This is an optimization exercise on Yosys and OpenROAD, whose aim is a short achievable clock period and few clock cycles, not a production implementation. RTL that was checked went through simulation tests only; none was proved equivalent to the original. The series may have gaps, and a smaller design here may also do less where the tests do not look. Function not checked in runs 2 to 6, 8 and 9: the RTL went through the layout flow alone. No activity file was given, so power comes from the tool's default toggle rates.

### Sequential cells grouped by signal name, run 1

Scale: 3 px per um.
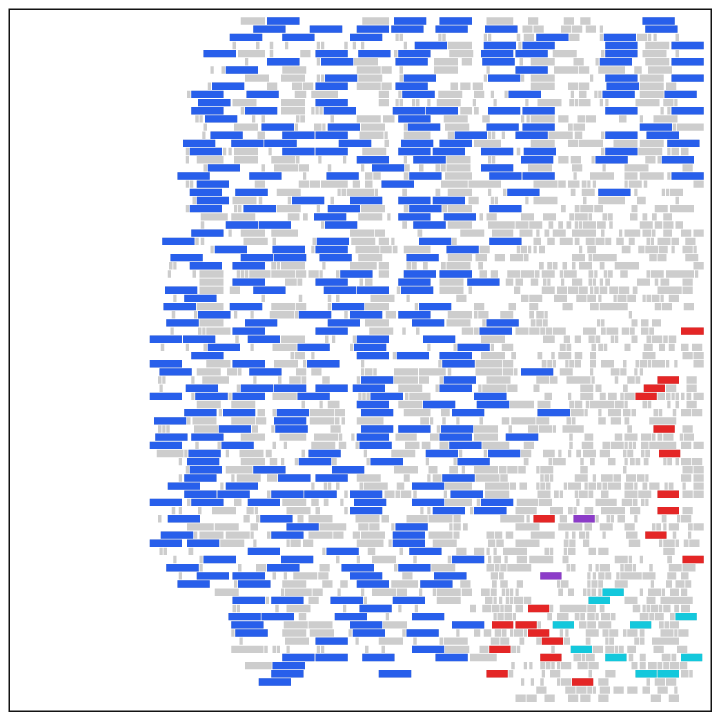
### Sizing map, run 1

Scale: 2 px per um.
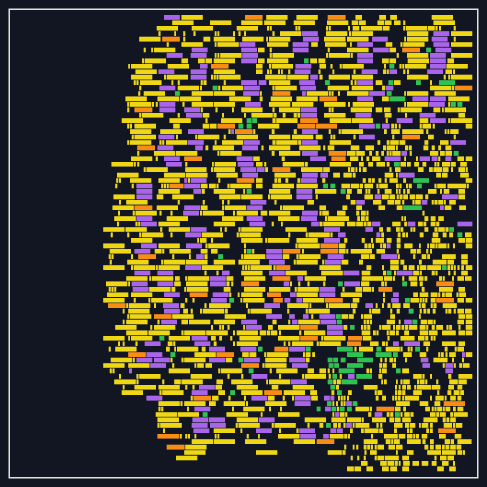
### Ports around the boundary, run 1

Scale: 2 px per um. Pins as bars across the die edge, other pins in gray.
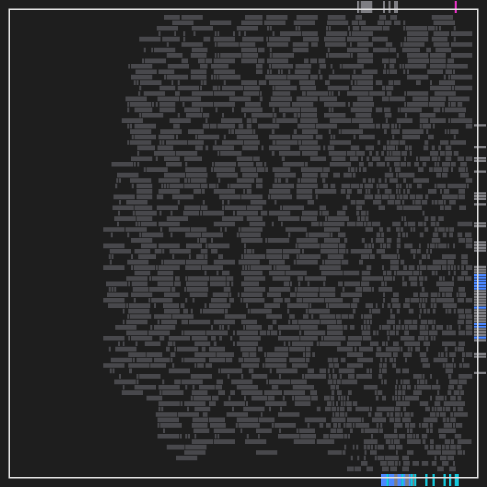
### Congestion heat map, run 1

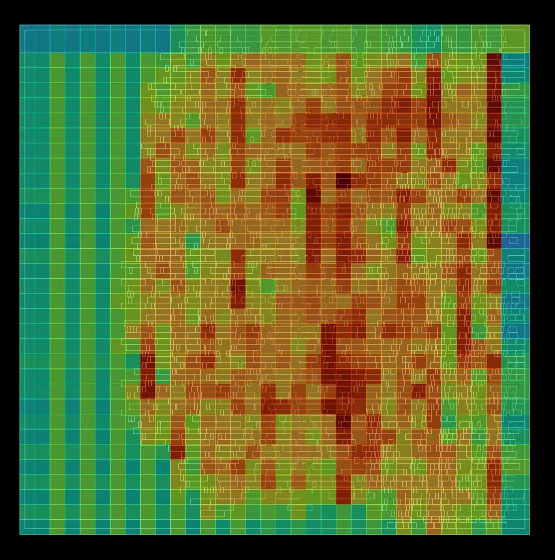
<file path="flow/design.v">
module ArithmeticLogicUnit(       
      input [19:0] input1,  
      input [19:0] input2,   
      input [1:0] select,      
      output reg [19:0] result          
   );  
 always @(*)  
 begin   
      case(select)  
      2'b00: result = input1 + input2;  
      2'b01: result = input1 & input2;  
      2'b10: result = input1 | input2;  
      2'b11: result = input1 ^ input2;  
      default:result = input1 + input2;  
      endcase  
 end  
 endmodule  
module RegisterFile(
 input    clock,
 input    reset,
 input    WE,
 input  [3:0] DstAddr,
 input  [19:0] input1,
 input  [3:0] Src1Addr,
 output  [19:0] Src1Out,
 input  [3:0] Src2Addr,
 output  [19:0] Src2Out
);
 reg [19:0] register_array [15:0];
 integer i;
 always @ (posedge clock ) begin
   if (reset) begin
    for(i=0;i<16;i=i+1)
     register_array[i] <= 20'd0;
   end else if(WE) begin
    register_array[DstAddr] <= input1;
   end
 end
 assign Src1Out = register_array[Src1Addr];
 assign Src2Out = register_array[Src2Addr];
endmodule
module Control_Unit(
      input clock,
      input reset,
      input [3:0] opcode,
      input [2:0] nzp,
      input greater, less, equal,
      output reg IR_WE,
      output reg PC_WE,
      output reg branch_sig,
      output reg reg_write,
      output reg mem_load,
      output reg mem_st,
      output reg imm_signal,
      output reg [1:0] alu_control,
      output reg src_sel
    );
 localparam S_FETCH  = 2'd0;
 localparam S_DECODE = 2'd1;
 localparam S_EXEC   = 2'd2;
 localparam S_MEM    = 2'd3;
 reg [1:0] state, next_state;
 always @(posedge clock)
 begin
  if (reset)
   state <= S_FETCH;
  else
   state <= next_state;
 end
 always @(*)
 begin
  next_state  = S_FETCH;
  IR_WE       = 1'b0;
  PC_WE       = 1'b0;
  branch_sig  = 1'b0;
  reg_write   = 1'b0;
  mem_load    = 1'b0;
  mem_st      = 1'b0;
  imm_signal  = opcode[0];
  alu_control = opcode[2:1];
  src_sel     = ~opcode[3];
  case (state)
   S_FETCH:  next_state = S_DECODE;
   S_DECODE: begin
     IR_WE = 1'b1;
     next_state = S_EXEC;
   end
   S_EXEC: begin
     case (opcode)
      4'h0, 4'h1, 4'h2, 4'h3, 4'h4, 4'h5, 4'h6, 4'h7: begin  
        reg_write = 1'b1;
        PC_WE = 1'b1;
      end
      4'h8: begin  
        branch_sig = 1'b1;
        PC_WE = 1'b1;
      end
      4'h9: begin  
        next_state = S_MEM;
      end
      4'ha: begin  
        mem_st = 1'b1;
        PC_WE = 1'b1;
      end
      default: begin  
        branch_sig = (nzp[2] & less) | (nzp[1] & equal) | (nzp[0] & greater);
        PC_WE = 1'b1;
      end
     endcase
   end
   S_MEM: begin
     reg_write = 1'b1;
     mem_load = 1'b1;
     PC_WE = 1'b1;
   end
  endcase
 end
endmodule
module Datapath_Unit(
 input clk,
 input reset,
 input IR_WE, PC_WE, branch_sig, reg_write, mem_load, imm_signal, src_sel,
 input [1:0] alu_control,
 output [3:0] opcode,
 output [2:0] nzp,
 output greater, less, equal,
 output [9:0] imem_addr,
 input  [19:0] imem_rdata,
 output [9:0] dmem_addr,
 output [19:0] dmem_wdata,
 input  [19:0] dmem_rdata
);
 reg  [9:0] pc_current;
 reg  [19:0] instr;
 wire [9:0] plus1, pc_next, offset;
 wire [3:0] Src1Addr, Src2Addr, DstAddr;
 wire [19:0] Src1Out, Src2Out, IMM_bits, input2, ALUK, wb_data;
 always @(posedge clk)
 begin
   if (reset)
     pc_current <= 10'd0;
   else if (PC_WE)
     pc_current <= pc_next;
 end
 assign plus1 = pc_current + 10'd1;
 assign offset = (opcode == 4'h8) ? instr[9:0] : {{5{instr[7]}}, instr[7:3]};
 assign pc_next = branch_sig ? plus1 + offset : plus1;
 always @(posedge clk)
 begin
   if (reset)
     instr <= 20'd0;
   else if (IR_WE)
     instr <= imem_rdata;
 end
 assign imem_addr = pc_current;
 assign DstAddr  = instr[15:12];
 assign Src1Addr = src_sel ? instr[11:8] : instr[15:12];
 assign Src2Addr = src_sel ? instr[7:4]  : instr[11:8];
 RegisterFile reg_file
 (
  .clock(clk),
  .reset(reset),
  .WE(reg_write),
  .DstAddr(DstAddr),
  .input1(wb_data),
  .Src1Addr(Src1Addr),
  .Src1Out(Src1Out),
  .Src2Addr(Src2Addr),
  .Src2Out(Src2Out)
 );
 assign IMM_bits = {{12{instr[7]}}, instr[7:0]};
 assign input2 = imm_signal ? IMM_bits : Src2Out;
 ArithmeticLogicUnit alu_unit(.input1(Src1Out), .input2(input2), .select(alu_control), .result(ALUK));
 assign less    = $signed(Src1Out) < $signed(Src2Out);
 assign equal   = Src1Out == Src2Out;
 assign greater = $signed(Src1Out) > $signed(Src2Out);
 assign dmem_addr  = instr[9:0];
 assign dmem_wdata = Src1Out;
 assign wb_data = mem_load ? dmem_rdata : ALUK;
 assign opcode = instr[19:16];
 assign nzp    = instr[2:0];
endmodule
module CPU(
 input clk,
 input rst,
 output [9:0] imem_addr,
 input  [19:0] imem_rdata,
 output [9:0] dmem_addr,
 output [19:0] dmem_wdata,
 output dmem_we,
 input  [19:0] dmem_rdata
);
 wire IR_WE, PC_WE, branch_sig, reg_write, mem_load, mem_st, imm_signal, src_sel;
 wire greater, less, equal;
 wire [1:0] alu_control;
 wire [3:0] opcode;
 wire [2:0] nzp;
 Datapath_Unit DU
 (
  .clk(clk),
  .reset(rst),
  .IR_WE(IR_WE),
  .PC_WE(PC_WE),
  .branch_sig(branch_sig),
  .reg_write(reg_write),
  .mem_load(mem_load),
  .imm_signal(imm_signal),
  .src_sel(src_sel),
  .alu_control(alu_control),
  .opcode(opcode),
  .nzp(nzp),
  .greater(greater),
  .less(less),
  .equal(equal),
  .imem_addr(imem_addr),
  .imem_rdata(imem_rdata),
  .dmem_addr(dmem_addr),
  .dmem_wdata(dmem_wdata),
  .dmem_rdata(dmem_rdata)
 );
 Control_Unit Control
 (
  .clock(clk),
  .reset(rst),
  .opcode(opcode),
  .nzp(nzp),
  .greater(greater),
  .less(less),
  .equal(equal),
  .IR_WE(IR_WE),
  .PC_WE(PC_WE),
  .branch_sig(branch_sig),
  .reg_write(reg_write),
  .mem_load(mem_load),
  .mem_st(mem_st),
  .imm_signal(imm_signal),
  .alu_control(alu_control),
  .src_sel(src_sel)
 );
 assign dmem_we = mem_st;
endmodule
</file>
<file path="flow/run.sh">
#!/bin/bash
# synth_recipe.tcl (not shown) runs the flow's synth.tcl, then flattens the netlist and writes it again
# the make line also repeats each setting of config.mk as NAME=value (left out here)
make -C /OpenROAD-flow-scripts/flow DESIGN_CONFIG=/design/flow/config.mk WORK_HOME=/design/flow/orfs CLKGATE_MAP_FILE= SYNTH_SCRIPT=/design/flow/synth_recipe.tcl finish
</file>
<file path="flow/constraint.sdc">
create_clock -name core_clock -period 7.0 [get_ports {clk}]
set_input_delay 1.4000 -clock core_clock [delete_from_list [all_inputs] [get_ports {clk}]]
set_output_delay 1.4000 -clock core_clock [all_outputs]
set_load 0.01 [all_outputs]
</file>
<file path="flow/config.mk">
export PLATFORM = sky130hd
export DESIGN_NAME = CPU
export DESIGN_NICKNAME = CPU
export VERILOG_FILES = /design/flow/design.v
export SDC_FILE = /design/flow/constraint.sdc
export NUM_CORES = 4
export LEC_CHECK = 0
export CAP_MARGIN = 20
export CORE_MARGIN = 2
export CORE_UTILIZATION = 40
export SLEW_MARGIN = 20
</file>
==> flow_metrics.py, run 1 <==
metrics = {
    "power": {
        "vdd_drop_max_v": 0.0001861,
        "p_leak_nw": 9.396,
        "power.density_nw_per_um2": 266.8,
    },
    "clock_tree": {
        "cts_setup_buffers": 0,
        "cts_tree": "done",
        "cts_buffer_depth": 3,
        "cts_root_buffer": "clkbuf_16",
        "clock_sinks": 352,
        "clk_latency_ns": 0.55,
        "postCtsHoldBufs": 0,
        "cts_buffers": 39,
        "ctsResizeCount": 0,
        "cts.clk_slew.worst_paths_ns": 0.07,
        "cts_htree_levels": 2,
    },
    "logic_synthesis": {
        "yosysTopAreaCell": "edfxtp_1",
        "synth-async-reset-ratio": 0,
        "ys_top_cells_by_area": "edfxtp_1 46%, mux4_2 18%, nor2_1 6.2%",
        "synth_cell_types": 64,
        "syn_area_per_cell_um2": 12.31,
        "synthesis.nets": 1825,
        "synth_ff_type": "edfxtp_1",
        "syn_inst": 1711,
        "synth-edff-count": 320,
        "ys_ff_latch": 352,
        "syn_area_um2": 21070,
        "yosysWarningCount": 4,
        "yosysSeqAreaShare": 0.4865,
        "synth_top_area_frac": 0.4561,
    },
    "place": {
        "dp_hpwl_mm": 41.05,
        "placed_cells": 2411,
        "routabilityCongestion": 0.8939,
    },
    "sta": {
        "slew_headroom": 0.2958,
        "fmax_mhz": 161.3,
        "worst_slew_pin_slew_ns": 1.027,
        "final-max-slew-violation-count": 0,
        "setup_viol": 0,
        "final.period_utilization": 0.8855,
        "min_period_ns": 6.199,
        "hold_viol": 0,
        "finClkSkew_ns": 0.02016,
        "final.setup.tns_ns": 0,
        "rsz0062_at_grt": "no",
    },
    "layout": {
        "antennaDiodeCount": 0,
        "finish.net_count": 1878,
        "layoutNonFillerInstCount": 2478,
        "drive_gt1_frac": 0.2034,
        "seq_area_um2": 10250,
        "multiInputGateArea_um2": 10050,
        "n_fill_cell": 4634,
    },
    "worst_setup_path": {
        "critPathLaunchType": "register",
        "critical_path.max_fanout": 16,
        "cp.arrival_ns": 6.46,
        "crit_type": "register to register",
        "cp_slowest_cell": "o21ai_0",
        "critPathCaptureType": "register",
        "cpPeakStageDelay_ns": 0.59,
        "cp.required_ns": 7.27,
        "cp_common_cell": "buf_4",
        "path_cells": "buf_4, mux2i_4, buf_4, buf_4, mux4_2, mux2_2, o21ai_0, o21ai_0, ha_1, a21o_1, a21o_1, a21boi_1, inv_1, a41oi_1, xnor2_1, mux4_2, mux2i_4, nor2_1",
    },
    "route": {
        "drt-met1-wl_mm": 26.15,
        "met2RoutedLength_mm": 31.90,
        "drc": 0,
        "num_vias": 14830,
        "top_layer": "met4",
        "routed_wl_mm": 64.99,
        "dr_wl_met3_mm": 5.435,
        "drtIter0Drc": 1633,
        "ant_nets": 0,
        "dr.pass1.iters": 5,
        "viasPerCell": 5.984,
    },
    "outcome": {
        "status": "complete, no violations",
    },
    "grt": {
        "grt_max_degree": 51,
        "grt_pass1_vias": 14810,
        "overflow": 0,
        "grt_pass1_wl_mm": 95.51,
        "antenna_found_initial": 1,
    },
    "die": {
        "io_pins": 83,
        "core-area_um2": 52340,
        "initial_core_util": 0.4025,
        "num_rows": 84,
        "die-area_um2": 54520,
    },
    "job": {
        "cap_violations": 0,
    },
    "worst_hold_path": {
        "hp-class": "register to register",
    },
}
Testbench counts for the RTL of run 1, summed over its fixed seeds: cycles 55,560.
Notes on 'Sequential cells grouped by signal name' above:
- cyan: `DU.pc_current` (flops 10; where south-east)
- red: `DU.instr` (flops 20)
- blue: `DU.reg_file.register_array` (flops 320)
- purple: `Control.state` (flops 2)
Seq area share: 0.4246
Seq power: 2.43 mW

Notes on 'Sizing map' above:
- orange: x6 and larger (cells 55)
- green: x3 and x4 (cells 79)
- yellow: x1 and smaller (cells 1,426)
- purple: x2 (cells 230)
Area growth, synth to finish: 14.59%
post-route cell area: 24,140 um^2
Non-clk bufs: 154
Final WS setup: 0.8013 ns

Notes on 'Ports around the boundary' above:
- cyan: `imem_addr` (pins 10; direction output; edge south)
- magenta: `clk` (pins 1; direction input; edge north)
- blue: `imem_rdata` (pins 20; direction input; edge 10 east, 10 south)
- all pins by edge: 46 east, 25 south, 12 north
Port-buffer cells: 82
die span in x: 233.5 um
DIE HEIGHT: 233.5 um

Notes on 'Congestion heat map' above:
global routing usage on met3: 0.02710
met1 Use GR: 0.3211
gr usage total: 0.2397
DR WL/cell: 26.23 um
GRT busiest layer: met2

-- run 1: critical path: cells and delay by family (launching register included) --
| family | cells | cell delay [ns] |
|---|---|---|
| flops | 1 | 0.39 |
| fa+ha+maj | 1 | 0.45 |
| simple gates | 1 | 0.11 |
| xor+xnor | 1 | 0.11 |
| buf+inv | 4 | 0.84 |
| compound gates | 6 | 1.82 |
| mux | 5 | 2.19 |
-- run 1: placed cells by master, fill, tap and decap left out, types with 12 or more instances in the layout --
cell,instances
nand3_1,12
nand2b_2,15
edfxtp_1,320
clkbuf_16,43
a211oi_1,17
ha_1,70
buf_4,64
mux2i_1,98
mux4_2,169
nor2b_1,17
nor2_1,346
nor3_1,23
o21ai_0,52
nand2_1,104
a21oi_1,61
mux2_2,24
clkdlybuf4s50_1,81
inv_1,67
a21o_1,15
dfxtp_1,31
xnor2_1,20
-- run 1: sequential cells by signal, summed over array words and instances, names as in the netlist --
| name | cells |
|---|---|
| Control.state | 2 |
| DU.instr | 20 |
| DU.reg_file.register_array | 320 |
| DU.pc_current | 10 |
-- run 1: synthesized netlist by cell type, types with 2 or more instances --
cell type and n:
edfxtp_1 320, nor2b_1 17, o22ai_1 3, mux4_2 169, a21o_1 15, o22a_1 2
a31o_2 2, dfxtp_1 32, buf_6 3, o21bai_1 3, nand3_1 13, nand2b_1 21
nand2_1 106, nor2_1 346, mux2i_4 3, fa_1 2, o211ai_1 4, nor3_1 23
mux2i_1 105, or2_2 3, a21boi_1 2, o21ai_1 4, ha_1 70, mux2_2 24
a31oi_1 4, o21a_1 4, xor2_1 11, a211oi_1 17, nor4_1 2, nor3b_1 2
buf_4 16, and3_1 8, nand4_1 4, clkbuf_1 87, xnor2_1 20, a2111oi_0 2
inv_1 67, o21ai_0 52, or3_1 6, and2_1 2, buf_1 8, a21oi_1 61
buf_2 25
-- run 1: per-stage QoR --
stage               power, mW  cell area [um^2]  setup WS, ns    util  hold WS [ns]
global route            6.676             24140        0.4344  0.4613        0.5481
detailed placement      4.361             22870        0.8720  0.4369        0.5108
floorplan               3.723             21070         1.566       -        0.4483
finish                  6.441             24140        0.8013  0.4613        0.5184
global placement        4.332             22870        0.9719  0.4369        0.5130
CTS                     6.431             24140        0.8624  0.4612        0.5208
-- run 1: path summary, 6_finish.rpt --
check / startpoint / to / slack, ns / cells after the start
worst max-delay path: DU.instr[19] / DU.reg_file.register_array[6][15] / 0.80 / 18
worst min-delay path: DU.instr[3] / DU.instr[3] / 0.52 / 2
worst max register to register: DU.instr[19] / DU.reg_file.register_array[6][15] / 0.80 / 18
worst min register to register: DU.instr[3] / DU.instr[3] / 0.52 / 2
-- run 1: power breakdown --
group	switching [mW]	internal [mW]	leakage, nW	total [mW]
sequential	0.0569	2.37	3.57	2.43
clock	0.863	1.23	0.619	2.09
combinational	1.18	0.741	5.21	1.92
-- run 1: metal layers --
layer | track usage | vias up
li1 | - | 6432
met1 | 0.3211 | 7604
met2 | 0.4129 | 699
met3 | 0.02710 | 93
met4 | 0.06566 | 0
met5 | 0 | -
-- run 1: area by class of cell --
type                    instances  area share
clock buffers                  52     0.04638
clock inverters                15    0.006219
inverters                      67     0.01042
multi-input cells            1150      0.4164
flip-flops and latches        352      0.4246
well taps                     688     0.03566
repair buffers                154     0.06032
-- run 1: cells by family (layout without fill, tap and decap cells) --
group	after synthesis	count (layout)	synth area share
XOR/XNOR	31	31	0.01289
adder cells (fa/ha/maj)	72	72	0.04347
AND/OR/NAND/NOR	558	558	0.1106
buffers and inverters	209	288	0.04371
AO/OA/AOI/OAI	186	186	0.05440
multiplexers	303	303	0.2485
flip-flops	352	352	0.4865
### Met1 routing, run 1

Scale: 2 px per um.
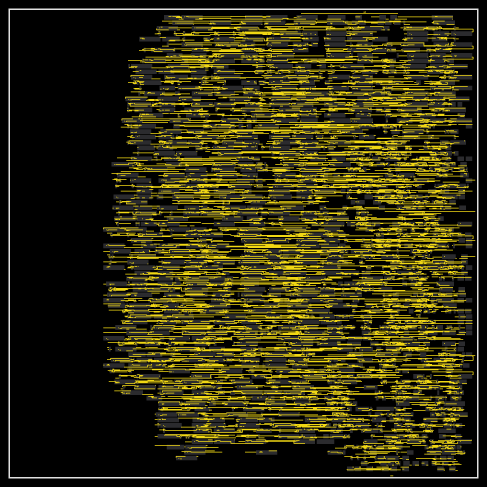

## Run 2: files that changed since run 1, shown whole
==> flow/design.v <==
module CPU(
 input clk,
 input rst,
 output [9:0] imem_addr,
 input  [19:0] imem_rdata,
 output [9:0] dmem_addr,
 output [19:0] dmem_wdata,
 output dmem_we,
 input  [19:0] dmem_rdata
);
 reg  [9:0] fpc;           
 reg        dv;            
 assign imem_addr = fpc;
 wire [19:0] di = imem_rdata;
 wire [3:0]  dop = di[19:16];
 wire d_jump = dop == 4'h8;
 wire d_br   = dop[3] & (dop[2] | (dop[1] & dop[0]));
 wire d_bpred = d_br & di[7];                  
 wire d_redir = dv & (d_jump | d_bpred);
 wire [9:0] d_off = d_jump ? di[9:0] : {{5{di[7]}}, di[7:3]};
 wire [9:0] d_tgt = fpc + d_off;
 reg  [19:0] ir;
 reg         rv;
 reg  [9:0]  rpc1;         
 reg         rhold;        
 wire [3:0]  rop = ir[19:16];
 wire r_alu = ~rop[3];
 wire r_ld  = rop == 4'h9;
 wire r_st  = rop == 4'hA;
 wire r_br  = rop[3] & (rop[2] | (rop[1] & rop[0]));
 wire r_bpred = r_br & ir[7];
 wire [3:0] ra_addr = rop[3] ? ir[15:12] : ir[11:8];
 wire [3:0] rb_addr = rop[3] ? ir[11:8]  : ir[7:4];
 wire d_alu = ~dop[3];
 wire d_st  = dop == 4'hA;
 wire [3:0] d_aa = dop[3] ? di[15:12] : di[11:8];
 wire [3:0] d_ba = dop[3] ? di[11:8]  : di[7:4];
 wire d_usea = d_alu | d_st | d_br;
 wire d_useb = (d_alu & ~dop[0]) | d_br;
 wire d_lu = dv & rv & ~rhold & r_ld &
             ((d_usea & d_aa == ir[15:12]) | (d_useb & d_ba == ir[15:12]));
 reg  [19:0] ea, eb;
 reg         ev, e_wr, e_ld, e_br, e_bpred;
 reg  [3:0]  e_dst;
 reg  [1:0]  e_fn;
 reg  [2:0]  e_nzp;
 reg  [9:0]  e_alt;        
 reg  [9:0]  dma;
 reg  [19:0] dmw;
 reg         dmwe;
 assign dmem_addr  = dma;
 assign dmem_wdata = dmw;
 assign dmem_we    = dmwe;
 reg [19:0] e_res;
 always @(*) begin
  case (e_fn)
   2'b00: e_res = ea + eb;
   2'b01: e_res = ea & eb;
   2'b10: e_res = ea | eb;
   default: e_res = ea ^ eb;
  endcase
 end
 wire e_lt = $signed(ea) < $signed(eb);
 wire e_eq = ea == eb;
 wire e_gt = ~e_lt & ~e_eq;
 wire e_taken = (e_nzp[2] & e_lt) | (e_nzp[1] & e_eq) | (e_nzp[0] & e_gt);
 wire e_redir = ev & e_br & (e_taken ^ e_bpred);
 reg  [19:0] w_res;
 reg         w_wr, w_ld;
 reg  [3:0]  w_dst;
 wire [19:0] w_val = w_ld ? dmem_rdata : w_res;
 reg [19:0] rf [0:15];
 integer i;
 always @(posedge clk) begin
  if (rst) begin
   for (i = 0; i < 16; i = i + 1) rf[i] <= 20'd0;
  end else if (w_wr) begin
   rf[w_dst] <= w_val;
  end
 end
 wire e_fwd_ok = ev & e_wr & ~e_ld;
 wire [19:0] fa = (e_fwd_ok & e_dst == ra_addr) ? e_res :
                  (w_wr & w_dst == ra_addr) ? w_val : rf[ra_addr];
 wire [19:0] fb = (e_fwd_ok & e_dst == rb_addr) ? e_res :
                  (w_wr & w_dst == rb_addr) ? w_val : rf[rb_addr];
 wire r_go = rv & ~rhold & ~e_redir;      
 always @(posedge clk) begin
  if (rst) begin
   fpc <= 10'd1;           
   dv <= 1'b1;
   rv <= 1'b0;
   rhold <= 1'b0;
   ir <= 20'd0;
   rpc1 <= 10'd0;
   ev <= 1'b0;
   e_wr <= 1'b0; e_ld <= 1'b0; e_br <= 1'b0; e_bpred <= 1'b0;
   e_dst <= 4'd0; e_fn <= 2'd0; e_nzp <= 3'd0; e_alt <= 10'd0;
   ea <= 20'd0; eb <= 20'd0;
   dma <= 10'd0; dmw <= 20'd0; dmwe <= 1'b0;
   w_res <= 20'd0; w_wr <= 1'b0; w_ld <= 1'b0; w_dst <= 4'd0;
  end else begin
   if (e_redir) begin
    fpc <= e_alt;
    dv <= 1'b0;
   end else if (d_redir) begin
    fpc <= d_tgt;
    dv <= 1'b0;
   end else if (d_lu) begin
    dv <= 1'b0;
   end else begin
    fpc <= fpc + 10'd1;
    dv <= 1'b1;
   end
   rhold <= d_lu & ~e_redir;
   if (!rhold) begin
    ir <= di;
    rpc1 <= fpc;
    rv <= dv & ~e_redir & ~d_jump;
   end else if (e_redir) begin
    rv <= 1'b0;
   end
   ev <= r_go;
   e_wr <= r_go & (r_alu | r_ld);
   e_ld <= r_ld;
   e_br <= r_br;
   e_bpred <= r_bpred;
   e_dst <= ir[15:12];
   e_fn <= rop[2:1];
   e_nzp <= ir[2:0];
   e_alt <= r_bpred ? rpc1 : rpc1 + {{5{ir[7]}}, ir[7:3]};
   ea <= fa;
   eb <= (r_alu & rop[0]) ? {{12{ir[7]}}, ir[7:0]} : fb;
   dma <= ir[9:0];
   dmw <= fa;
   dmwe <= r_go & r_st;
   w_res <= e_res;
   w_wr <= e_wr;
   w_ld <= e_ld;
   w_dst <= e_dst;
  end
 end
endmodule
==> flow/config.mk <==
export PLATFORM = sky130hd
export DESIGN_NAME = CPU
export DESIGN_NICKNAME = CPU
export VERILOG_FILES = /design/flow/design.v
export SDC_FILE = /design/flow/constraint.sdc
export NUM_CORES = 4
export LEC_CHECK = 0
export ABC_CLOCK_PERIOD_IN_PS = 2400
export CAP_MARGIN = 20
export CORE_MARGIN = 2
export CORE_UTILIZATION = 40
export SETUP_SLACK_MARGIN = 4.6
export SLEW_MARGIN = 20
export TNS_END_PERCENT = 100
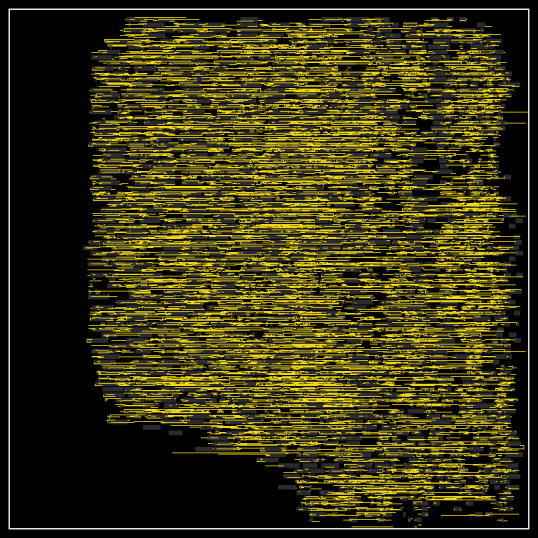
*Met1 routing, run 2*
Scale: 2 px per um.
- longest straight run: 66.2 um
- wire length on this layer: 36.8 mm
- share of all routed wire: 37%
- main direction: horizontal
- nets with wire on the layer: 2,648
routed vias: 22.26k
met1 Use GR: 0.3510
routed wire length: 100.0 mm

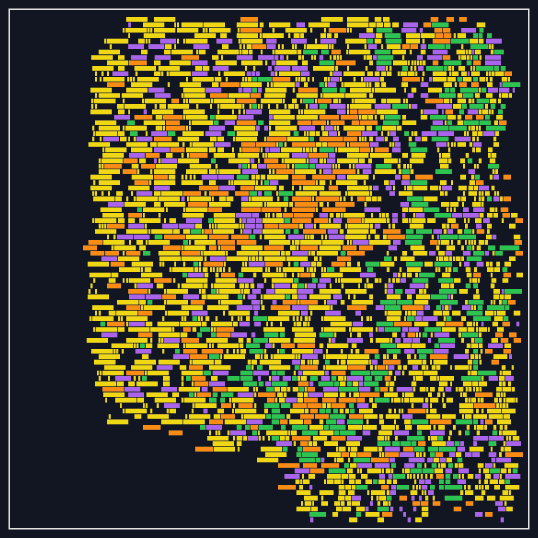
*Sizing map, run 2*
Scale: 2 px per um.
- yellow: x1 and smaller (cells 1,763)
- purple: x2 (cells 384)
- orange: x6 and larger (cells 264)
- green: x3 and x4 (cells 320)
Non-clk bufs: 337
post-route cell area: 35,390 um^2
Final WS setup: 3.574 ns

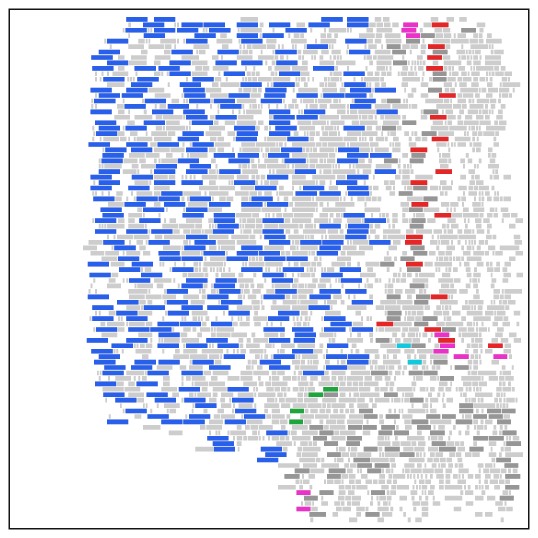
*Sequential cells grouped by signal name, run 2*
Scale: 2 px per um.
- blue: `rf` (flops 320)
- cyan: `e_fn` (flops 2)
- magenta: `dma` (flops 10)
- green: `w_dst` (flops 4; where south)
- red: `ea` (flops 20)
- not colored: 105
Seq area share: 0.3550
Final Util: 0.5499

==> flow_metrics.py, run 2 <==
metrics = {
    "logic_synthesis": {
        "ys_top_cells_by_area": "edfxtp_1 37%, dfxtp_1 11%, mux4_2 9.1%",
        "synth-async-reset-ratio": 0,
        "yosysWarningCount": 1,
        "synth-edff-count": 320,
        "yosysSeqAreaShare": 0.4779,
        "ys_ff_latch": 461,
        "synth_top_area_frac": 0.3694,
        "yosysTopAreaCell": "edfxtp_1",
        "synth_common_cells": "450 x nor2_1, 320 x edfxtp_1, 276 x nand2_1",
        "synthesis.nets": 2590,
        "synth_ff_type": "edfxtp_1",
        "syn_area_per_cell_um2": 10.54,
        "syn_inst": 2467,
        "synth_most_common_cell": "nor2_1",
    },
    "worst_setup_path": {
        "cp.required_ns": 7.48,
        "cp_common_cell": "nand3b_1",
        "cpPeakStageDelay_ns": 0.37,
        "critPathCaptureType": "register",
        "path_cells": "buf_8, nor3_4, a21oi_2, nand3b_1, nand3b_1, ha_2, fa_2, a21o_1, a211oi_2, nor2_1, o22ai_1, xnor2_1, mux2_4, nor2_2, nor3_1",
        "critical_path.max_fanout": 3,
        "crit_type": "primary input to register",
        "critPathLaunchType": "primary input",
        "cp_slowest_cell": "fa_2",
        "cp.arrival_ns": 3.91,
    },
    "clock_tree": {
        "cts.clk_slew.worst_paths_ns": 0.06,
        "cts_htree_levels": 2,
        "cts_root_buffer": "clkbuf_16",
        "clock_sinks": 461,
        "cts_buffer_depth": 3,
        "cts_buffers": 50,
        "cts_tree": "done",
    },
    "die": {
        "initial_core_util": 0.4042,
        "num_rows": 93,
        "core-area_um2": 64350,
        "die_x_um": 259.0,
        "die_h_um": 259.0,
        "die-area_um2": 67080,
    },
    "place": {
        "port_buffers": 82,
        "dp_hpwl_mm": 52.56,
        "routabilityCongestion": 0.9482,
    },
    "worst_hold_path": {
        "hp-class": "register to register",
    },
    "sta": {
        "finClkSkew_ns": 0.02422,
        "worst_slew_pin_slew_ns": 1.077,
        "hold_viol": 0,
        "final.period_utilization": 0.4894,
        "setup_viol": 0,
        "final-max-slew-violation-count": 0,
        "fmax_mhz": 291.9,
    },
    "grt": {
        "grt_max_degree": 61,
        "antenna_found_initial": 0,
        "overflow": 0,
        "grt_use_total": 0.2809,
    },
    "power": {
        "p_leak_nw": 12.73,
        "fin_total_pwr_mw": 8.027,
        "power.density_nw_per_um2": 226.8,
        "vdd_drop_max_v": 0.0001848,
    },
    "route": {
        "dr.pass1.iters": 6,
        "drtIter0Drc": 2771,
        "ant_nets": 0,
        "wl_per_cell_um": 27.89,
        "viasPerCell": 6.205,
    },
    "job": {
        "cap_violations": 0,
    },
    "layout": {
        "final_common_cell": "nor2_1",
        "drive_gt1_frac": 0.3544,
        "top_register": "rf",
        "syn2layout_area_growth_pct": 36.05,
        "largest_register_ff_count": 320,
        "finish.net_count": 2812,
        "final_cell_mix": "435 x nor2_1, 320 x edfxtp_1, 220 x nand2_1",
        "n_fill_cell": 5195,
    },
    "outcome": {
        "status": "complete, no violations",
    },
}
[run 2: changes by cell type in the layout (fill, tap and decap cells not counted), moves of 32 or more]
cell             before  now
nand2_1             104  220
nor2_1              346  435
buf_6                 0   73
mux4_2              169  105
buf_4                64  124
clkdlybuf4s50_1      81   24
dfxtp_1              31   86
a21oi_2               1   44
a211oi_2              0   34
a311oi_1              0   32
nand2_8               0   32
[run 2: path summary, 6_finish.rpt]
path	from	to	slack [ns]	cells after the start
max reg2reg	eb[1]	eb[15]	4.20	11
min	e_ld	w_ld	0.47	1
max	imem_rdata[16]	fpc[8]	3.57	15
min reg2reg	e_ld	w_ld	0.47	1
[run 2: cells by family after synthesis]
logic type,Yosys count,synth area share
xor gates and xnor gates,50,0.01684
and+or+nand+nor,941,0.1559
buffers and inverters,270,0.04700
muxes,270,0.1577
DFF,461,0.4779
adders and majority gates,81,0.03983
AOI/OAI and AO/OA,394,0.1049
[run 2: critical path: cells and delay by family]
kind / cells / cell delay (ns)
AND/OR/NAND/NOR: 6 / 0.82
adder cells (fa/ha/maj): 2 / 0.56
buffers and inverters: 1 / 0.10
AO/OA/AOI/OAI: 4 / 0.67
multiplexers: 1 / 0.26
XOR/XNOR: 1 / 0.09
[run 2: final cells by class]
type / instances / area [um^2] / area share
multi-input cells: 1767 / 15360 / 0.4341
flip-flops and latches: 461 / 12560 / 0.3550
repair buffers: 337 / 4342 / 0.1227
clock buffers: 60 / 1351 / 0.03819
well taps: 855 / 1070 / 0.03023
clock inverters: 34 / 410.4 / 0.01160
inverters: 72 / 285.3 / 0.008061
diodes: 1 / 2.502 / 0.00007071
[run 2: routing by layer]
metal / vias to the layer above / wire [um] / track usage
met5: - / 0 / 0
met4: 0 / 7177 / 0.1607
met3: 400 / 10020 / 0.05907
met2: 1460 / 46040 / 0.4525
met1: 10950 / 36790 / 0.3510
li1: 9445 / - / -
[run 2: repair_timing]
action,CTS,global route
gates cloned,57,16
resized for setup,606,247
buffers inserted,121,64
pin swaps,137,160
hold buffers,0,0
setup endpoints to repair,686,335
[run 2: through the flow]
stage,instance area (um^2),std cells,worst slack [ns]
2_1_floorplan,27050,2467,3.179
3_3_place_gp,27890,3233,2.184
3_5_place_dp,27920,3234,2.174
4_1_cts,33740,3506,3.630
5_1_grt,35390,3586,3.430
6_report,35390,3587,3.574
[run 2: power by group]
group / switching (mW) / internal (mW)
Sequential: 0.122 / 3.05
Combinational: 1.10 / 0.897
Clock: 1.20 / 1.65
Total: 2.42 / 5.60
### The clock network, run 2

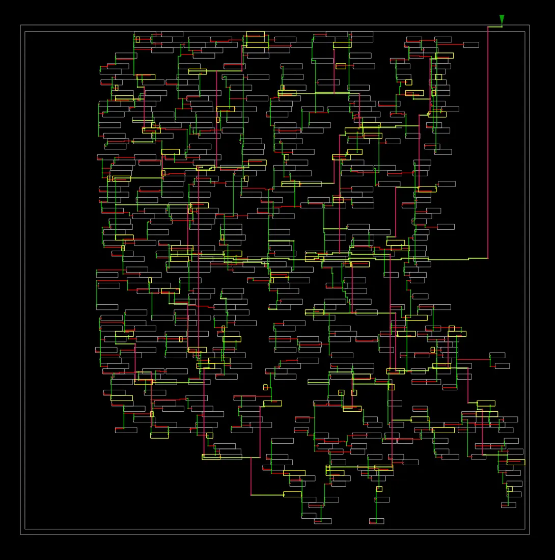

--- run 3 (diff from run 2) ---
==> flow/config.mk (replaced) <==
export PLATFORM = sky130hd
export DESIGN_NAME = CPU
export DESIGN_NICKNAME = CPU
export VERILOG_FILES = /design/flow/design.v
export SDC_FILE = /design/flow/constraint.sdc
export NUM_CORES = 4
export LEC_CHECK = 0
export CAP_MARGIN = 20
export CORE_MARGIN = 2
export CORE_UTILIZATION = 40
export SLEW_MARGIN = 20
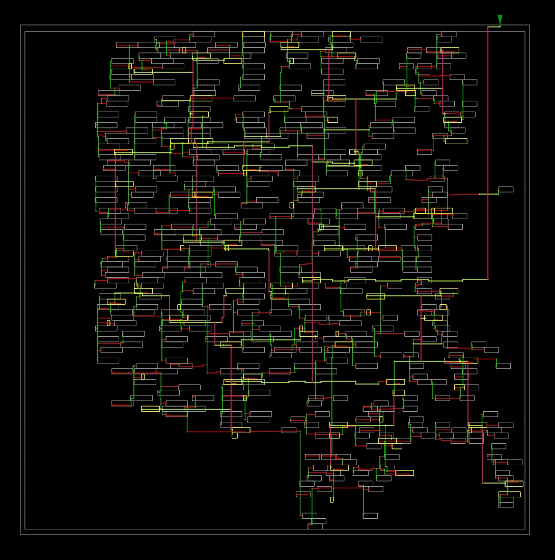
*The clock network, run 3*
sequential cells: 461
clk pwr: 2.73 mW

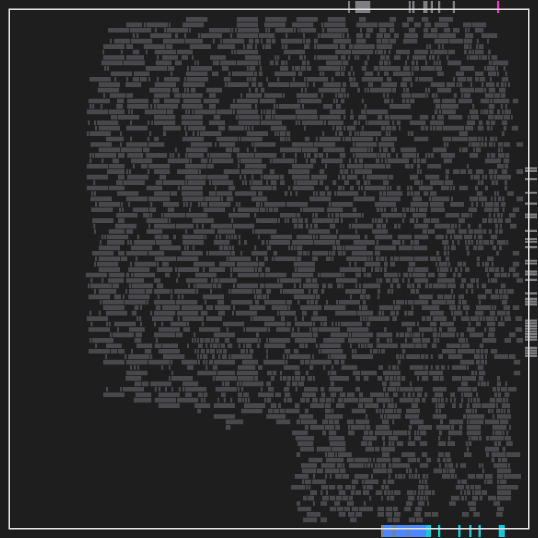
*Ports around the boundary, run 3*
Scale: 2 px per um. Pins as bars across the die edge, other pins in gray.
- magenta: `clk` (pins 1; direction input; edge north)
- blue: `imem_rdata` (pins 20; direction input; edge south)
- cyan: `imem_addr` (pins 10; direction output; edge south)
- all pins by edge: 34 south, 32 east, 17 north
die span in x: 259.0 um
DIE HEIGHT: 259.0 um

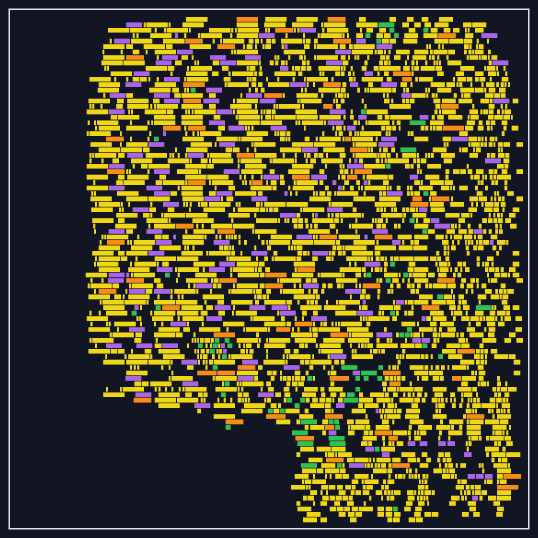
*Sizing map, run 3*
Scale: 2 px per um.
- green: x3 and x4 (cells 68)
- purple: x2 (cells 155)
- orange: x6 and larger (cells 72)
- yellow: x1 and smaller (cells 2,204)
Non-clk bufs: 139
Final WS setup: 2.459 ns
post-route cell area: 29,270 um^2
Area growth, synth to finish: 12.53%

==> flow_metrics.py, run 3 <==
metrics = {
    "die": {
        "num_rows": 93,
        "core-area_um2": 64350,
        "io_pins": 83,
        "initial_core_util": 0.4042,
        "die-area_um2": 67080,
    },
    "place": {
        "dpl-instance-area_um2": 27480,
        "dp_hpwl_mm": 53.16,
        "port_buffers": 82,
        "routabilityCongestion": 0.8600,
    },
    "sta": {
        "rsz0062_at_grt": "no",
        "final.period_utilization": 0.6487,
        "final-max-slew-violation-count": 0,
        "final.setup.tns_ns": 0,
        "slew_headroom": 0.2577,
        "hold_viol": 0,
        "finClkSkew_ns": 0.03665,
        "worst_slew_pin_slew_ns": 1.111,
        "fmax_mhz": 220.2,
        "min_period_ns": 4.541,
        "setup_viol": 0,
    },
    "route": {
        "drc": 0,
        "routed_wl_mm": 79.76,
        "drtIter0Drc": 2056,
        "wl_per_cell_um": 23.77,
        "dr.pass1.iters": 5,
        "ant_nets": 0,
        "num_vias": 19700,
        "viasPerCell": 5.872,
    },
    "grt": {
        "grt_max_degree": 115,
        "grt_use_total": 0.2342,
        "grt_pass1_vias": 19130,
        "grt_pass1_wl_mm": 120.4,
        "antenna_found_initial": 3,
        "overflow": 0,
    },
    "power": {
        "p_leak_nw": 10.30,
        "power.density_nw_per_um2": 246.4,
        "vdd_drop_max_v": 0.0001965,
    },
    "layout": {
        "finish.net_count": 2583,
        "final_common_cell": "nor2_1",
        "final_cell_mix": "450 x nor2_1, 320 x edfxtp_1, 270 x nand2_1",
        "multiInputGateArea_um2": 12480,
        "top_register": "rf",
        "utilization": 0.4549,
        "seq_area_um2": 12430,
        "largest_register_ff_count": 320,
        "n_fill_cell": 5932,
        "drive_gt1_frac": 0.1180,
    },
    "clock_tree": {
        "cts_buffer_depth": 3,
        "cts_setup_buffers": 0,
        "clock_sinks": 461,
        "cts.clk_slew.worst_paths_ns": 0.06,
        "cts_htree_levels": 2,
        "clk_latency_ns": 0.62,
        "ctsResizeCount": 0,
        "postCtsHoldBufs": 0,
        "cts_tree": "done",
        "cts_buffers": 50,
        "cts_root_buffer": "clkbuf_16",
    },
    "logic_synthesis": {
        "syn_inst": 2467,
        "syn_area_per_cell_um2": 10.54,
        "synth_most_common_cell": "nor2_1",
        "yosysWarningCount": 1,
        "ys_top_cells_by_area": "edfxtp_1 37%, dfxtp_1 11%, mux4_2 9.1%",
        "synth_top_area_frac": 0.3694,
        "synth-edff-count": 320,
        "yosysTopAreaCell": "edfxtp_1",
        "synth_ff_type": "edfxtp_1",
        "yosysSeqAreaShare": 0.4779,
        "ys_ff_latch": 461,
        "synth_cell_types": 78,
        "synth-async-reset-ratio": 0,
        "synthesis.nets": 2590,
        "synth_common_cells": "450 x nor2_1, 320 x edfxtp_1, 276 x nand2_1",
    },
    "worst_setup_path": {
        "critPathCaptureType": "register",
        "ff2ff_path_depth": 10,
        "crit_type": "primary input to register",
        "critical_path.max_fanout": 16,
        "cp.required_ns": 7.44,
        "cpPeakStageDelay_ns": 0.90,
        "cp_slowest_cell": "clkdlybuf4s50_1",
        "cp.arrival_ns": 4.99,
        "critPathLaunchType": "primary input",
        "path_cells": "clkdlybuf4s50_1, nand3b_1, nand3b_1, ha_1, fa_1, a21o_1, a211oi_1, nor2_1, o22ai_1, xnor2_1, mux2_2, nor2_1, nor3_1",
    },
    "worst_hold_path": {
        "holdPathStages": 1,
        "hp-class": "register to register",
    },
    "outcome": {
        "status": "complete, no violations",
    },
}
## run 3: logic make-up after synthesis
group / Yosys count / share of synthesized area
AO/OA/AOI/OAI: 394 / 0.1049
XOR/XNOR: 50 / 0.01684
adder cells (fa/ha/maj): 81 / 0.03983
buffers and inverters: 270 / 0.04700
flip-flops: 461 / 0.4779
multiplexers: 270 / 0.1577
AND/OR/NAND/NOR: 941 / 0.1559
## run 3: critical path, delay by kind of cell
family	cells	cell delay, ns
buffers and inverters	1	0.90
adder cells (fa/ha/maj)	2	0.66
AO/OA/AOI/OAI	3	0.67
AND/OR/NAND/NOR	5	0.99
multiplexers	1	0.26
XOR/XNOR	1	0.09
## run 3: layout make-up
| type | instances | area share |
|---|---|---|
| clock buffers | 68 | 0.04788 |
| inverters | 72 | 0.009233 |
| flip-flops and latches | 461 | 0.4248 |
| well taps | 855 | 0.03655 |
| repair buffers | 139 | 0.04557 |
| clock inverters | 23 | 0.009661 |
| multi-input cells | 1736 | 0.4263 |
| diodes | 1 | 0.00008549 |
## run 3: per-layer routing
| layer | share of wire | GRT usage |
|---|---|---|
| met3 | 0.083 | 0.04374 |
| met4 | 0.030 | 0.07691 |
| met2 | 0.46 | 0.3728 |
| met1 | 0.42 | 0.3225 |
| met5 | 0.00034 | 0 |
## run 3: where the power goes
part	internal [mW]	total [mW]	switching, mW
combinational	0.506	1.33	0.819
sequential	3.05	3.15	0.104
clock	1.59	2.73	1.14
## run 3: metrics by stage
stage | std cells | worst slack, ns | hold slack, ns | power, mW
after floorplan | 2467 | 2.880 | 0.4285 | 4.043
after global placement | 3257 | 1.945 | 0.4524 | 4.476
after detailed placement | 3259 | 1.873 | 0.4601 | 4.504
after CTS | 3350 | 2.488 | 0.4661 | 7.212
after global routing | 3354 | 2.235 | 0.4700 | 7.458
final | 3355 | 2.459 | 0.4649 | 7.212
## run 3: worst paths after layout
kind / start / endpoint / slack [ns]
min reg2reg: e_ld / w_ld / 0.46
max: imem_rdata[19] / fpc[8] / 2.46
min: e_ld / w_ld / 0.46
max reg2reg: ea[10] / dmwe / 2.89
### Sequential cells grouped by signal name, run 3

Scale: 2 px per um.
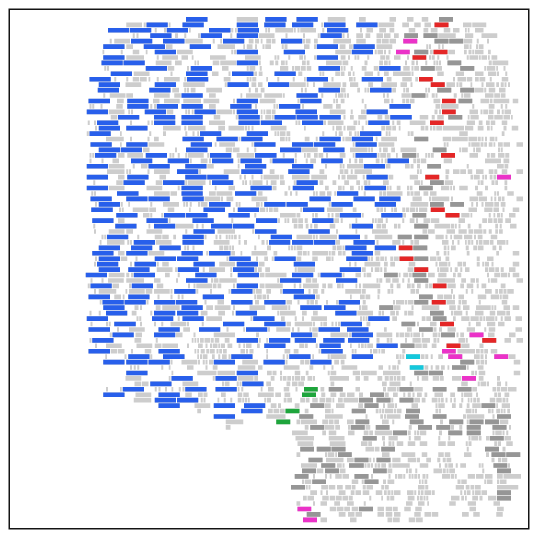

--- run 4 (changed files replaced; the others as in run 3) ---
==> flow/design.v <==
module ks_add #(parameter W = 20) (
 input  [W-1:0] a,
 input  [W-1:0] b,
 output [W-1:0] s
);
 localparam L = $clog2(W);
 wire [W-1:0] g [0:L];
 wire [W-1:0] p [0:L];
 assign g[0] = a & b;
 assign p[0] = a ^ b;
 genvar l, i;
 generate
  for (l = 0; l < L; l = l + 1) begin : lvl
   for (i = 0; i < W; i = i + 1) begin : col
    if (i >= (1 << l)) begin : comb
     assign g[l+1][i] = g[l][i] | (p[l][i] & g[l][i-(1<<l)]);
     assign p[l+1][i] = p[l][i] & p[l][i-(1<<l)];
    end else begin : thru
     assign g[l+1][i] = g[l][i];
     assign p[l+1][i] = p[l][i];
    end
   end
  end
 endgenerate
 assign s = p[0] ^ {g[L][W-2:0], 1'b0};
endmodule
module cmp_signed #(parameter W = 20) (
 input  [W-1:0] a,
 input  [W-1:0] b,
 output lt,
 output eq
);
 localparam L = $clog2(W);
 localparam N = 1 << L;
 wire [N-1:0] l0, e0;
 assign l0[W-1] = a[W-1] & ~b[W-1];
 assign l0[W-2:0] = ~a[W-2:0] & b[W-2:0];
 assign e0[W-1:0] = ~(a ^ b);
 generate
  if (N > W) begin : padding
   assign l0[N-1:W] = {(N-W){1'b0}};
   assign e0[N-1:W] = {(N-W){1'b1}};
  end
 endgenerate
 wire [N-1:0] lv [0:L];
 wire [N-1:0] ev [0:L];
 assign lv[0] = l0;
 assign ev[0] = e0;
 genvar k, j;
 generate
  for (k = 0; k < L; k = k + 1) begin : lvl
   for (j = 0; j < (N >> (k + 1)); j = j + 1) begin : node
    assign lv[k+1][j] = lv[k][2*j+1] | (ev[k][2*j+1] & lv[k][2*j]);
    assign ev[k+1][j] = ev[k][2*j+1] & ev[k][2*j];
   end
   if ((N >> (k + 1)) < N) begin : rest
    assign lv[k+1][N-1:(N >> (k + 1))] = {(N - (N >> (k + 1))){1'b0}};
    assign ev[k+1][N-1:(N >> (k + 1))] = {(N - (N >> (k + 1))){1'b0}};
   end
  end
 endgenerate
 assign lt = lv[L][0];
 assign eq = ev[L][0];
endmodule
module CPU(
 input clk,
 input rst,
 output [9:0] imem_addr,
 input  [19:0] imem_rdata,
 output [9:0] dmem_addr,
 output [19:0] dmem_wdata,
 output dmem_we,
 input  [19:0] dmem_rdata
);
 reg  [9:0] fpc;           
 reg        dv;            
 reg  [9:0] dpc, dpc1;     
 assign imem_addr = fpc;
 wire [9:0] fpc_inc = fpc + 10'd1;
 wire [19:0] di = imem_rdata;
 wire [3:0]  dop = di[19:16];
 wire d_jump = dop == 4'h8;
 wire d_br   = dop[3] & (dop[2] | (dop[1] & dop[0]));
 wire d_back = d_br & di[7];
 wire [9:0] d_jt, d_bt;
 ks_add #(10) d_jadd (.a(dpc1), .b(di[9:0]), .s(d_jt));
 ks_add #(10) d_badd (.a(dpc1), .b({{5{di[7]}}, di[7:3]}), .s(d_bt));
 reg  [19:0] ir;
 reg         rv;           
 reg  [9:0]  rpc, rpc1;
 reg         rhold;        
 reg         r_bp;         
 reg         r_fb;         
 wire [3:0]  rop = ir[19:16];
 wire r_alu = ~rop[3];
 wire r_jmp = rop == 4'h8;
 wire r_ld  = rop == 4'h9;
 wire r_st  = rop == 4'hA;
 wire r_br  = rop[3] & (rop[2] | (rop[1] & rop[0]));
 wire r_fbv = rv & r_fb;
 wire [3:0] ra_addr = rop[3] ? ir[15:12] : ir[11:8];
 wire [3:0] rb_addr = rop[3] ? ir[11:8]  : ir[7:4];
 wire [9:0] r_bt, r_jt;
 ks_add #(10) r_badd (.a(rpc1), .b({{5{ir[7]}}, ir[7:3]}), .s(r_bt));
 ks_add #(10) r_jadd (.a(rpc1), .b(ir[9:0]), .s(r_jt));
 wire [9:0] r_succ = r_jmp ? r_jt : rpc1;
 wire d_alu = ~dop[3];
 wire d_st  = dop == 4'hA;
 wire [3:0] d_aa = dop[3] ? di[15:12] : di[11:8];
 wire [3:0] d_ba = dop[3] ? di[11:8]  : di[7:4];
 wire d_usea = d_alu | d_st | d_br;
 wire d_useb = (d_alu & ~dop[0]) | d_br;
 wire d_lu = dv & rv & ~rhold & r_ld &
             ((d_usea & (d_aa == ir[15:12])) | (d_useb & (d_ba == ir[15:12])));
 wire d_jr = dv & d_jump & ~r_fbv;              
 wire d_bk = dv & d_back & ~r_fbv;              
 reg  [19:0] ea, eb;
 reg         ev, e_wr, e_ld, e_br, e_bp;
 reg  [3:0]  e_dst;
 reg  [3:0]  e_fs;         
 reg  [2:0]  e_nzp;
 reg  [9:0]  e_t, e_f;     
 reg  [9:0]  dma;
 reg  [19:0] dmw;
 reg         dmwe;
 assign dmem_addr  = dma;
 assign dmem_wdata = dmw;
 assign dmem_we    = dmwe;
 wire [19:0] e_sum;
 ks_add #(20) e_add (.a(ea), .b(eb), .s(e_sum));
 wire [19:0] e_res = ({20{e_fs[0]}} & e_sum) | ({20{e_fs[1]}} & (ea & eb)) |
                     ({20{e_fs[2]}} & (ea | eb)) | ({20{e_fs[3]}} & (ea ^ eb));
 wire e_lt, e_eq;
 cmp_signed #(20) e_cmp (.a(ea), .b(eb), .lt(e_lt), .eq(e_eq));
 wire e_gt = ~e_lt & ~e_eq;
 wire e_taken = (e_nzp[2] & e_lt) | (e_nzp[1] & e_eq) | (e_nzp[0] & e_gt);
 wire e_act = ev & e_br;
 wire rt_hit = rv & (rpc == e_t), rf_hit = rv & (rpc == e_f);
 wire dt_hit = dv & (dpc == e_t), df_hit = dv & (dpc == e_f);
 wire ft_hit = fpc == e_t,        ff_hit = fpc == e_f;
 wire r_hit = e_taken ? rt_hit : rf_hit;
 wire d_hit = (e_taken ? dt_hit : df_hit) & ~r_fbv;
 wire f_hit = e_taken ? ft_hit : ff_hit;
 wire fb_nt = e_bp & ~e_taken & r_hit;           
 wire killR = e_act & ~r_hit;
 wire killD = e_act & (fb_nt | (~r_hit & ~d_hit));
 wire e_keepf = e_act & ~r_hit & ~d_hit & f_hit;
 wire e_redir = e_act & (fb_nt | (~r_hit & ~d_hit & ~f_hit));
 wire [9:0] e_addr = fb_nt ? r_succ : (e_taken ? e_t : e_f);
 reg  [19:0] w_res;
 reg         w_wr, w_ld;
 reg  [3:0]  w_dst;
 wire [19:0] w_val = w_ld ? dmem_rdata : w_res;
 reg [19:0] rf [0:15];
 integer i;
 always @(posedge clk) begin
  if (rst) begin
   for (i = 0; i < 16; i = i + 1) rf[i] <= 20'd0;
  end else if (w_wr) begin
   rf[w_dst] <= w_val;
  end
 end
 wire e_fwd = ev & e_wr & ~e_ld;
 wire [19:0] fa = (e_fwd & (e_dst == ra_addr)) ? e_res :
                  (w_wr & (w_dst == ra_addr)) ? w_val : rf[ra_addr];
 wire [19:0] fb = (e_fwd & (e_dst == rb_addr)) ? e_res :
                  (w_wr & (w_dst == rb_addr)) ? w_val : rf[rb_addr];
 wire r_go = rv & ~rhold & ~killR;      
 always @(posedge clk) begin
  if (rst) begin
   fpc <= 10'd1;           
   dv <= 1'b1;
   dpc <= 10'd0; dpc1 <= 10'd1;
   rv <= 1'b0; rhold <= 1'b0; r_bp <= 1'b0; r_fb <= 1'b0;
   ir <= 20'd0; rpc <= 10'd0; rpc1 <= 10'd0;
   ev <= 1'b0;
   e_wr <= 1'b0; e_ld <= 1'b0; e_br <= 1'b0; e_bp <= 1'b0;
   e_dst <= 4'd0; e_fs <= 4'd0; e_nzp <= 3'd0; e_t <= 10'd0; e_f <= 10'd0;
   ea <= 20'd0; eb <= 20'd0;
   dma <= 10'd0; dmw <= 20'd0; dmwe <= 1'b0;
   w_res <= 20'd0; w_wr <= 1'b0; w_ld <= 1'b0; w_dst <= 4'd0;
  end else begin
   dpc <= fpc;
   dpc1 <= fpc_inc;
   if (e_redir) begin
    fpc <= e_addr;
    dv <= 1'b0;
   end else if (e_keepf) begin
    fpc <= fpc_inc;
    dv <= 1'b1;
   end else if (d_jr) begin
    fpc <= d_jt;
    dv <= 1'b0;
   end else if (d_bk) begin
    fpc <= d_bt;
    dv <= ~d_lu;
   end else if (d_lu) begin
    dv <= 1'b0;
   end else begin
    fpc <= fpc_inc;
    dv <= 1'b1;
   end
   rhold <= d_lu & ~killD;
   if (!rhold) begin
    ir <= di;
    rpc <= dpc;
    rpc1 <= dpc1;
    rv <= dv & ~killD & ~(d_jump & ~r_fbv);
    r_bp <= d_bk;
    r_fb <= d_bk & ~d_lu;
   end
   ev <= r_go;
   e_wr <= r_go & (r_alu | r_ld);
   e_ld <= r_ld;
   e_br <= r_br;
   e_bp <= r_bp;
   e_dst <= ir[15:12];
   e_fs <= r_alu ? (4'b0001 << rop[2:1]) : 4'b0000;
   e_nzp <= ir[2:0];
   e_t <= r_bt;
   e_f <= rpc1;
   ea <= fa;
   eb <= (r_alu & rop[0]) ? {{12{ir[7]}}, ir[7:0]} : fb;
   if (r_ld | r_st) dma <= ir[9:0];
   if (r_st) dmw <= fa;
   dmwe <= r_go & r_st;
   w_res <= e_res;
   w_wr <= e_wr;
   w_ld <= e_ld;
   w_dst <= e_dst;
  end
 end
endmodule
==> flow/config.mk <==
export PLATFORM = sky130hd
export DESIGN_NAME = CPU
export DESIGN_NICKNAME = CPU
export VERILOG_FILES = /design/flow/design.v
export SDC_FILE = /design/flow/constraint.sdc
export NUM_CORES = 4
export LEC_CHECK = 0
export ABC_CLOCK_PERIOD_IN_PS = 2200
export CAP_MARGIN = 20
export CORE_MARGIN = 2
export CORE_UTILIZATION = 40
export SETUP_SLACK_MARGIN = 4.8
export SLEW_MARGIN = 20
export TNS_END_PERCENT = 100
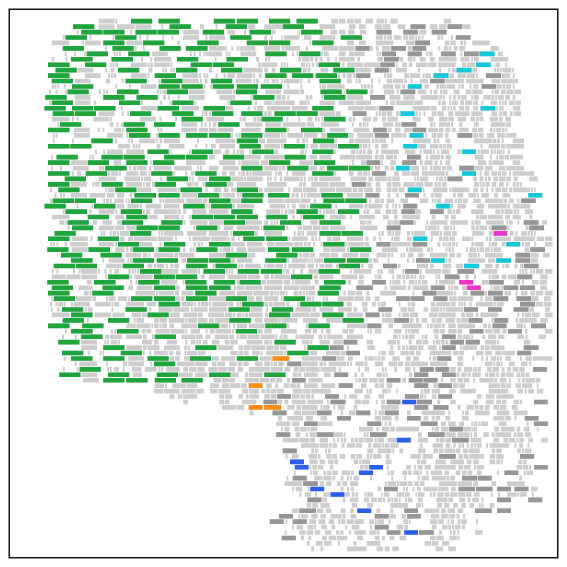
*Sequential cells grouped by signal name, run 4*
Scale: 2 px per um.
- magenta: `e_nzp` (flops 3)
- blue: `dpc1` (flops 10)
- orange: `w_dst` (flops 4)
- green: `rf` (flops 320)
- cyan: `ea` (flops 20)
Final Util: 0.5604
Seq power: 3.57 mW
Seq area share: 0.3458
storage element area: 13,900 um^2

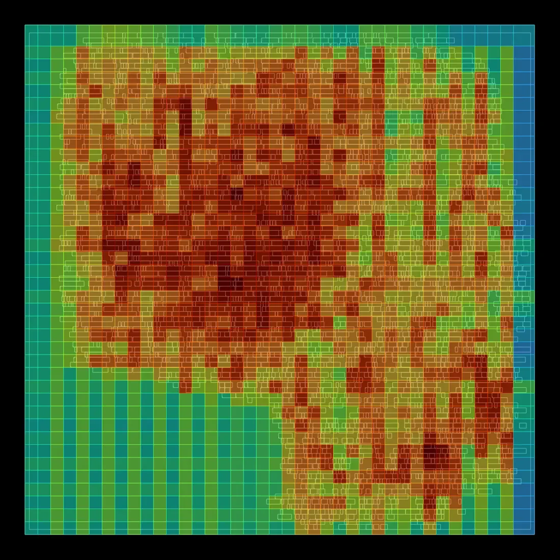
*Congestion heat map, run 4*
global routing usage on met3: 0.06351
gr usage total: 0.2855
M2 GR Usage: 0.4564
DR WL/cell: 27.83 um
met1 Use GR: 0.3689

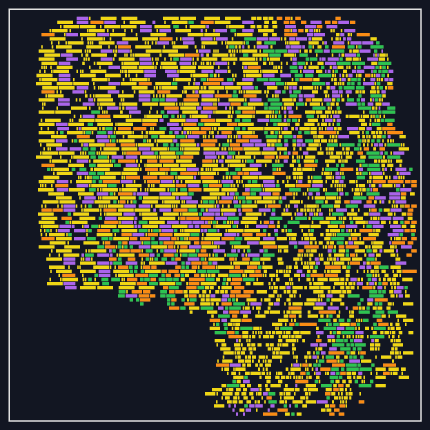
*Sizing map, run 4*
Scale: 1.5 px per um.
- green: x3 and x4 (cells 472)
- yellow: x1 and smaller (cells 1,996)
- orange: x6 and larger (cells 281)
- purple: x2 (cells 449)
post-route cell area: 40,200 um^2
Non-clk bufs: 463

==> flow_metrics.py, run 4 <==
metrics = {
    "logic_synthesis": {
        "synthesis.nets": 2924,
        "ys_ff_latch": 528,
        "synth_common_cells": "513 x nor2_1, 320 x edfxtp_1, 275 x nand2_1",
        "synth_ff_type": "edfxtp_1",
        "ys_top_cells_by_area": "edfxtp_1 33%, dfxtp_1 14%, mux4_2 12%",
        "yosysWarningCount": 4,
        "synth-xor-area-share": 0.02864,
        "syn_inst": 2782,
        "synth_top_family_by_area": "simple AND/OR/NAND/NOR gates",
        "yosysTopAreaCell": "edfxtp_1",
        "synth_cell_types": 83,
        "syn_area_per_cell_um2": 10.44,
        "synth-edff-count": 320,
        "synth-compound-area-share": 0.08910,
        "synthMuxAreaShare": 0.1611,
        "yosysSeqAreaShare": 0.4741,
        "synth_adder_area_share": 0.04436,
        "synth-async-reset-ratio": 0,
        "synth_most_common_cell": "nor2_1",
        "synth_simple_gate_area_share": 0.1624,
        "synth_top_area_frac": 0.3307,
        "syn_area_um2": 29050,
    },
    "power": {
        "p_int_mw": 6.073,
        "p_seq_frac": 0.409,
        "power.switching_mw": 2.667,
        "combPwrFrac": 0.242,
        "p_sw_frac": 0.3051,
        "p_leak_nw": 15.22,
        "power.density_nw_per_um2": 217.4,
        "p_clk_frac": 0.349,
        "vdd_drop_max_v": 0.0002025,
    },
    "clock_tree": {
        "cts_buffers": 58,
        "cts_tree": "done",
        "cts_buffer_depth": 3,
        "cts.clk_slew.worst_paths_ns": 0.06,
        "clk_latency_ns": 0.68,
        "cts_htree_levels": 2,
        "cts_root_buffer": "clkbuf_16",
        "clock_sinks": 528,
    },
    "sta": {
        "setup_ws_ns": 2.974,
        "slew_headroom": 0.2404,
        "rsz0062_at_grt": "yes",
        "fmax_mhz": 248.4,
        "finClkSkew_ns": 0.07499,
        "worst_slew_pin_slew_ns": 1.137,
        "final.setup.tns_ns": 0,
        "setup_viol": 0,
        "final.period_utilization": 0.5752,
        "hold_viol": 0,
        "min_period_ns": 4.026,
        "final-max-slew-violation-count": 0,
        "whs_ns": 0.4380,
    },
    "place": {
        "port_buffers": 82,
        "dp_hpwl_mm": 59.24,
        "routabilityCongestion": 0.8980,
        "place_ws_ns": 1.887,
        "dpl-instance-area_um2": 31180,
    },
    "die": {
        "core-area_um2": 71730,
        "die_h_um": 273.5,
        "die_x_um": 273.5,
        "num_rows": 98,
        "initial_core_util": 0.4050,
        "die-area_um2": 74810,
        "io_pins": 83,
    },
    "grt": {
        "overflow": 0,
        "grt_max_degree": 68,
        "antenna_found_initial": 1,
        "grt_pass1_vias": 24170,
        "grt_pass1_wl_mm": 159.0,
    },
    "layout": {
        "top_register": "rf",
        "antennaDiodeCount": 0,
        "finish.net_count": 3293,
        "syn2layout_area_growth_pct": 38.35,
        "final_cell_mix": "445 x nor2_1, 320 x edfxtp_1, 244 x nand2_1",
        "drive_gt1_frac": 0.3759,
        "final_common_cell": "nor2_1",
        "largest_register_ff_count": 320,
    },
    "route": {
        "dr.pass1.iters": 8,
        "viasPerCell": 6.195,
        "top_layer": "met5",
        "drt-met1-wl_mm": 42.25,
        "num_vias": 25700,
        "met2RoutedLength_mm": 52.63,
        "dr_wl_met3_mm": 12.77,
        "drc": 0,
        "routed_wl_mm": 115.4,
        "drtIter0Drc": 3740,
        "ant_nets": 0,
    },
    "worst_setup_path": {
        "crit_type": "register to register",
        "cpPeakStageDelay_ns": 0.42,
        "cp.arrival_ns": 4.62,
        "path_cells": "inv_1, ha_4, nor2_1, nand4_1, a21oi_1, o41a_1, buf_6, o211ai_4, nand2_8, buf_6, o221a_4, o211a_4, a31oi_4, and2_4, buf_4, nor3_2, a221oi_1, o21a_1",
        "critPathTopFamily": "compound AO/OA/AOI/OAI gates",
        "cp_slowest_cell": "o41a_1",
        "crit_buf_inv": 4,
        "cp.required_ns": 7.60,
        "critical_path.max_fanout": 8,
        "critPathLaunchType": "register",
        "critPathCaptureType": "register",
        "cp_common_cell": "buf_6",
    },
    "outcome": {
        "status": "complete, no violations",
    },
    "job": {
        "cap_violations": 0,
    },
    "worst_hold_path": {
        "hp-class": "register to register",
    },
}
run 4: final timing paths:
check	endpoint	start	slack (ns)	cells after the start
worst max-delay path	fpc[6]	ea[6]	2.97	18
worst min-delay path	w_ld	e_ld	0.44	1
worst max register to register	fpc[6]	ea[6]	2.97	18
worst min register to register	w_ld	e_ld	0.44	1
run 4: layer usage:
layer	GRT usage	vias up
li1	-	10800
met3	0.06351	483
met4	0.1345	2
met2	0.4564	1793
met5	0	-
met1	0.3689	12620
run 4: power by group through the flow:
stage	clock network, mW	registers, mW	logic (mW)
after global placement	0	3.62	1.38
after detailed placement	0	3.63	1.40
after floorplan	0	3.57	1.05
final	3.05	3.57	2.12
after global routing	3.18	3.58	2.21
after CTS	3.06	3.56	1.87
run 4: cells by family (layout without fill, tap and decap cells):
family                   after synthesis  after routing
XOR/XNOR                              95             95
AO/OA/AOI/OAI                        408            409
adder cells (fa/ha/maj)              100            100
buffers and inverters                303            674
AND/OR/NAND/NOR                     1082           1126
multiplexers                         266            266
flip-flops                           528            528
run 4: layout make-up:
class	instances	area (um^2)
Clock buffer	78	1567
Clock inverter	29	290.3
Fill cell	5753	31530
Inverter	104	390.4
Multi-Input combinational cell	1996	17510
Sequential cell	528	13900
Tap cell	950	1189
Timing Repair Buffer	463	5349
run 4: metrics by stage:
stage | instances | power [mW]
global route | 4148 | 8.976
global placement | 3638 | 5.003
detailed placement | 3638 | 5.032
CTS | 4008 | 8.490
finish | 4148 | 8.740
floorplan | 2782 | 4.624
run 4: what timing repair did:
action / 4_1_cts / 5_1_grt
hold buffers: 0 / 0
resized for setup: 662 / 308
setup endpoints to repair: 846 / 566
setup buffers: 205 / 118
pin swaps: 117 / 115
gates cloned: 58 / 21
### The clock network, run 4

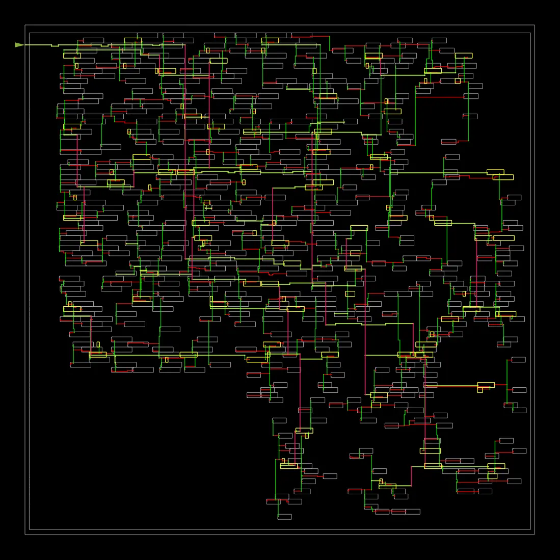

--- run 5 (diff from run 4) ---
--- a/flow/design.v
+++ b/flow/design.v
@@ -135,18 +135,21 @@
  wire e_gt = ~e_lt & ~e_eq;
  wire e_taken = (e_nzp[2] & e_lt) | (e_nzp[1] & e_eq) | (e_nzp[0] & e_gt);
  wire e_act = ev & e_br;
- wire rt_hit = rv & (rpc == e_t), rf_hit = rv & (rpc == e_f);
- wire dt_hit = dv & (dpc == e_t), df_hit = dv & (dpc == e_f);
- wire ft_hit = fpc == e_t,        ff_hit = fpc == e_f;
- wire r_hit = e_taken ? rt_hit : rf_hit;
- wire d_hit = (e_taken ? dt_hit : df_hit) & ~r_fbv;
- wire f_hit = e_taken ? ft_hit : ff_hit;
- wire fb_nt = e_bp & ~e_taken & r_hit;           
- wire killR = e_act & ~r_hit;
- wire killD = e_act & (fb_nt | (~r_hit & ~d_hit));
- wire e_keepf = e_act & ~r_hit & ~d_hit & f_hit;
- wire e_redir = e_act & (fb_nt | (~r_hit & ~d_hit & ~f_hit));
- wire [9:0] e_addr = fb_nt ? r_succ : (e_taken ? e_t : e_f);
+ wire rt_hit = rv & (rpc == e_t), rn_hit = rv & (rpc == e_f);
+ wire dt_hit = dv & ~r_fbv & (dpc == e_t), dn_hit = dv & ~r_fbv & (dpc == e_f);
+ wire ft_hit = fpc == e_t,        fn_hit = fpc == e_f;
+ wire fbn = e_bp & rn_hit;         
+ wire killR_t = e_act & ~rt_hit;
+ wire killR_n = e_act & ~rn_hit;
+ wire killD_t = e_act & ~rt_hit & ~dt_hit;
+ wire killD_n = e_act & (fbn | (~rn_hit & ~dn_hit));
+ wire keepf_t = e_act & ~rt_hit & ~dt_hit & ft_hit;
+ wire keepf_n = e_act & ~fbn & ~rn_hit & ~dn_hit & fn_hit;
+ wire redir_t = e_act & ~rt_hit & ~dt_hit & ~ft_hit;
+ wire redir_n = e_act & (fbn | (~rn_hit & ~dn_hit & ~fn_hit));
+ wire [9:0] addr_n = fbn ? r_succ : e_f;
+ wire killR = e_taken ? killR_t : killR_n;
+ wire killD = e_taken ? killD_t : killD_n;
  reg  [19:0] w_res;
  reg         w_wr, w_ld;
  reg  [3:0]  w_dst;
@@ -166,6 +169,12 @@
  wire [19:0] fb = (e_fwd & (e_dst == rb_addr)) ? e_res :
                   (w_wr & (w_dst == rb_addr)) ? w_val : rf[rb_addr];
  wire r_go = rv & ~rhold & ~killR;      
+ wire [9:0] fpc_d = d_jr ? d_jt : d_bk ? d_bt : d_lu ? fpc : fpc_inc;
+ wire       dv_d  = d_jr ? 1'b0 : d_bk ? ~d_lu : ~d_lu;
+ wire [9:0] fpc_t = redir_t ? e_t    : keepf_t ? fpc_inc : fpc_d;
+ wire [9:0] fpc_n = redir_n ? addr_n : keepf_n ? fpc_inc : fpc_d;
+ wire       dv_t  = redir_t ? 1'b0 : keepf_t ? 1'b1 : dv_d;
+ wire       dv_n  = redir_n ? 1'b0 : keepf_n ? 1'b1 : dv_d;
  always @(posedge clk) begin
   if (rst) begin
    fpc <= 10'd1;           
@@ -182,24 +191,8 @@
   end else begin
    dpc <= fpc;
    dpc1 <= fpc_inc;
-   if (e_redir) begin
-    fpc <= e_addr;
-    dv <= 1'b0;
-   end else if (e_keepf) begin
-    fpc <= fpc_inc;
-    dv <= 1'b1;
-   end else if (d_jr) begin
-    fpc <= d_jt;
-    dv <= 1'b0;
-   end else if (d_bk) begin
-    fpc <= d_bt;
-    dv <= ~d_lu;
-   end else if (d_lu) begin
-    dv <= 1'b0;
-   end else begin
-    fpc <= fpc_inc;
-    dv <= 1'b1;
-   end
+   fpc <= e_taken ? fpc_t : fpc_n;
+   dv <= e_taken ? dv_t : dv_n;
    rhold <= d_lu & ~killD;
    if (!rhold) begin
     ir <= di;
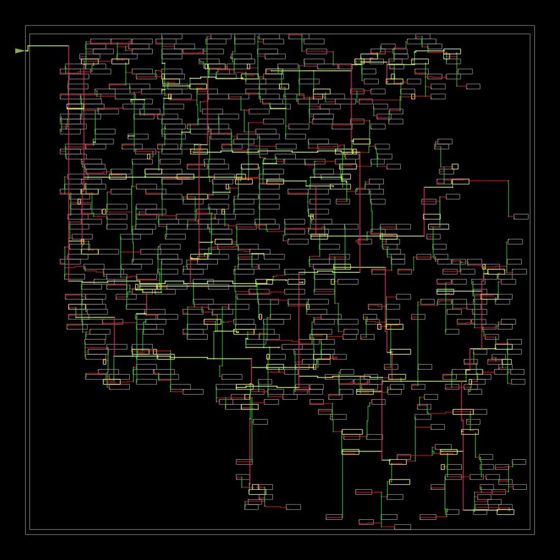
*The clock network, run 5*
final clock skew: 0.08666 ns
CTS sink count: 528
worst skew pair latency: 0.71 ns
clk pwr: 3.22 mW
sequential cells: 528

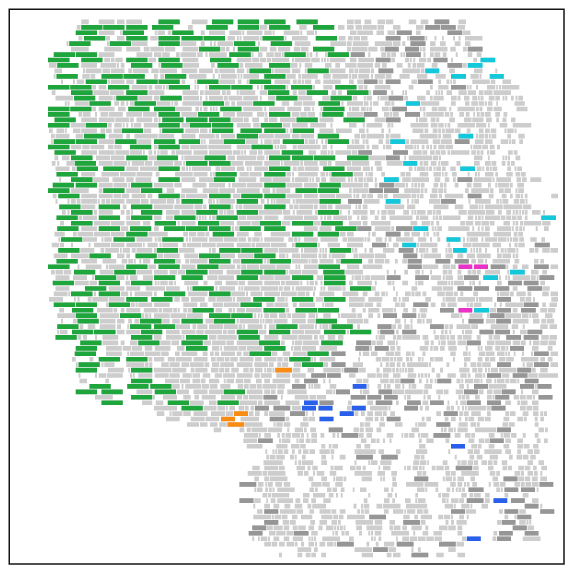
*Sequential cells grouped by signal name, run 5*
Scale: 2 px per um.
- blue: `dpc1` (flops 10)
- cyan: `ea` (flops 20)
- orange: `w_dst` (flops 4; where south)
- magenta: `e_nzp` (flops 3)
- green: `rf` (flops 320)
Final Util: 0.6042
Seq area share: 0.3150

==> flow_metrics.py, run 5 <==
metrics = {
    "logic_synthesis": {
        "syn_area_per_cell_um2": 10.44,
        "ys_top_cells_by_area": "edfxtp_1 32%, dfxtp_1 14%, mux4_2 12%",
        "synth-async-reset-ratio": 0,
        "synth_ff_type": "edfxtp_1",
        "ys_ff_latch": 528,
        "synth_most_common_cell": "nor2_1",
        "yosysSeqAreaShare": 0.4634,
        "synth_cell_types": 84,
        "synth_common_cells": "496 x nor2_1, 320 x edfxtp_1, 291 x nand2_1",
        "synthesis.nets": 2989,
    },
    "grt": {
        "grt_use_total": 0.3179,
        "grt_pass1_vias": 26050,
        "overflow": 0,
        "antenna_found_initial": 1,
        "grt_max_degree": 54,
    },
    "sta": {
        "worst_slew_pin_slew_ns": 1.123,
        "setup_viol": 0,
        "hold_viol": 0,
        "min_period_ns": 3.104,
        "fmax_mhz": 322.1,
        "final.period_utilization": 0.4435,
        "slew_headroom": 0.2506,
        "rsz0062_at_grt": "yes",
        "setup_ws_ns": 3.896,
    },
    "worst_setup_path": {
        "crit_buf_inv": 6,
        "cpPeakStageDelay_ns": 0.52,
        "critPathCaptureType": "register",
        "critPathLaunchType": "register",
        "cp.arrival_ns": 3.62,
        "critPathTopFamily": "compound AO/OA/AOI/OAI gates",
        "reg2reg_slack_ns": 3.90,
        "path_cells": "buf_4, mux2i_4, buf_12, buf_16, buf_12, buf_4, buf_6, mux4_2, and2_4, a211oi_4, a31oi_4, a21oi_2, a221oi_2",
        "cp_slowest_cell": "a211oi_4",
        "critical_path.max_fanout": 6,
        "cp.required_ns": 7.52,
    },
    "place": {
        "port_buffers": 82,
        "dpl-instance-area_um2": 32050,
        "routabilityCongestion": 0.8981,
        "placed_cells": 3709,
    },
    "die": {
        "core-area_um2": 73210,
        "die_h_um": 276.6,
        "initial_core_util": 0.4060,
        "num_rows": 99,
    },
    "layout": {
        "design_area_um2": 44230,
        "drive_gt1_frac": 0.4737,
        "n_fill_cell": 5306,
        "layoutNonFillerInstCount": 4286,
        "antennaDiodeCount": 0,
        "finish.net_count": 3426,
        "final_common_cell": "edfxtp_1",
        "multiInputGateArea_um2": 20650,
        "top_register": "rf",
    },
    "clock_tree": {
        "cts_buffers": 59,
        "cts_buffer_depth": 3,
        "cts_root_buffer": "clkbuf_16",
        "postCtsHoldBufs": 0,
        "cts.clk_slew.worst_paths_ns": 0.06,
    },
    "outcome": {
        "status": "complete, no violations",
    },
    "power": {
        "p_leak_nw": 16.21,
        "power.density_nw_per_um2": 210.8,
        "vdd_drop_max_v": 0.0002351,
    },
    "route": {
        "num_vias": 28200,
        "dr.pass1.iters": 6,
        "viasPerCell": 6.580,
        "routed_wl_mm": 137.3,
        "ant_nets": 0,
    },
    "job": {
        "cap_violations": 0,
    },
    "worst_hold_path": {
        "hp-class": "register to register",
    },
}
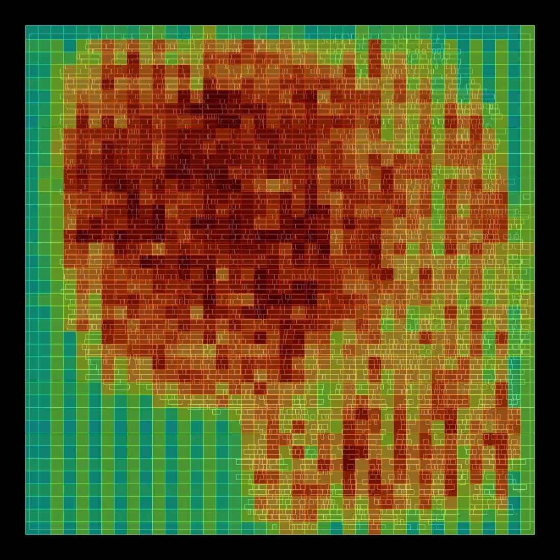
*Congestion heat map, run 5*
met1 Use GR: 0.4003
DR WL/cell: 32.03 um
global routing usage on met3: 0.07399

run 5: timing repair:
| action | CTS | global route |
|---|---|---|
| gates resized for setup | 973 | 540 |
| setup buffers | 245 | 114 |
| pin swaps | 218 | 189 |
| cloned | 93 | 20 |
| setup endpoints to repair | 855 | 744 |
run 5: worst register-to-register path: stages (launching register included):
cell,delay (ns)
dfxtp_4,0.38
buf_4,0.17
mux2i_4,0.22
buf_12,0.15
buf_16,0.14
buf_12,0.16
buf_4,0.13
buf_6,0.08
mux4_2,0.48
and2_4,0.18
a211oi_4,0.52
a31oi_4,0.08
a21oi_2,0.17
a221oi_2,0.07
run 5: area by class of cell:
type / count / share of cell area
clock inverters: 28 / 0.007808
repair buffers: 505 / 0.1398
inverters: 81 / 0.007214
flip-flops and latches: 528 / 0.3150
clock buffers: 76 / 0.03618
well taps: 959 / 0.02713
multi-input cells: 2109 / 0.4669
run 5: logic make-up (layout without fill, tap and decap cells):
kind of cell,after synthesis,after routing,share of synthesized area
xor+xnor,126,126,0.03713
simple gates,1094,1175,0.1606
buf+inv,292,690,0.04011
flops,528,528,0.4634
fa+ha+maj,100,100,0.04336
compound gates,430,430,0.09378
mux,277,278,0.1616
run 5: path summary, 6_finish.rpt:
path | startpoint | endpoint | cells past startpoint
worst min-delay path | e_ld | w_ld | 1
worst max register to register | ir[4] | eb[18] | 13
worst max-delay path | ir[4] | eb[18] | 13
worst min register to register | e_ld | w_ld | 1
run 5: metal layers:
metal,up-vias,wire length (um),global-route usage
met4,2,12150,0.1890
met2,2369,60900,0.4998
met3,763,17120,0.07399
met1,13800,47100,0.4003
li1,11270,-,-
met5,-,13,0.002502
run 5: metrics by stage:
| step | hold slack (ns) | utilization | power (mW) |
|---|---|---|---|
| 2_1_floorplan | 0.4379 | - | 4.745 |
| 3_3_place_gp | 0.4497 | 0.4378 | 5.185 |
| 3_5_place_dp | 0.4510 | 0.4378 | 5.215 |
| 4_1_cts | 0.4592 | 0.5575 | 8.947 |
| 5_1_grt | 0.4686 | 0.6042 | 9.512 |
| 6_report | 0.4585 | 0.6042 | 9.324 |
run 5: power by group:
group	internal, mW	switching (mW)	total (mW)
combinational	1.11	1.35	2.46
clock	1.80	1.42	3.22
sequential	3.45	0.197	3.65
total	6.36	2.96	9.32
### Met1 routing, run 5

Scale: 1.5 px per um.
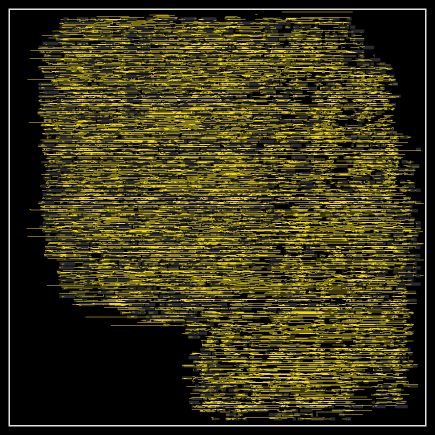

--- run 6 (diff from run 5) ---
==> flow/config.mk (replaced) <==
export PLATFORM = sky130hd
export DESIGN_NAME = CPU
export DESIGN_NICKNAME = CPU
export VERILOG_FILES = /design/flow/design.v
export SDC_FILE = /design/flow/constraint.sdc
export NUM_CORES = 4
export LEC_CHECK = 0
export ABC_CLOCK_PERIOD_IN_PS = 2500
export CAP_MARGIN = 20
export CORE_MARGIN = 2
export CORE_UTILIZATION = 40
export SETUP_SLACK_MARGIN = 4.3
export SLEW_MARGIN = 20
export TNS_END_PERCENT = 100
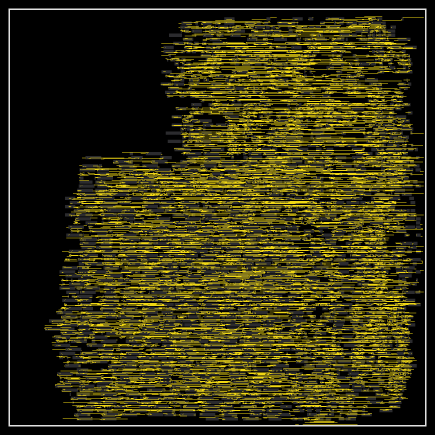
*Met1 routing, run 6*
Scale: 1.5 px per um.
- longest straight run: 74.1 um
- main direction: horizontal
- wire length on this layer: 44.4 mm
- nets with wire on the layer: 3,043
routed vias: 25.15k
met1 Use GR: 0.3899
routed wire length: 112.2 mm

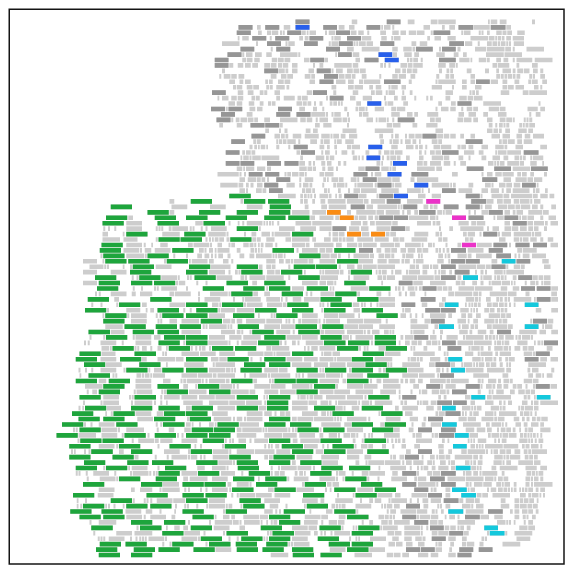
*Sequential cells grouped by signal name, run 6*
Scale: 2 px per um.
- green: `rf` (flops 320)
- cyan: `ea` (flops 20)
- orange: `w_dst` (flops 4; where center)
- blue: `dpc1` (flops 10)
- magenta: `e_nzp` (flops 3)
Seq power: 3.62 mW
storage element area: 13,860 um^2

==> flow_metrics.py, run 6 <==
metrics = {
    "outcome": {
        "status": "complete, no violations",
    },
    "grt": {
        "grt_pass1_vias": 23400,
        "grt_pass1_wl_mm": 157.0,
        "antenna_found_initial": 0,
        "overflow": 0,
        "grt_use_total": 0.2711,
    },
    "logic_synthesis": {
        "synthesis.nets": 2989,
        "syn_area_per_cell_um2": 10.44,
        "synth-edff-count": 320,
        "ys_ff_latch": 528,
        "syn_inst": 2847,
        "yosysTopAreaCell": "edfxtp_1",
        "ys_top_cells_by_area": "edfxtp_1 32%, dfxtp_1 14%, mux4_2 12%",
        "synth_top_area_frac": 0.3233,
        "synth_ff_type": "edfxtp_1",
        "synth_cell_types": 84,
        "yosysWarningCount": 4,
        "synth-compound-area-share": 0.09378,
        "synthMuxAreaShare": 0.1616,
    },
    "sta": {
        "whs_ns": 0.4581,
        "hold_viol": 0,
        "final-max-slew-violation-count": 0,
        "fmax_mhz": 320.1,
        "finClkSkew_ns": 0.07664,
        "setup_viol": 0,
        "worst_slew_pin_slew_ns": 0.9275,
        "slew_headroom": 0.3802,
    },
    "clock_tree": {
        "cts_root_buffer": "clkbuf_16",
        "cts_buffers": 59,
        "cts.clk_slew.worst_paths_ns": 0.07,
        "cts_buffer_depth": 3,
        "postCtsHoldBufs": 0,
    },
    "die": {
        "core-area_um2": 73210,
        "initial_core_util": 0.4060,
        "num_rows": 99,
    },
    "power": {
        "power.switching_mw": 2.775,
        "p_leak_nw": 14.59,
        "p_seq_frac": 0.403,
        "p_int_mw": 6.223,
        "combPwrFrac": 0.248,
        "p_clk_frac": 0.349,
    },
    "layout": {
        "finish.net_count": 3208,
        "final_cell_mix": "482 x nor2_1, 320 x edfxtp_1, 222 x nand2_1",
        "antennaDiodeCount": 0,
        "utilization": 0.5364,
    },
    "route": {
        "drc": 0,
        "ant_nets": 0,
        "viasPerCell": 6.171,
        "wl_per_cell_um": 27.53,
        "drtIter0Drc": 3047,
    },
    "place": {
        "routabilityCongestion": 0.9031,
        "port_buffers": 82,
    },
    "worst_setup_path": {
        "critPathLaunchType": "primary input",
        "cp_slowest_cell": "or4_4",
        "critPathTopFamily": "compound AO/OA/AOI/OAI gates",
        "cp.arrival_ns": 3.66,
        "cpPeakStageDelay_ns": 0.59,
        "crit_buf_inv": 1,
        "crit_type": "primary input to register",
    },
    "worst_hold_path": {
        "hp-class": "register to register",
    },
    "job": {
        "cap_violations": 0,
    },
}
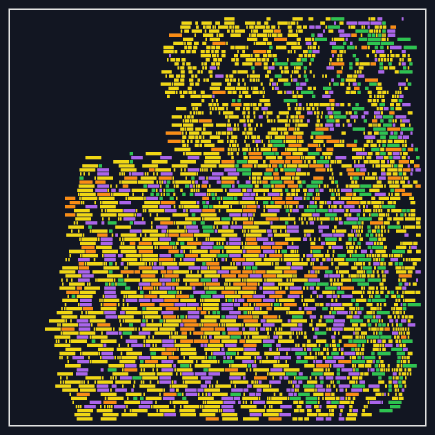
*Sizing map, run 6*
Scale: 1.5 px per um.
- green: x3 and x4 (cells 352)
- purple: x2 (cells 485)
- orange: x6 and larger (cells 214)
- yellow: x1 and smaller (cells 2,065)
Final WS setup: 3.876 ns
Area growth, synth to finish: 32.10%
post-route cell area: 39,270 um^2
Non-clk bufs: 367

==> run 6: cells by family after synthesis <==
kind of cell / Yosys count
and+or+nand+nor: 1094
AOI/OAI and AO/OA: 430
adders and majority gates: 100
xor gates and xnor gates: 126
muxes: 277
DFF: 528
buffers and inverters: 292
==> run 6: power by group through the flow <==
| stage | Sequential (mW) | Combinational (mW) | Clock (mW) |
|---|---|---|---|
| after floorplan | 3.59 | 1.06 | 0 |
| after global placement | 3.68 | 1.47 | 0 |
| after detailed placement | 3.68 | 1.48 | 0 |
| after CTS | 3.61 | 1.88 | 3.14 |
| after global routing | 3.64 | 2.35 | 3.27 |
| final | 3.62 | 2.23 | 3.14 |
==> run 6: metal layers <==
| layer | routed length [um] | global-route usage | vias up |
|---|---|---|---|
| met2 | 50330 | 0.4125 | 1614 |
| met1 | 44400 | 0.3899 | 12570 |
| met4 | 4109 | 0.07244 | 0 |
| met5 | 0 | 0 | - |
| li1 | - | - | 10700 |
| met3 | 13360 | 0.06015 | 265 |
==> run 6: path summary, 6_finish.rpt <==
path | start | end | slack [ns] | cells after the start
min | e_ld | w_ld | 0.46 | 1
min reg2reg | e_ld | w_ld | 0.46 | 1
max reg2reg | ir[2] | fpc[9] | 4.01 | 10
max | imem_rdata[19] | fpc[0] | 3.88 | 10
==> run 6: what timing repair did <==
item,4_1_cts,5_1_grt
resized for setup,484,328
setup buffers,103,90
endpoints found under the setup margin,231,170
pin swaps,117,164
cloned,24,21
==> run 6: metrics by stage <==
| step | cells | power (mW) |
|---|---|---|
| floorplan | 2847 | 4.657 |
| detailed placement | 3726 | 5.169 |
| global placement | 3725 | 5.150 |
| global route | 4075 | 9.255 |
| CTS | 3964 | 8.634 |
| finish | 4075 | 8.998 |
==> run 6: final cells by class <==
type / instances / area, um^2
sequential: 528 / 13860
multi-input combinational: 2029 / 17620
fill: 6071 / 33940
clock inverter: 30 / 270.3
clock buffer: 81 / 1662
inverter: 81 / 324.1
tap: 959 / 1200
timing repair buffer: 367 / 4328
### Ports around the boundary, run 6

Scale: 1.5 px per um. Pins as bars across the die edge, other pins in gray.
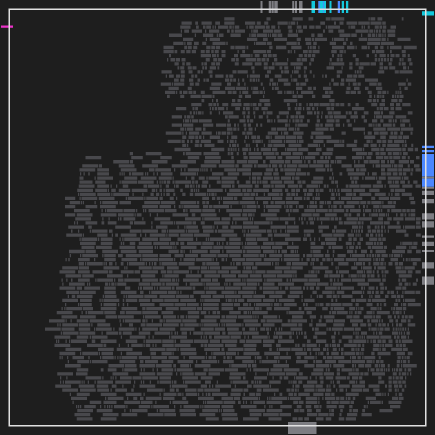

--- run 7 (diff from run 6) ---
--- a/flow/design.v
+++ b/flow/design.v
@@ -1,9 +1,8 @@
-module ks_add #(parameter W = 20) (
+module ks_add #(parameter W = 20, parameter L = 5) (
  input  [W-1:0] a,
  input  [W-1:0] b,
  output [W-1:0] s
 );
- localparam L = $clog2(W);
  wire [W-1:0] g [0:L];
  wire [W-1:0] p [0:L];
  assign g[0] = a & b;
@@ -24,13 +23,12 @@
  endgenerate
  assign s = p[0] ^ {g[L][W-2:0], 1'b0};
 endmodule
-module cmp_signed #(parameter W = 20) (
+module cmp_signed #(parameter W = 20, parameter L = 5) (
  input  [W-1:0] a,
  input  [W-1:0] b,
  output lt,
  output eq
 );
- localparam L = $clog2(W);
  localparam N = 1 << L;
  wire [N-1:0] l0, e0;
  assign l0[W-1] = a[W-1] & ~b[W-1];
@@ -83,8 +81,8 @@
  wire d_br   = dop[3] & (dop[2] | (dop[1] & dop[0]));
  wire d_back = d_br & di[7];
  wire [9:0] d_jt, d_bt;
- ks_add #(10) d_jadd (.a(dpc1), .b(di[9:0]), .s(d_jt));
- ks_add #(10) d_badd (.a(dpc1), .b({{5{di[7]}}, di[7:3]}), .s(d_bt));
+ ks_add #(10, 4) d_jadd (.a(dpc1), .b(di[9:0]), .s(d_jt));
+ ks_add #(10, 4) d_badd (.a(dpc1), .b({{5{di[7]}}, di[7:3]}), .s(d_bt));
  reg  [19:0] ir;
  reg         rv;           
  reg  [9:0]  rpc, rpc1;
@@ -101,8 +99,8 @@
  wire [3:0] ra_addr = rop[3] ? ir[15:12] : ir[11:8];
  wire [3:0] rb_addr = rop[3] ? ir[11:8]  : ir[7:4];
  wire [9:0] r_bt, r_jt;
- ks_add #(10) r_badd (.a(rpc1), .b({{5{ir[7]}}, ir[7:3]}), .s(r_bt));
- ks_add #(10) r_jadd (.a(rpc1), .b(ir[9:0]), .s(r_jt));
+ ks_add #(10, 4) r_badd (.a(rpc1), .b({{5{ir[7]}}, ir[7:3]}), .s(r_bt));
+ ks_add #(10, 4) r_jadd (.a(rpc1), .b(ir[9:0]), .s(r_jt));
  wire [9:0] r_succ = r_jmp ? r_jt : rpc1;
  wire d_alu = ~dop[3];
  wire d_st  = dop == 4'hA;
==> flow/config.mk (replaced) <==
export PLATFORM = sky130hd
export DESIGN_NAME = CPU
export DESIGN_NICKNAME = CPU
export VERILOG_FILES = /design/flow/design.v
export SDC_FILE = /design/flow/constraint.sdc
export NUM_CORES = 4
export LEC_CHECK = 0
export ABC_CLOCK_PERIOD_IN_PS = 2200
export CAP_MARGIN = 20
export CORE_MARGIN = 2
export CORE_UTILIZATION = 40
export SETUP_SLACK_MARGIN = 4.8
export SLEW_MARGIN = 20
export TNS_END_PERCENT = 100
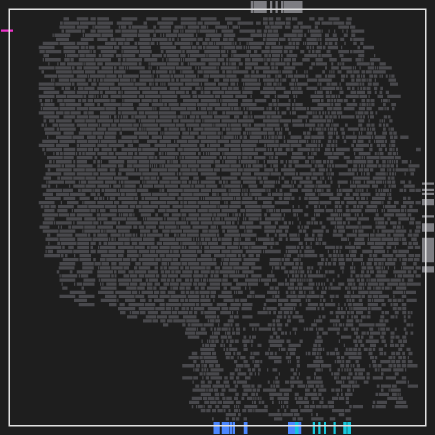
*Ports around the boundary, run 7*
Scale: 1.5 px per um. Pins as bars across the die edge, other pins in gray.
- blue: `imem_rdata` (pins 20; direction input; edge south)
- cyan: `imem_addr` (pins 10; direction output; edge south)
- magenta: `clk` (pins 1; direction input; edge west)
- all pins by edge: 30 south, 26 east, 26 north, 1 west
die span in x: 276.6 um
DIE HEIGHT: 276.6 um

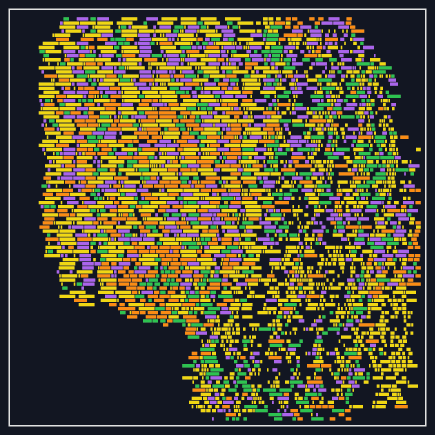
*Sizing map, run 7*
Scale: 1.5 px per um.
- orange: x6 and larger (cells 453)
- yellow: x1 and smaller (cells 1,751)
- purple: x2 (cells 617)
- green: x3 and x4 (cells 506)
post-route cell area: 44,230 um^2
Area growth, synth to finish: 48.79%

==> flow_metrics.py, run 7 <==
metrics = {
    "layout": {
        "final_common_cell": "edfxtp_1",
        "antennaDiodeCount": 0,
        "finish.net_count": 3426,
        "n_fill_cell": 5306,
        "utilization": 0.6042,
        "final_cell_mix": "320 x edfxtp_1, 315 x nor2_1, 194 x nand2_1",
        "largest_register_ff_count": 320,
        "drive_gt1_frac": 0.4737,
        "multiInputGateArea_um2": 20650,
    },
    "clock_tree": {
        "cts_buffer_depth": 3,
        "cts_htree_levels": 2,
        "postCtsHoldBufs": 0,
        "cts.clk_slew.worst_paths_ns": 0.06,
        "cts_root_buffer": "clkbuf_16",
        "cts_buffers": 59,
        "clock_sinks": 528,
    },
    "power": {
        "p_leak_nw": 16.21,
        "p_clk_frac": 0.345,
        "p_seq_frac": 0.391,
        "vdd_drop_max_v": 0.0002351,
        "p_int_mw": 6.359,
        "power.switching_mw": 2.964,
        "fin_total_pwr_mw": 9.324,
        "p_sw_frac": 0.3179,
        "combPwrFrac": 0.263,
    },
    "worst_setup_path": {
        "path_cells": "buf_4, mux2i_4, buf_12, buf_16, buf_12, buf_4, buf_6, mux4_2, and2_4, a211oi_4, a31oi_4, a21oi_2, a221oi_2",
        "cpPeakStageDelay_ns": 0.52,
        "cp.arrival_ns": 3.62,
        "cp.required_ns": 7.52,
        "crit_buf_inv": 6,
        "crit_type": "register to register",
        "cp_slowest_cell": "a211oi_4",
        "critPathLaunchType": "register",
    },
    "logic_synthesis": {
        "synth-async-reset-ratio": 0,
        "ys_ff_latch": 528,
        "synthesis.nets": 2989,
        "synth_most_common_cell": "nor2_1",
        "yosysTopAreaCell": "edfxtp_1",
        "synth_cell_types": 84,
        "yosysSeqAreaShare": 0.4634,
        "syn_inst": 2847,
        "synth_ff_type": "edfxtp_1",
        "synth_common_cells": "496 x nor2_1, 320 x edfxtp_1, 291 x nand2_1",
        "yosysWarningCount": 4,
        "syn_area_per_cell_um2": 10.44,
    },
    "sta": {
        "rsz0062_at_grt": "yes",
        "min_period_ns": 3.104,
        "slew_headroom": 0.2506,
        "final.setup.tns_ns": 0,
        "fmax_mhz": 322.1,
        "worst_slew_pin_slew_ns": 1.123,
        "setup_viol": 0,
        "whs_ns": 0.4585,
        "finClkSkew_ns": 0.08666,
        "hold_viol": 0,
        "final.period_utilization": 0.4435,
        "final-max-slew-violation-count": 0,
    },
    "place": {
        "dpl-instance-area_um2": 32050,
        "routabilityCongestion": 0.8981,
    },
    "die": {
        "num_rows": 99,
        "core-area_um2": 73210,
        "initial_core_util": 0.4060,
    },
    "route": {
        "num_vias": 28200,
        "drtIter0Drc": 4179,
        "dr.pass1.iters": 6,
        "drc": 0,
        "ant_nets": 0,
    },
    "outcome": {
        "status": "complete, no violations",
    },
    "job": {
        "cap_violations": 0,
    },
    "grt": {
        "grt_use_total": 0.3179,
        "antenna_found_initial": 1,
    },
    "worst_hold_path": {
        "hp-class": "register to register",
    },
}
Testbench counts for the RTL of run 7, summed over its fixed seeds: cycles 23,081.
[run 7: through the flow]
stage	std cells	worst slack, ns
final	4286	3.896
after global routing	4286	3.891
after CTS	4151	3.980
after detailed placement	3709	2.352
after global placement	3709	2.411
after floorplan	2847	3.507
[run 7: path summary, 6_finish.rpt]
kind	start	slack (ns)	cells past startpoint	to
hold / removal	e_ld	0.46	1	w_ld
setup / recovery	ir[4]	3.90	13	eb[18]
setup reg to reg	ir[4]	3.90	13	eb[18]
hold reg to reg	e_ld	0.46	1	w_ld
[run 7: power groups by stage]
stage	Combinational (mW)	Sequential, mW	Clock, mW
2_1_floorplan	1.14	3.60	0
3_3_place_gp	1.49	3.69	0
3_5_place_dp	1.51	3.70	0
4_1_cts	2.13	3.63	3.18
5_1_grt	2.54	3.66	3.31
6_report	2.46	3.65	3.22
[run 7: kinds of logic (layout without fill, tap and decap cells)]
group,Yosys count,count (layout),synth area share
XOR/XNOR,126,126,0.03713
AO/OA/AOI/OAI,430,430,0.09378
multiplexers,277,278,0.1616
flip-flops,528,528,0.4634
AND/OR/NAND/NOR,1094,1175,0.1606
buffers and inverters,292,690,0.04011
adder cells (fa/ha/maj),100,100,0.04336
[run 7: timing repair]
| item | CTS | global route |
|---|---|---|
| setup buffers | 245 | 114 |
| gates cloned | 93 | 20 |
| pin swaps | 218 | 189 |
| endpoints found under the setup margin | 855 | 744 |
| gates resized for setup | 973 | 540 |
[run 7: layout make-up]
type	instances	share of cell area
inverters	81	0.007214
repair buffers	505	0.1398
clock inverters	28	0.007808
well taps	959	0.02713
clock buffers	76	0.03618
flip-flops and latches	528	0.3150
multi-input cells	2109	0.4669
[run 7: routing by layer]
layer	routed length, um	part of all wire	track usage	up-vias
li1	-	-	-	11270
met1	47100	0.34	0.4003	13800
met2	60900	0.44	0.4998	2369
met3	17120	0.12	0.07399	763
met4	12150	0.089	0.1890	2
met5	13	0.000095	0.002502	-
--- run 8 (diff from run 7) ---
--- a/flow/design.v
+++ b/flow/design.v
@@ -96,8 +96,7 @@
  wire r_st  = rop == 4'hA;
  wire r_br  = rop[3] & (rop[2] | (rop[1] & rop[0]));
  wire r_fbv = rv & r_fb;
- wire [3:0] ra_addr = rop[3] ? ir[15:12] : ir[11:8];
- wire [3:0] rb_addr = rop[3] ? ir[11:8]  : ir[7:4];
+ reg  [3:0] ra_addr, rb_addr;     
  wire [9:0] r_bt, r_jt;
  ks_add #(10, 4) r_badd (.a(rpc1), .b({{5{ir[7]}}, ir[7:3]}), .s(r_bt));
  ks_add #(10, 4) r_jadd (.a(rpc1), .b(ir[9:0]), .s(r_jt));
@@ -167,8 +166,8 @@
  wire [19:0] fb = (e_fwd & (e_dst == rb_addr)) ? e_res :
                   (w_wr & (w_dst == rb_addr)) ? w_val : rf[rb_addr];
  wire r_go = rv & ~rhold & ~killR;      
- wire [9:0] fpc_d = d_jr ? d_jt : d_bk ? d_bt : d_lu ? fpc : fpc_inc;
- wire       dv_d  = d_jr ? 1'b0 : d_bk ? ~d_lu : ~d_lu;
+ wire [9:0] fpc_d = (rhold & dv) ? dpc : d_jr ? d_jt : d_bk ? d_bt : fpc_inc;
+ wire       dv_d  = ~(rhold & dv) & ~d_jr & ~(d_bk & d_lu);
  wire [9:0] fpc_t = redir_t ? e_t    : keepf_t ? fpc_inc : fpc_d;
  wire [9:0] fpc_n = redir_n ? addr_n : keepf_n ? fpc_inc : fpc_d;
  wire       dv_t  = redir_t ? 1'b0 : keepf_t ? 1'b1 : dv_d;
@@ -178,6 +177,7 @@
    fpc <= 10'd1;           
    dv <= 1'b1;
    dpc <= 10'd0; dpc1 <= 10'd1;
+   ra_addr <= 4'd0; rb_addr <= 4'd0;
    rv <= 1'b0; rhold <= 1'b0; r_bp <= 1'b0; r_fb <= 1'b0;
    ir <= 20'd0; rpc <= 10'd0; rpc1 <= 10'd0;
    ev <= 1'b0;
@@ -194,6 +194,8 @@
    rhold <= d_lu & ~killD;
    if (!rhold) begin
     ir <= di;
+    ra_addr <= dop[3] ? di[15:12] : di[11:8];
+    rb_addr <= dop[3] ? di[11:8]  : di[7:4];
     rpc <= dpc;
     rpc1 <= dpc1;
     rv <= dv & ~killD & ~(d_jump & ~r_fbv);
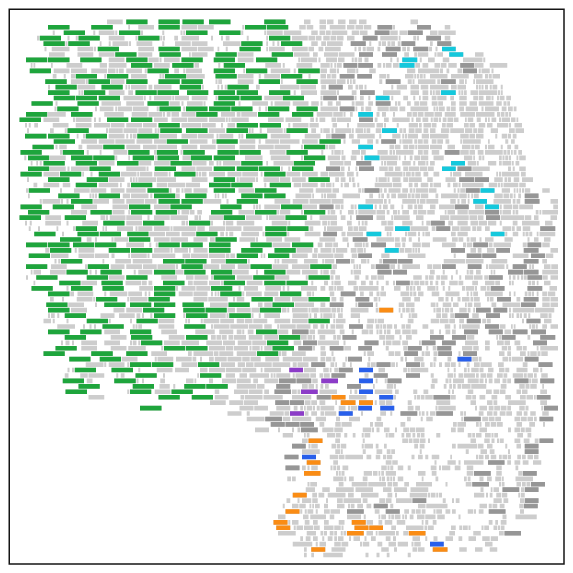
*Sequential cells grouped by signal name, run 8*
Scale: 2 px per um.
- orange: `ir` (flops 18; where south)
- purple: `w_dst` (flops 4)
- blue: `dpc1` (flops 10)
- green: `rf` (flops 320)
- cyan: `ea` (flops 20)
- not colored: 170
Seq area share: 0.3462
Final Util: 0.5606
Seq power: 3.75 mW
storage element area: 14,210 um^2

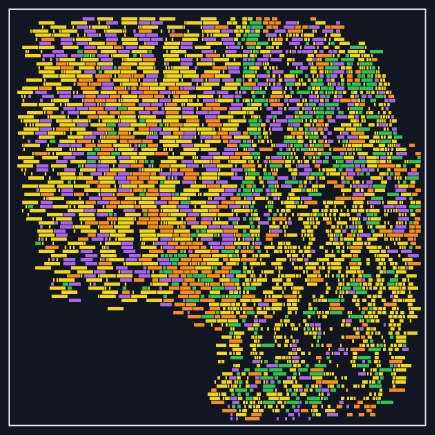
*Sizing map, run 8*
Scale: 1.5 px per um.
- yellow: x1 and smaller (cells 1,868)
- purple: x2 (cells 499)
- orange: x6 and larger (cells 348)
- green: x3 and x4 (cells 351)
Final WS setup: 3.949 ns
post-route cell area: 41,040 um^2
Area growth, synth to finish: 38.11%
Non-clk bufs: 409

==> flow_metrics.py, run 8 <==
metrics = {
    "power": {
        "fin_total_pwr_mw": 9.501,
        "vdd_drop_max_v": 0.0001499,
        "p_leak_nw": 14.57,
        "power.density_nw_per_um2": 231.5,
    },
    "die": {
        "initial_core_util": 0.4059,
        "num_rows": 99,
        "io_pins": 83,
        "core-area_um2": 73210,
        "die-area_um2": 76490,
    },
    "worst_setup_path": {
        "path_cells": "buf_8, ha_4, fa_2, a21oi_2, o211ai_1, a2111oi_2, nor3_1, xnor2_1, nor2_1, o21ai_2, mux2i_1, a22o_1",
        "critPathCaptureType": "register",
        "critPathLaunchType": "primary input",
        "critical_path.max_fanout": 2,
        "crit_type": "primary input to register",
        "cp.required_ns": 7.53,
        "cp.arrival_ns": 3.58,
        "critPathTopFamily": "compound AO/OA/AOI/OAI gates",
        "cpPeakStageDelay_ns": 0.40,
        "cp_slowest_cell": "fa_2",
        "crit_buf_inv": 1,
    },
    "worst_hold_path": {
        "hp-class": "register to register",
    },
    "route": {
        "routed_wl_mm": 121.7,
        "num_vias": 25450,
        "dr.pass1.iters": 6,
        "drc": 0,
        "wl_per_cell_um": 30.24,
        "viasPerCell": 6.322,
        "drtIter0Drc": 3284,
        "ant_nets": 0,
    },
    "place": {
        "place_ws_ns": 2.578,
        "dpl-instance-area_um2": 32230,
        "placed_cells": 3566,
        "port_buffers": 82,
        "routabilityCongestion": 0.9058,
        "dp_hpwl_mm": 64.10,
    },
    "grt": {
        "grt_pass1_vias": 24640,
        "grt_use_total": 0.2961,
        "antenna_found_initial": 2,
        "grt_pass1_wl_mm": 166.8,
        "overflow": 0,
        "grt_max_degree": 157,
    },
    "sta": {
        "final.period_utilization": 0.4359,
        "min_period_ns": 3.051,
        "slew_headroom": 0.2960,
        "finClkSkew_ns": 0.03142,
        "setup_viol": 0,
        "final-max-slew-violation-count": 0,
        "rsz0062_at_grt": "yes",
        "whs_ns": 0.4577,
        "hold_viol": 0,
        "worst_slew_pin_slew_ns": 1.054,
        "final.setup.tns_ns": 0,
        "fmax_mhz": 327.8,
    },
    "logic_synthesis": {
        "syn_area_per_cell_um2": 11.05,
        "ys_top_cells_by_area": "edfxtp_1 32%, mux4_2 15%, dfxtp_1 15%",
        "yosysWarningCount": 4,
        "synth-async-reset-ratio": 0,
        "synthesis.nets": 2832,
        "synth_cell_types": 73,
        "synth-edff-count": 320,
        "synth_common_cells": "514 x nor2_1, 320 x edfxtp_1, 222 x dfxtp_1",
        "synth_top_area_frac": 0.3234,
        "yosysTopAreaCell": "edfxtp_1",
        "yosysSeqAreaShare": 0.4729,
        "synth_ff_type": "edfxtp_1",
        "syn_area_um2": 29720,
        "syn_inst": 2690,
        "synth_most_common_cell": "nor2_1",
        "ys_ff_latch": 542,
    },
    "clock_tree": {
        "cts_tree": "done",
        "cts.clk_slew.worst_paths_ns": 0.06,
        "cts_buffers": 66,
        "clock_sinks": 542,
        "cts_root_buffer": "clkbuf_16",
        "cts_buffer_depth": 3,
        "cts_htree_levels": 3,
        "clk_latency_ns": 0.64,
        "postCtsHoldBufs": 0,
    },
    "job": {
        "cap_violations": 0,
    },
    "layout": {
        "layoutNonFillerInstCount": 4025,
        "final_cell_mix": "452 x nor2_1, 320 x edfxtp_1, 200 x mux4_2",
        "antennaDiodeCount": 0,
        "drive_gt1_frac": 0.3907,
        "final_common_cell": "nor2_1",
        "top_register": "rf",
        "finish.net_count": 3162,
        "largest_register_ff_count": 320,
    },
    "outcome": {
        "status": "complete, no violations",
    },
}
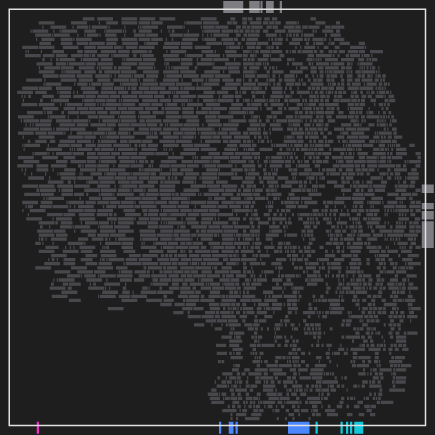
*Ports around the boundary, run 8*
Scale: 1.5 px per um. Pins as bars across the die edge, other pins in gray.
- magenta: `clk` (pins 1; direction input; edge south)
- blue: `imem_rdata` (pins 20; direction input; edge south)
- cyan: `imem_addr` (pins 10; direction output; edge south)
DIE HEIGHT: 276.6 um
die span in x: 276.6 um

==> run 8: cell types whose count changed in the layout (fill, tap and decap cells not counted), sizes merged, moves of 18 or more <==
| cell | delta |
|---|---|
| o21ai | +18 |
| mux4 | +40 |
| and2 | -19 |
| nor2 | +18 |
| inv | +21 |
| nand3 | -54 |
| a31oi | -21 |
| nand2 | -156 |
| buf | -98 |
==> run 8: worst min-delay path, stage by stage, from the launching register on <==
cell and delay, ns:
dfxtp_2 0.32, nand2_1 0.05, a21oi_1 0.05
==> run 8: path summary, 6_finish.rpt <==
path              slack (ns)  cells after the start           from     end
setup / recovery        3.95                     12  imem_rdata[3]  fpc[8]
hold / removal          0.46                      2         dma[7]  dma[7]
setup reg to reg        4.03                     12          eb[9]    e_wr
hold reg to reg         0.46                      2         dma[7]  dma[7]
==> run 8: area by class of cell <==
cell class	instances	area, um^2
clock buffer	81	1770
clock inverter	33	445.4
fill	5849	32160
inverter	98	396.6
multi-input combinational	1901	17970
sequential	542	14210
tap	959	1200
timing repair buffer	409	5034
timing repair inverter	2	20.02
==> run 8: cell families (layout without fill, tap and decap cells) <==
kind of cell / count (synthesis) / after routing / synth area share
and+or+nand+nor: 921 / 967 / 0.1358
DFF: 542 / 542 / 0.4729
AOI/OAI and AO/OA: 410 / 410 / 0.08753
muxes: 302 / 302 / 0.1860
buffers and inverters: 293 / 623 / 0.03844
xor gates and xnor gates: 122 / 122 / 0.03596
adders and majority gates: 100 / 100 / 0.04337
==> run 8: what timing repair did <==
action                                  CTS  global route
setup buffers                           180            81
gates cloned                             61            23
endpoints found under the hold margin     0             0
pin swaps                               128           147
gates resized for setup                 701           282
endpoints found under the setup margin  606           561
==> run 8: routing by layer <==
metal / up-vias / track usage / routed length, um
met5: - / 0 / 29
met4: 4 / 0.1470 / 7981
met3: 444 / 0.05966 / 13120
met2: 1756 / 0.4916 / 56550
met1: 12670 / 0.3685 / 44050
li1: 10570 / - / -
==> run 8: report_power, final <==
part | total, mW | switching, mW | internal, mW
logic | 2.16 | 1.16 | 1.00
clock network | 3.59 | 1.51 | 2.08
registers | 3.75 | 0.210 | 3.54
total | 9.50 | 2.87 | 6.63
### Met1 routing, run 8

Scale: 1.5 px per um.
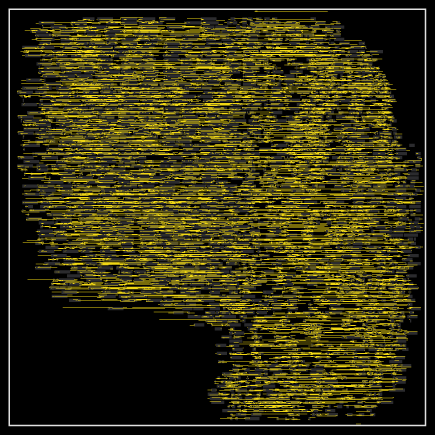

--- run 9 (diff from run 8) ---
==> flow/flow/run.sh (new file) <==
#!/bin/bash
# Standard layout, with the port buffers made from a stronger buffer cell
# than the one ORFS picks by default (a slow delay buffer).
set -e
export BUFFER_PORTS_ARGS="-buffer_cell sky130_fd_sc_hd__buf_8"
bash standard.sh > standard.log 2>&1
==> flow/standard.sh (new file) <==
#!/bin/bash
# synth_recipe.tcl (not shown) runs the flow's synth.tcl, then flattens the netlist and writes it again
# the make line also repeats each setting of config.mk as NAME=value (left out here)
make -C /OpenROAD-flow-scripts/flow DESIGN_CONFIG=/design/flow/config.mk WORK_HOME=/design/flow/orfs CLKGATE_MAP_FILE= SYNTH_SCRIPT=/design/flow/synth_recipe.tcl "${@:-finish}"
removed: flow/run.sh
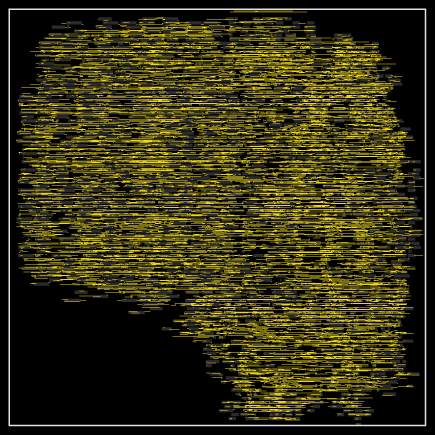
*Met1 routing, run 9*
Scale: 1.5 px per um.
- nets with wire on the layer: 2,944
- share of all routed wire: 38%
- main direction: horizontal
met1 Use GR: 0.3719
routed vias: 24.63k
routed wire length: 112.6 mm

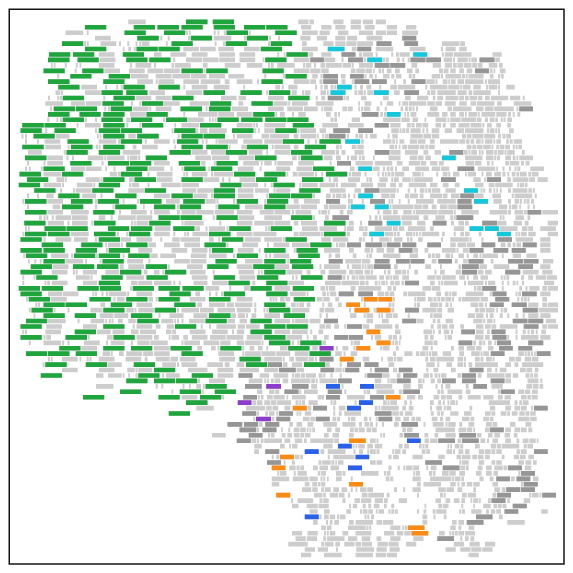
*Sequential cells grouped by signal name, run 9*
Scale: 2 px per um.
- green: `rf` (flops 320)
- cyan: `ea` (flops 20)
- blue: `dpc1` (flops 10)
- orange: `ir` (flops 18)
- purple: `w_dst` (flops 4)
- not colored: 170
Seq area share: 0.3561
Final Util: 0.5457

==> flow_metrics.py, run 9 <==
metrics = {
    "logic_synthesis": {
        "yosysSeqAreaShare": 0.4729,
        "synth_ff_type": "edfxtp_1",
        "synth_cell_types": 73,
        "yosysTopAreaCell": "edfxtp_1",
        "syn_area_per_cell_um2": 11.05,
        "synth_top_area_frac": 0.3234,
        "ys_ff_latch": 542,
        "yosysWarningCount": 4,
        "syn_area_um2": 29720,
        "synth-async-reset-ratio": 0,
        "synth-edff-count": 320,
        "ys_top_cells_by_area": "edfxtp_1 32%, mux4_2 15%, dfxtp_1 15%",
        "synth_most_common_cell": "nor2_1",
        "synthesis.nets": 2832,
        "synth_common_cells": "514 x nor2_1, 320 x edfxtp_1, 222 x dfxtp_1",
        "syn_inst": 2690,
    },
    "layout": {
        "finish.net_count": 3093,
        "syn2layout_area_growth_pct": 34.42,
        "final_common_cell": "nor2_1",
        "drive_gt1_frac": 0.3660,
        "largest_register_ff_count": 320,
        "top_register": "rf",
        "final_cell_mix": "496 x nor2_1, 320 x edfxtp_1, 200 x mux4_2",
        "n_fill_cell": 6004,
        "antennaDiodeCount": 0,
    },
    "grt": {
        "grt_pass1_wl_mm": 160.0,
        "grt_max_degree": 70,
        "grt_use_total": 0.2793,
        "overflow": 0,
        "antenna_found_initial": 0,
        "grt_pass1_vias": 23390,
    },
    "worst_setup_path": {
        "crit_type": "primary input to register",
        "critPathCaptureType": "register",
        "critPathLaunchType": "primary input",
        "cp.required_ns": 7.54,
        "critical_path.max_fanout": 3,
        "cp.arrival_ns": 3.54,
    },
    "die": {
        "initial_core_util": 0.4059,
        "die-area_um2": 76490,
        "die_h_um": 276.6,
        "die_x_um": 276.6,
        "core-area_um2": 73210,
        "num_rows": 99,
        "io_pins": 83,
    },
    "sta": {
        "final.period_utilization": 0.4285,
        "final.setup.tns_ns": 0,
        "min_period_ns": 3.000,
        "worst_slew_pin_slew_ns": 1.148,
        "slew_headroom": 0.2339,
        "final-max-slew-violation-count": 0,
        "setup_viol": 0,
        "fmax_mhz": 333.4,
        "finClkSkew_ns": 0.03132,
        "rsz0062_at_grt": "yes",
        "hold_viol": 0,
    },
    "power": {
        "fin_total_pwr_mw": 9.165,
        "p_leak_nw": 14.20,
        "vdd_drop_max_v": 0.0002222,
        "power.density_nw_per_um2": 229.4,
    },
    "route": {
        "ant_nets": 0,
        "dr.pass1.iters": 6,
        "drtIter0Drc": 3314,
        "wl_per_cell_um": 28.42,
        "viasPerCell": 6.217,
        "drc": 0,
    },
    "place": {
        "dp_hpwl_mm": 68.07,
        "port_buffers": 82,
        "routabilityCongestion": 0.9198,
    },
    "outcome": {
        "status": "complete, no violations",
    },
    "job": {
        "cap_violations": 0,
    },
    "worst_hold_path": {
        "hp-class": "register to register",
    },
    "clock_tree": {
        "cts_htree_levels": 2,
        "cts.clk_slew.worst_paths_ns": 0.06,
        "cts_tree": "done",
        "cts_buffer_depth": 3,
        "cts_root_buffer": "clkbuf_16",
    },
}
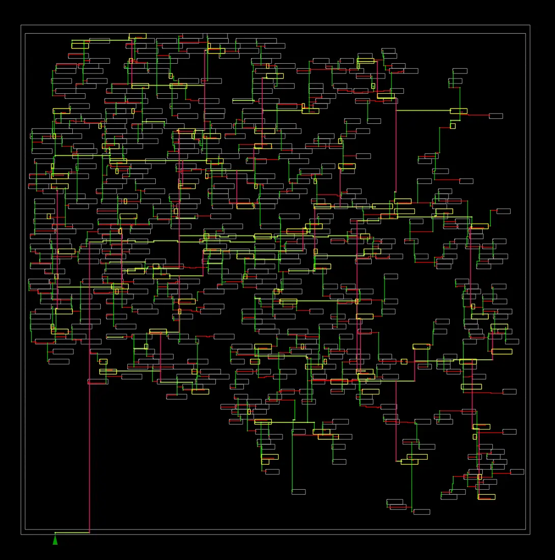
*The clock network, run 9*
CTS sink count: 542
sequential cells: 542
CTS Buf Count: 61
Clock Buffer Count: 77
worst skew pair latency: 0.65 ns

run 9: cell count changes in the layout (fill, tap and decap cells not counted), moves of 11 or more:
| cell | delta |
|---|---|
| nor2_2 | -36 |
| nand2_4 | +12 |
| nand2_8 | -26 |
| buf_4 | -17 |
| nor2_1 | +44 |
| clkdlybuf4s50_1 | -17 |
| buf_12 | -11 |
| buf_16 | -16 |
| buf_6 | -44 |
| buf_8 | +76 |
run 9: layout make-up:
cell class / count / area (um^2) / area share
clock inverter: 38 / 405.4 / 0.01015
clock buffer: 77 / 1632 / 0.04084
sequential: 542 / 14220 / 0.3561
timing repair buffer: 360 / 4609 / 0.1154
tap: 959 / 1200 / 0.03004
inverter: 98 / 396.6 / 0.009929
multi-input combinational: 1886 / 17460 / 0.4372
timing repair inverter: 2 / 17.52 / 0.0004385
run 9: power by group:
| part | internal (mW) | switching [mW] | total, mW |
|---|---|---|---|
| Clock | 1.91 | 1.39 | 3.30 |
| Combinational | 0.983 | 1.13 | 2.11 |
| Sequential | 3.54 | 0.215 | 3.75 |
| Total | 6.43 | 2.74 | 9.17 |
run 9: what timing repair did:
item,in CTS,in global routing
buffers inserted,137,88
resized for setup,343,205
gates cloned,44,14
pin swaps,110,108
hold buffers,0,0
setup endpoints to repair,822,573
endpoints found under the hold margin,0,0
run 9: worst paths after layout:
kind	from	to	slack, ns	depth (start not counted)
worst min-delay path	dma[2]	dma[2]	0.47	2
worst min register to register	dma[2]	dma[2]	0.47	2
worst max register to register	ea[9]	dmwe	4.01	12
worst max-delay path	imem_rdata[3]	fpc[6]	4.00	12
run 9: cell families after synthesis:
kind of cell,synth area share
flip-flops,0.4729
AND/OR/NAND/NOR,0.1358
multiplexers,0.1860
buffers and inverters,0.03844
adder cells (fa/ha/maj),0.04337
AO/OA/AOI/OAI,0.08753
XOR/XNOR,0.03596
run 9: worst max-delay path, cell delays in order:
cell	delay, ns
buf_8	0.10
ha_4	0.16
fa_2	0.37
a21oi_2	0.16
o211ai_1	0.16
buf_4	0.18
a21oi_2	0.13
xor2_1	0.23
o21ai_1	0.13
o22ai_2	0.18
mux2i_1	0.11
a22o_1	0.23
run 9: metal layers:
| layer | track usage | vias up | wire [um] |
|---|---|---|---|
| met3 | 0.05501 | 289 | 10950 |
| met2 | 0.4524 | 1472 | 53660 |
| met4 | 0.1040 | 0 | 4658 |
| li1 | - | 10390 | - |
| met5 | 0 | - | 0 |
| met1 | 0.3719 | 12480 | 43350 |
run 9: stage by stage:
step	worst slack, ns	cell area [um^2]	hold WS, ns	instances
5_1_grt	3.906	39950	0.4918	3962
3_5_place_dp	3.066	32610	0.4624	3564
3_3_place_gp	3.087	32610	0.4646	3564
4_1_cts	3.912	38030	0.4654	3860
2_1_floorplan	3.616	31270	0.4379	2690
6_report	4.000	39950	0.4654	3962

==> gallery <==
Ports around the boundary.
shot_01.png
Scale: 2 px per um. Pins as bars across the die edge, other pins in gray.
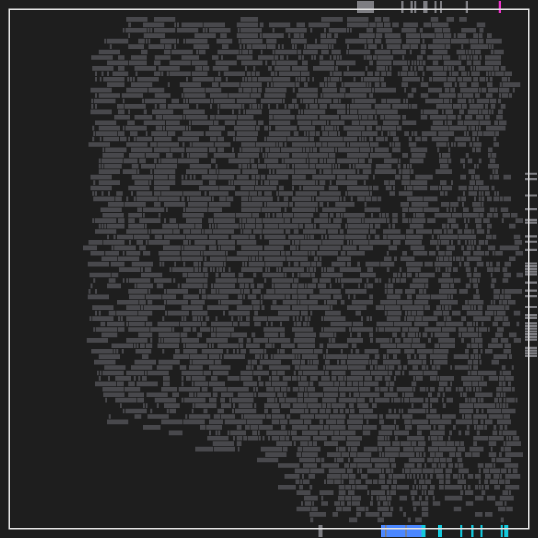
shot_02.png
Scale: 1.5 px per um. Pins as bars across the die edge, other pins in gray.
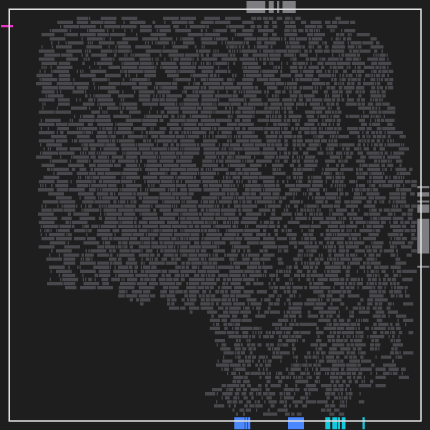
shot_01.png is run 2.
shot_02.png is run 4.

Key to shot_01.png:
- cyan: `imem_addr` (pins 10; direction output; edge south)
- magenta: `clk` (pins 1; direction input; edge north)
- blue: `imem_rdata` (pins 20; direction input; edge south)

==> re-timing with driven ports <==
The flow's constraints put no driver on any port. The routed layouts listed below were extracted and timed again, unchanged, in two steps.
Step 1, drivers: a clkbuf_16 drives clk and a buf_2 each remaining input, both assumed.
Step 2 times the ports against the registers' clock, not the clock port: input delays grow and output delays shrink by t, the midpoint of the rising clock arrivals with the driver on.
Three values: ideal ports, drivers, drivers and shift; two values: the first two.
run	t (ns)	slack for setup (ns)	latest minus earliest clock arrival (ns)
run 1	0.603	0.801 / 0.801 / 0.801	0.020 / 0.021
run 2	0.679	3.574 / 3.601 / 2.922	0.039 / 0.038
run 3	0.663	2.459 / 2.486 / 1.824	0.040 / 0.041
run 4	0.714	2.974 / 2.974 / 2.408	0.081 / 0.081
run 5	0.745	3.896 / 3.896 / 3.215	0.090 / 0.090
run 6	0.707	3.876 / 3.864 / 3.157	0.085 / 0.086
run 7	0.745	3.896 / 3.896 / 3.215	0.090 / 0.090
run 8	0.685	3.949 / 3.968 / 3.283	0.037 / 0.037
run 9	0.703	4.000 / 4.011 / 3.317	0.032 / 0.033
After both steps every run listed still meets setup and hold. For run 6, which loses most, drivers alone change the setup slack by -0.012 ns; drivers and shift together by -0.719 ns.
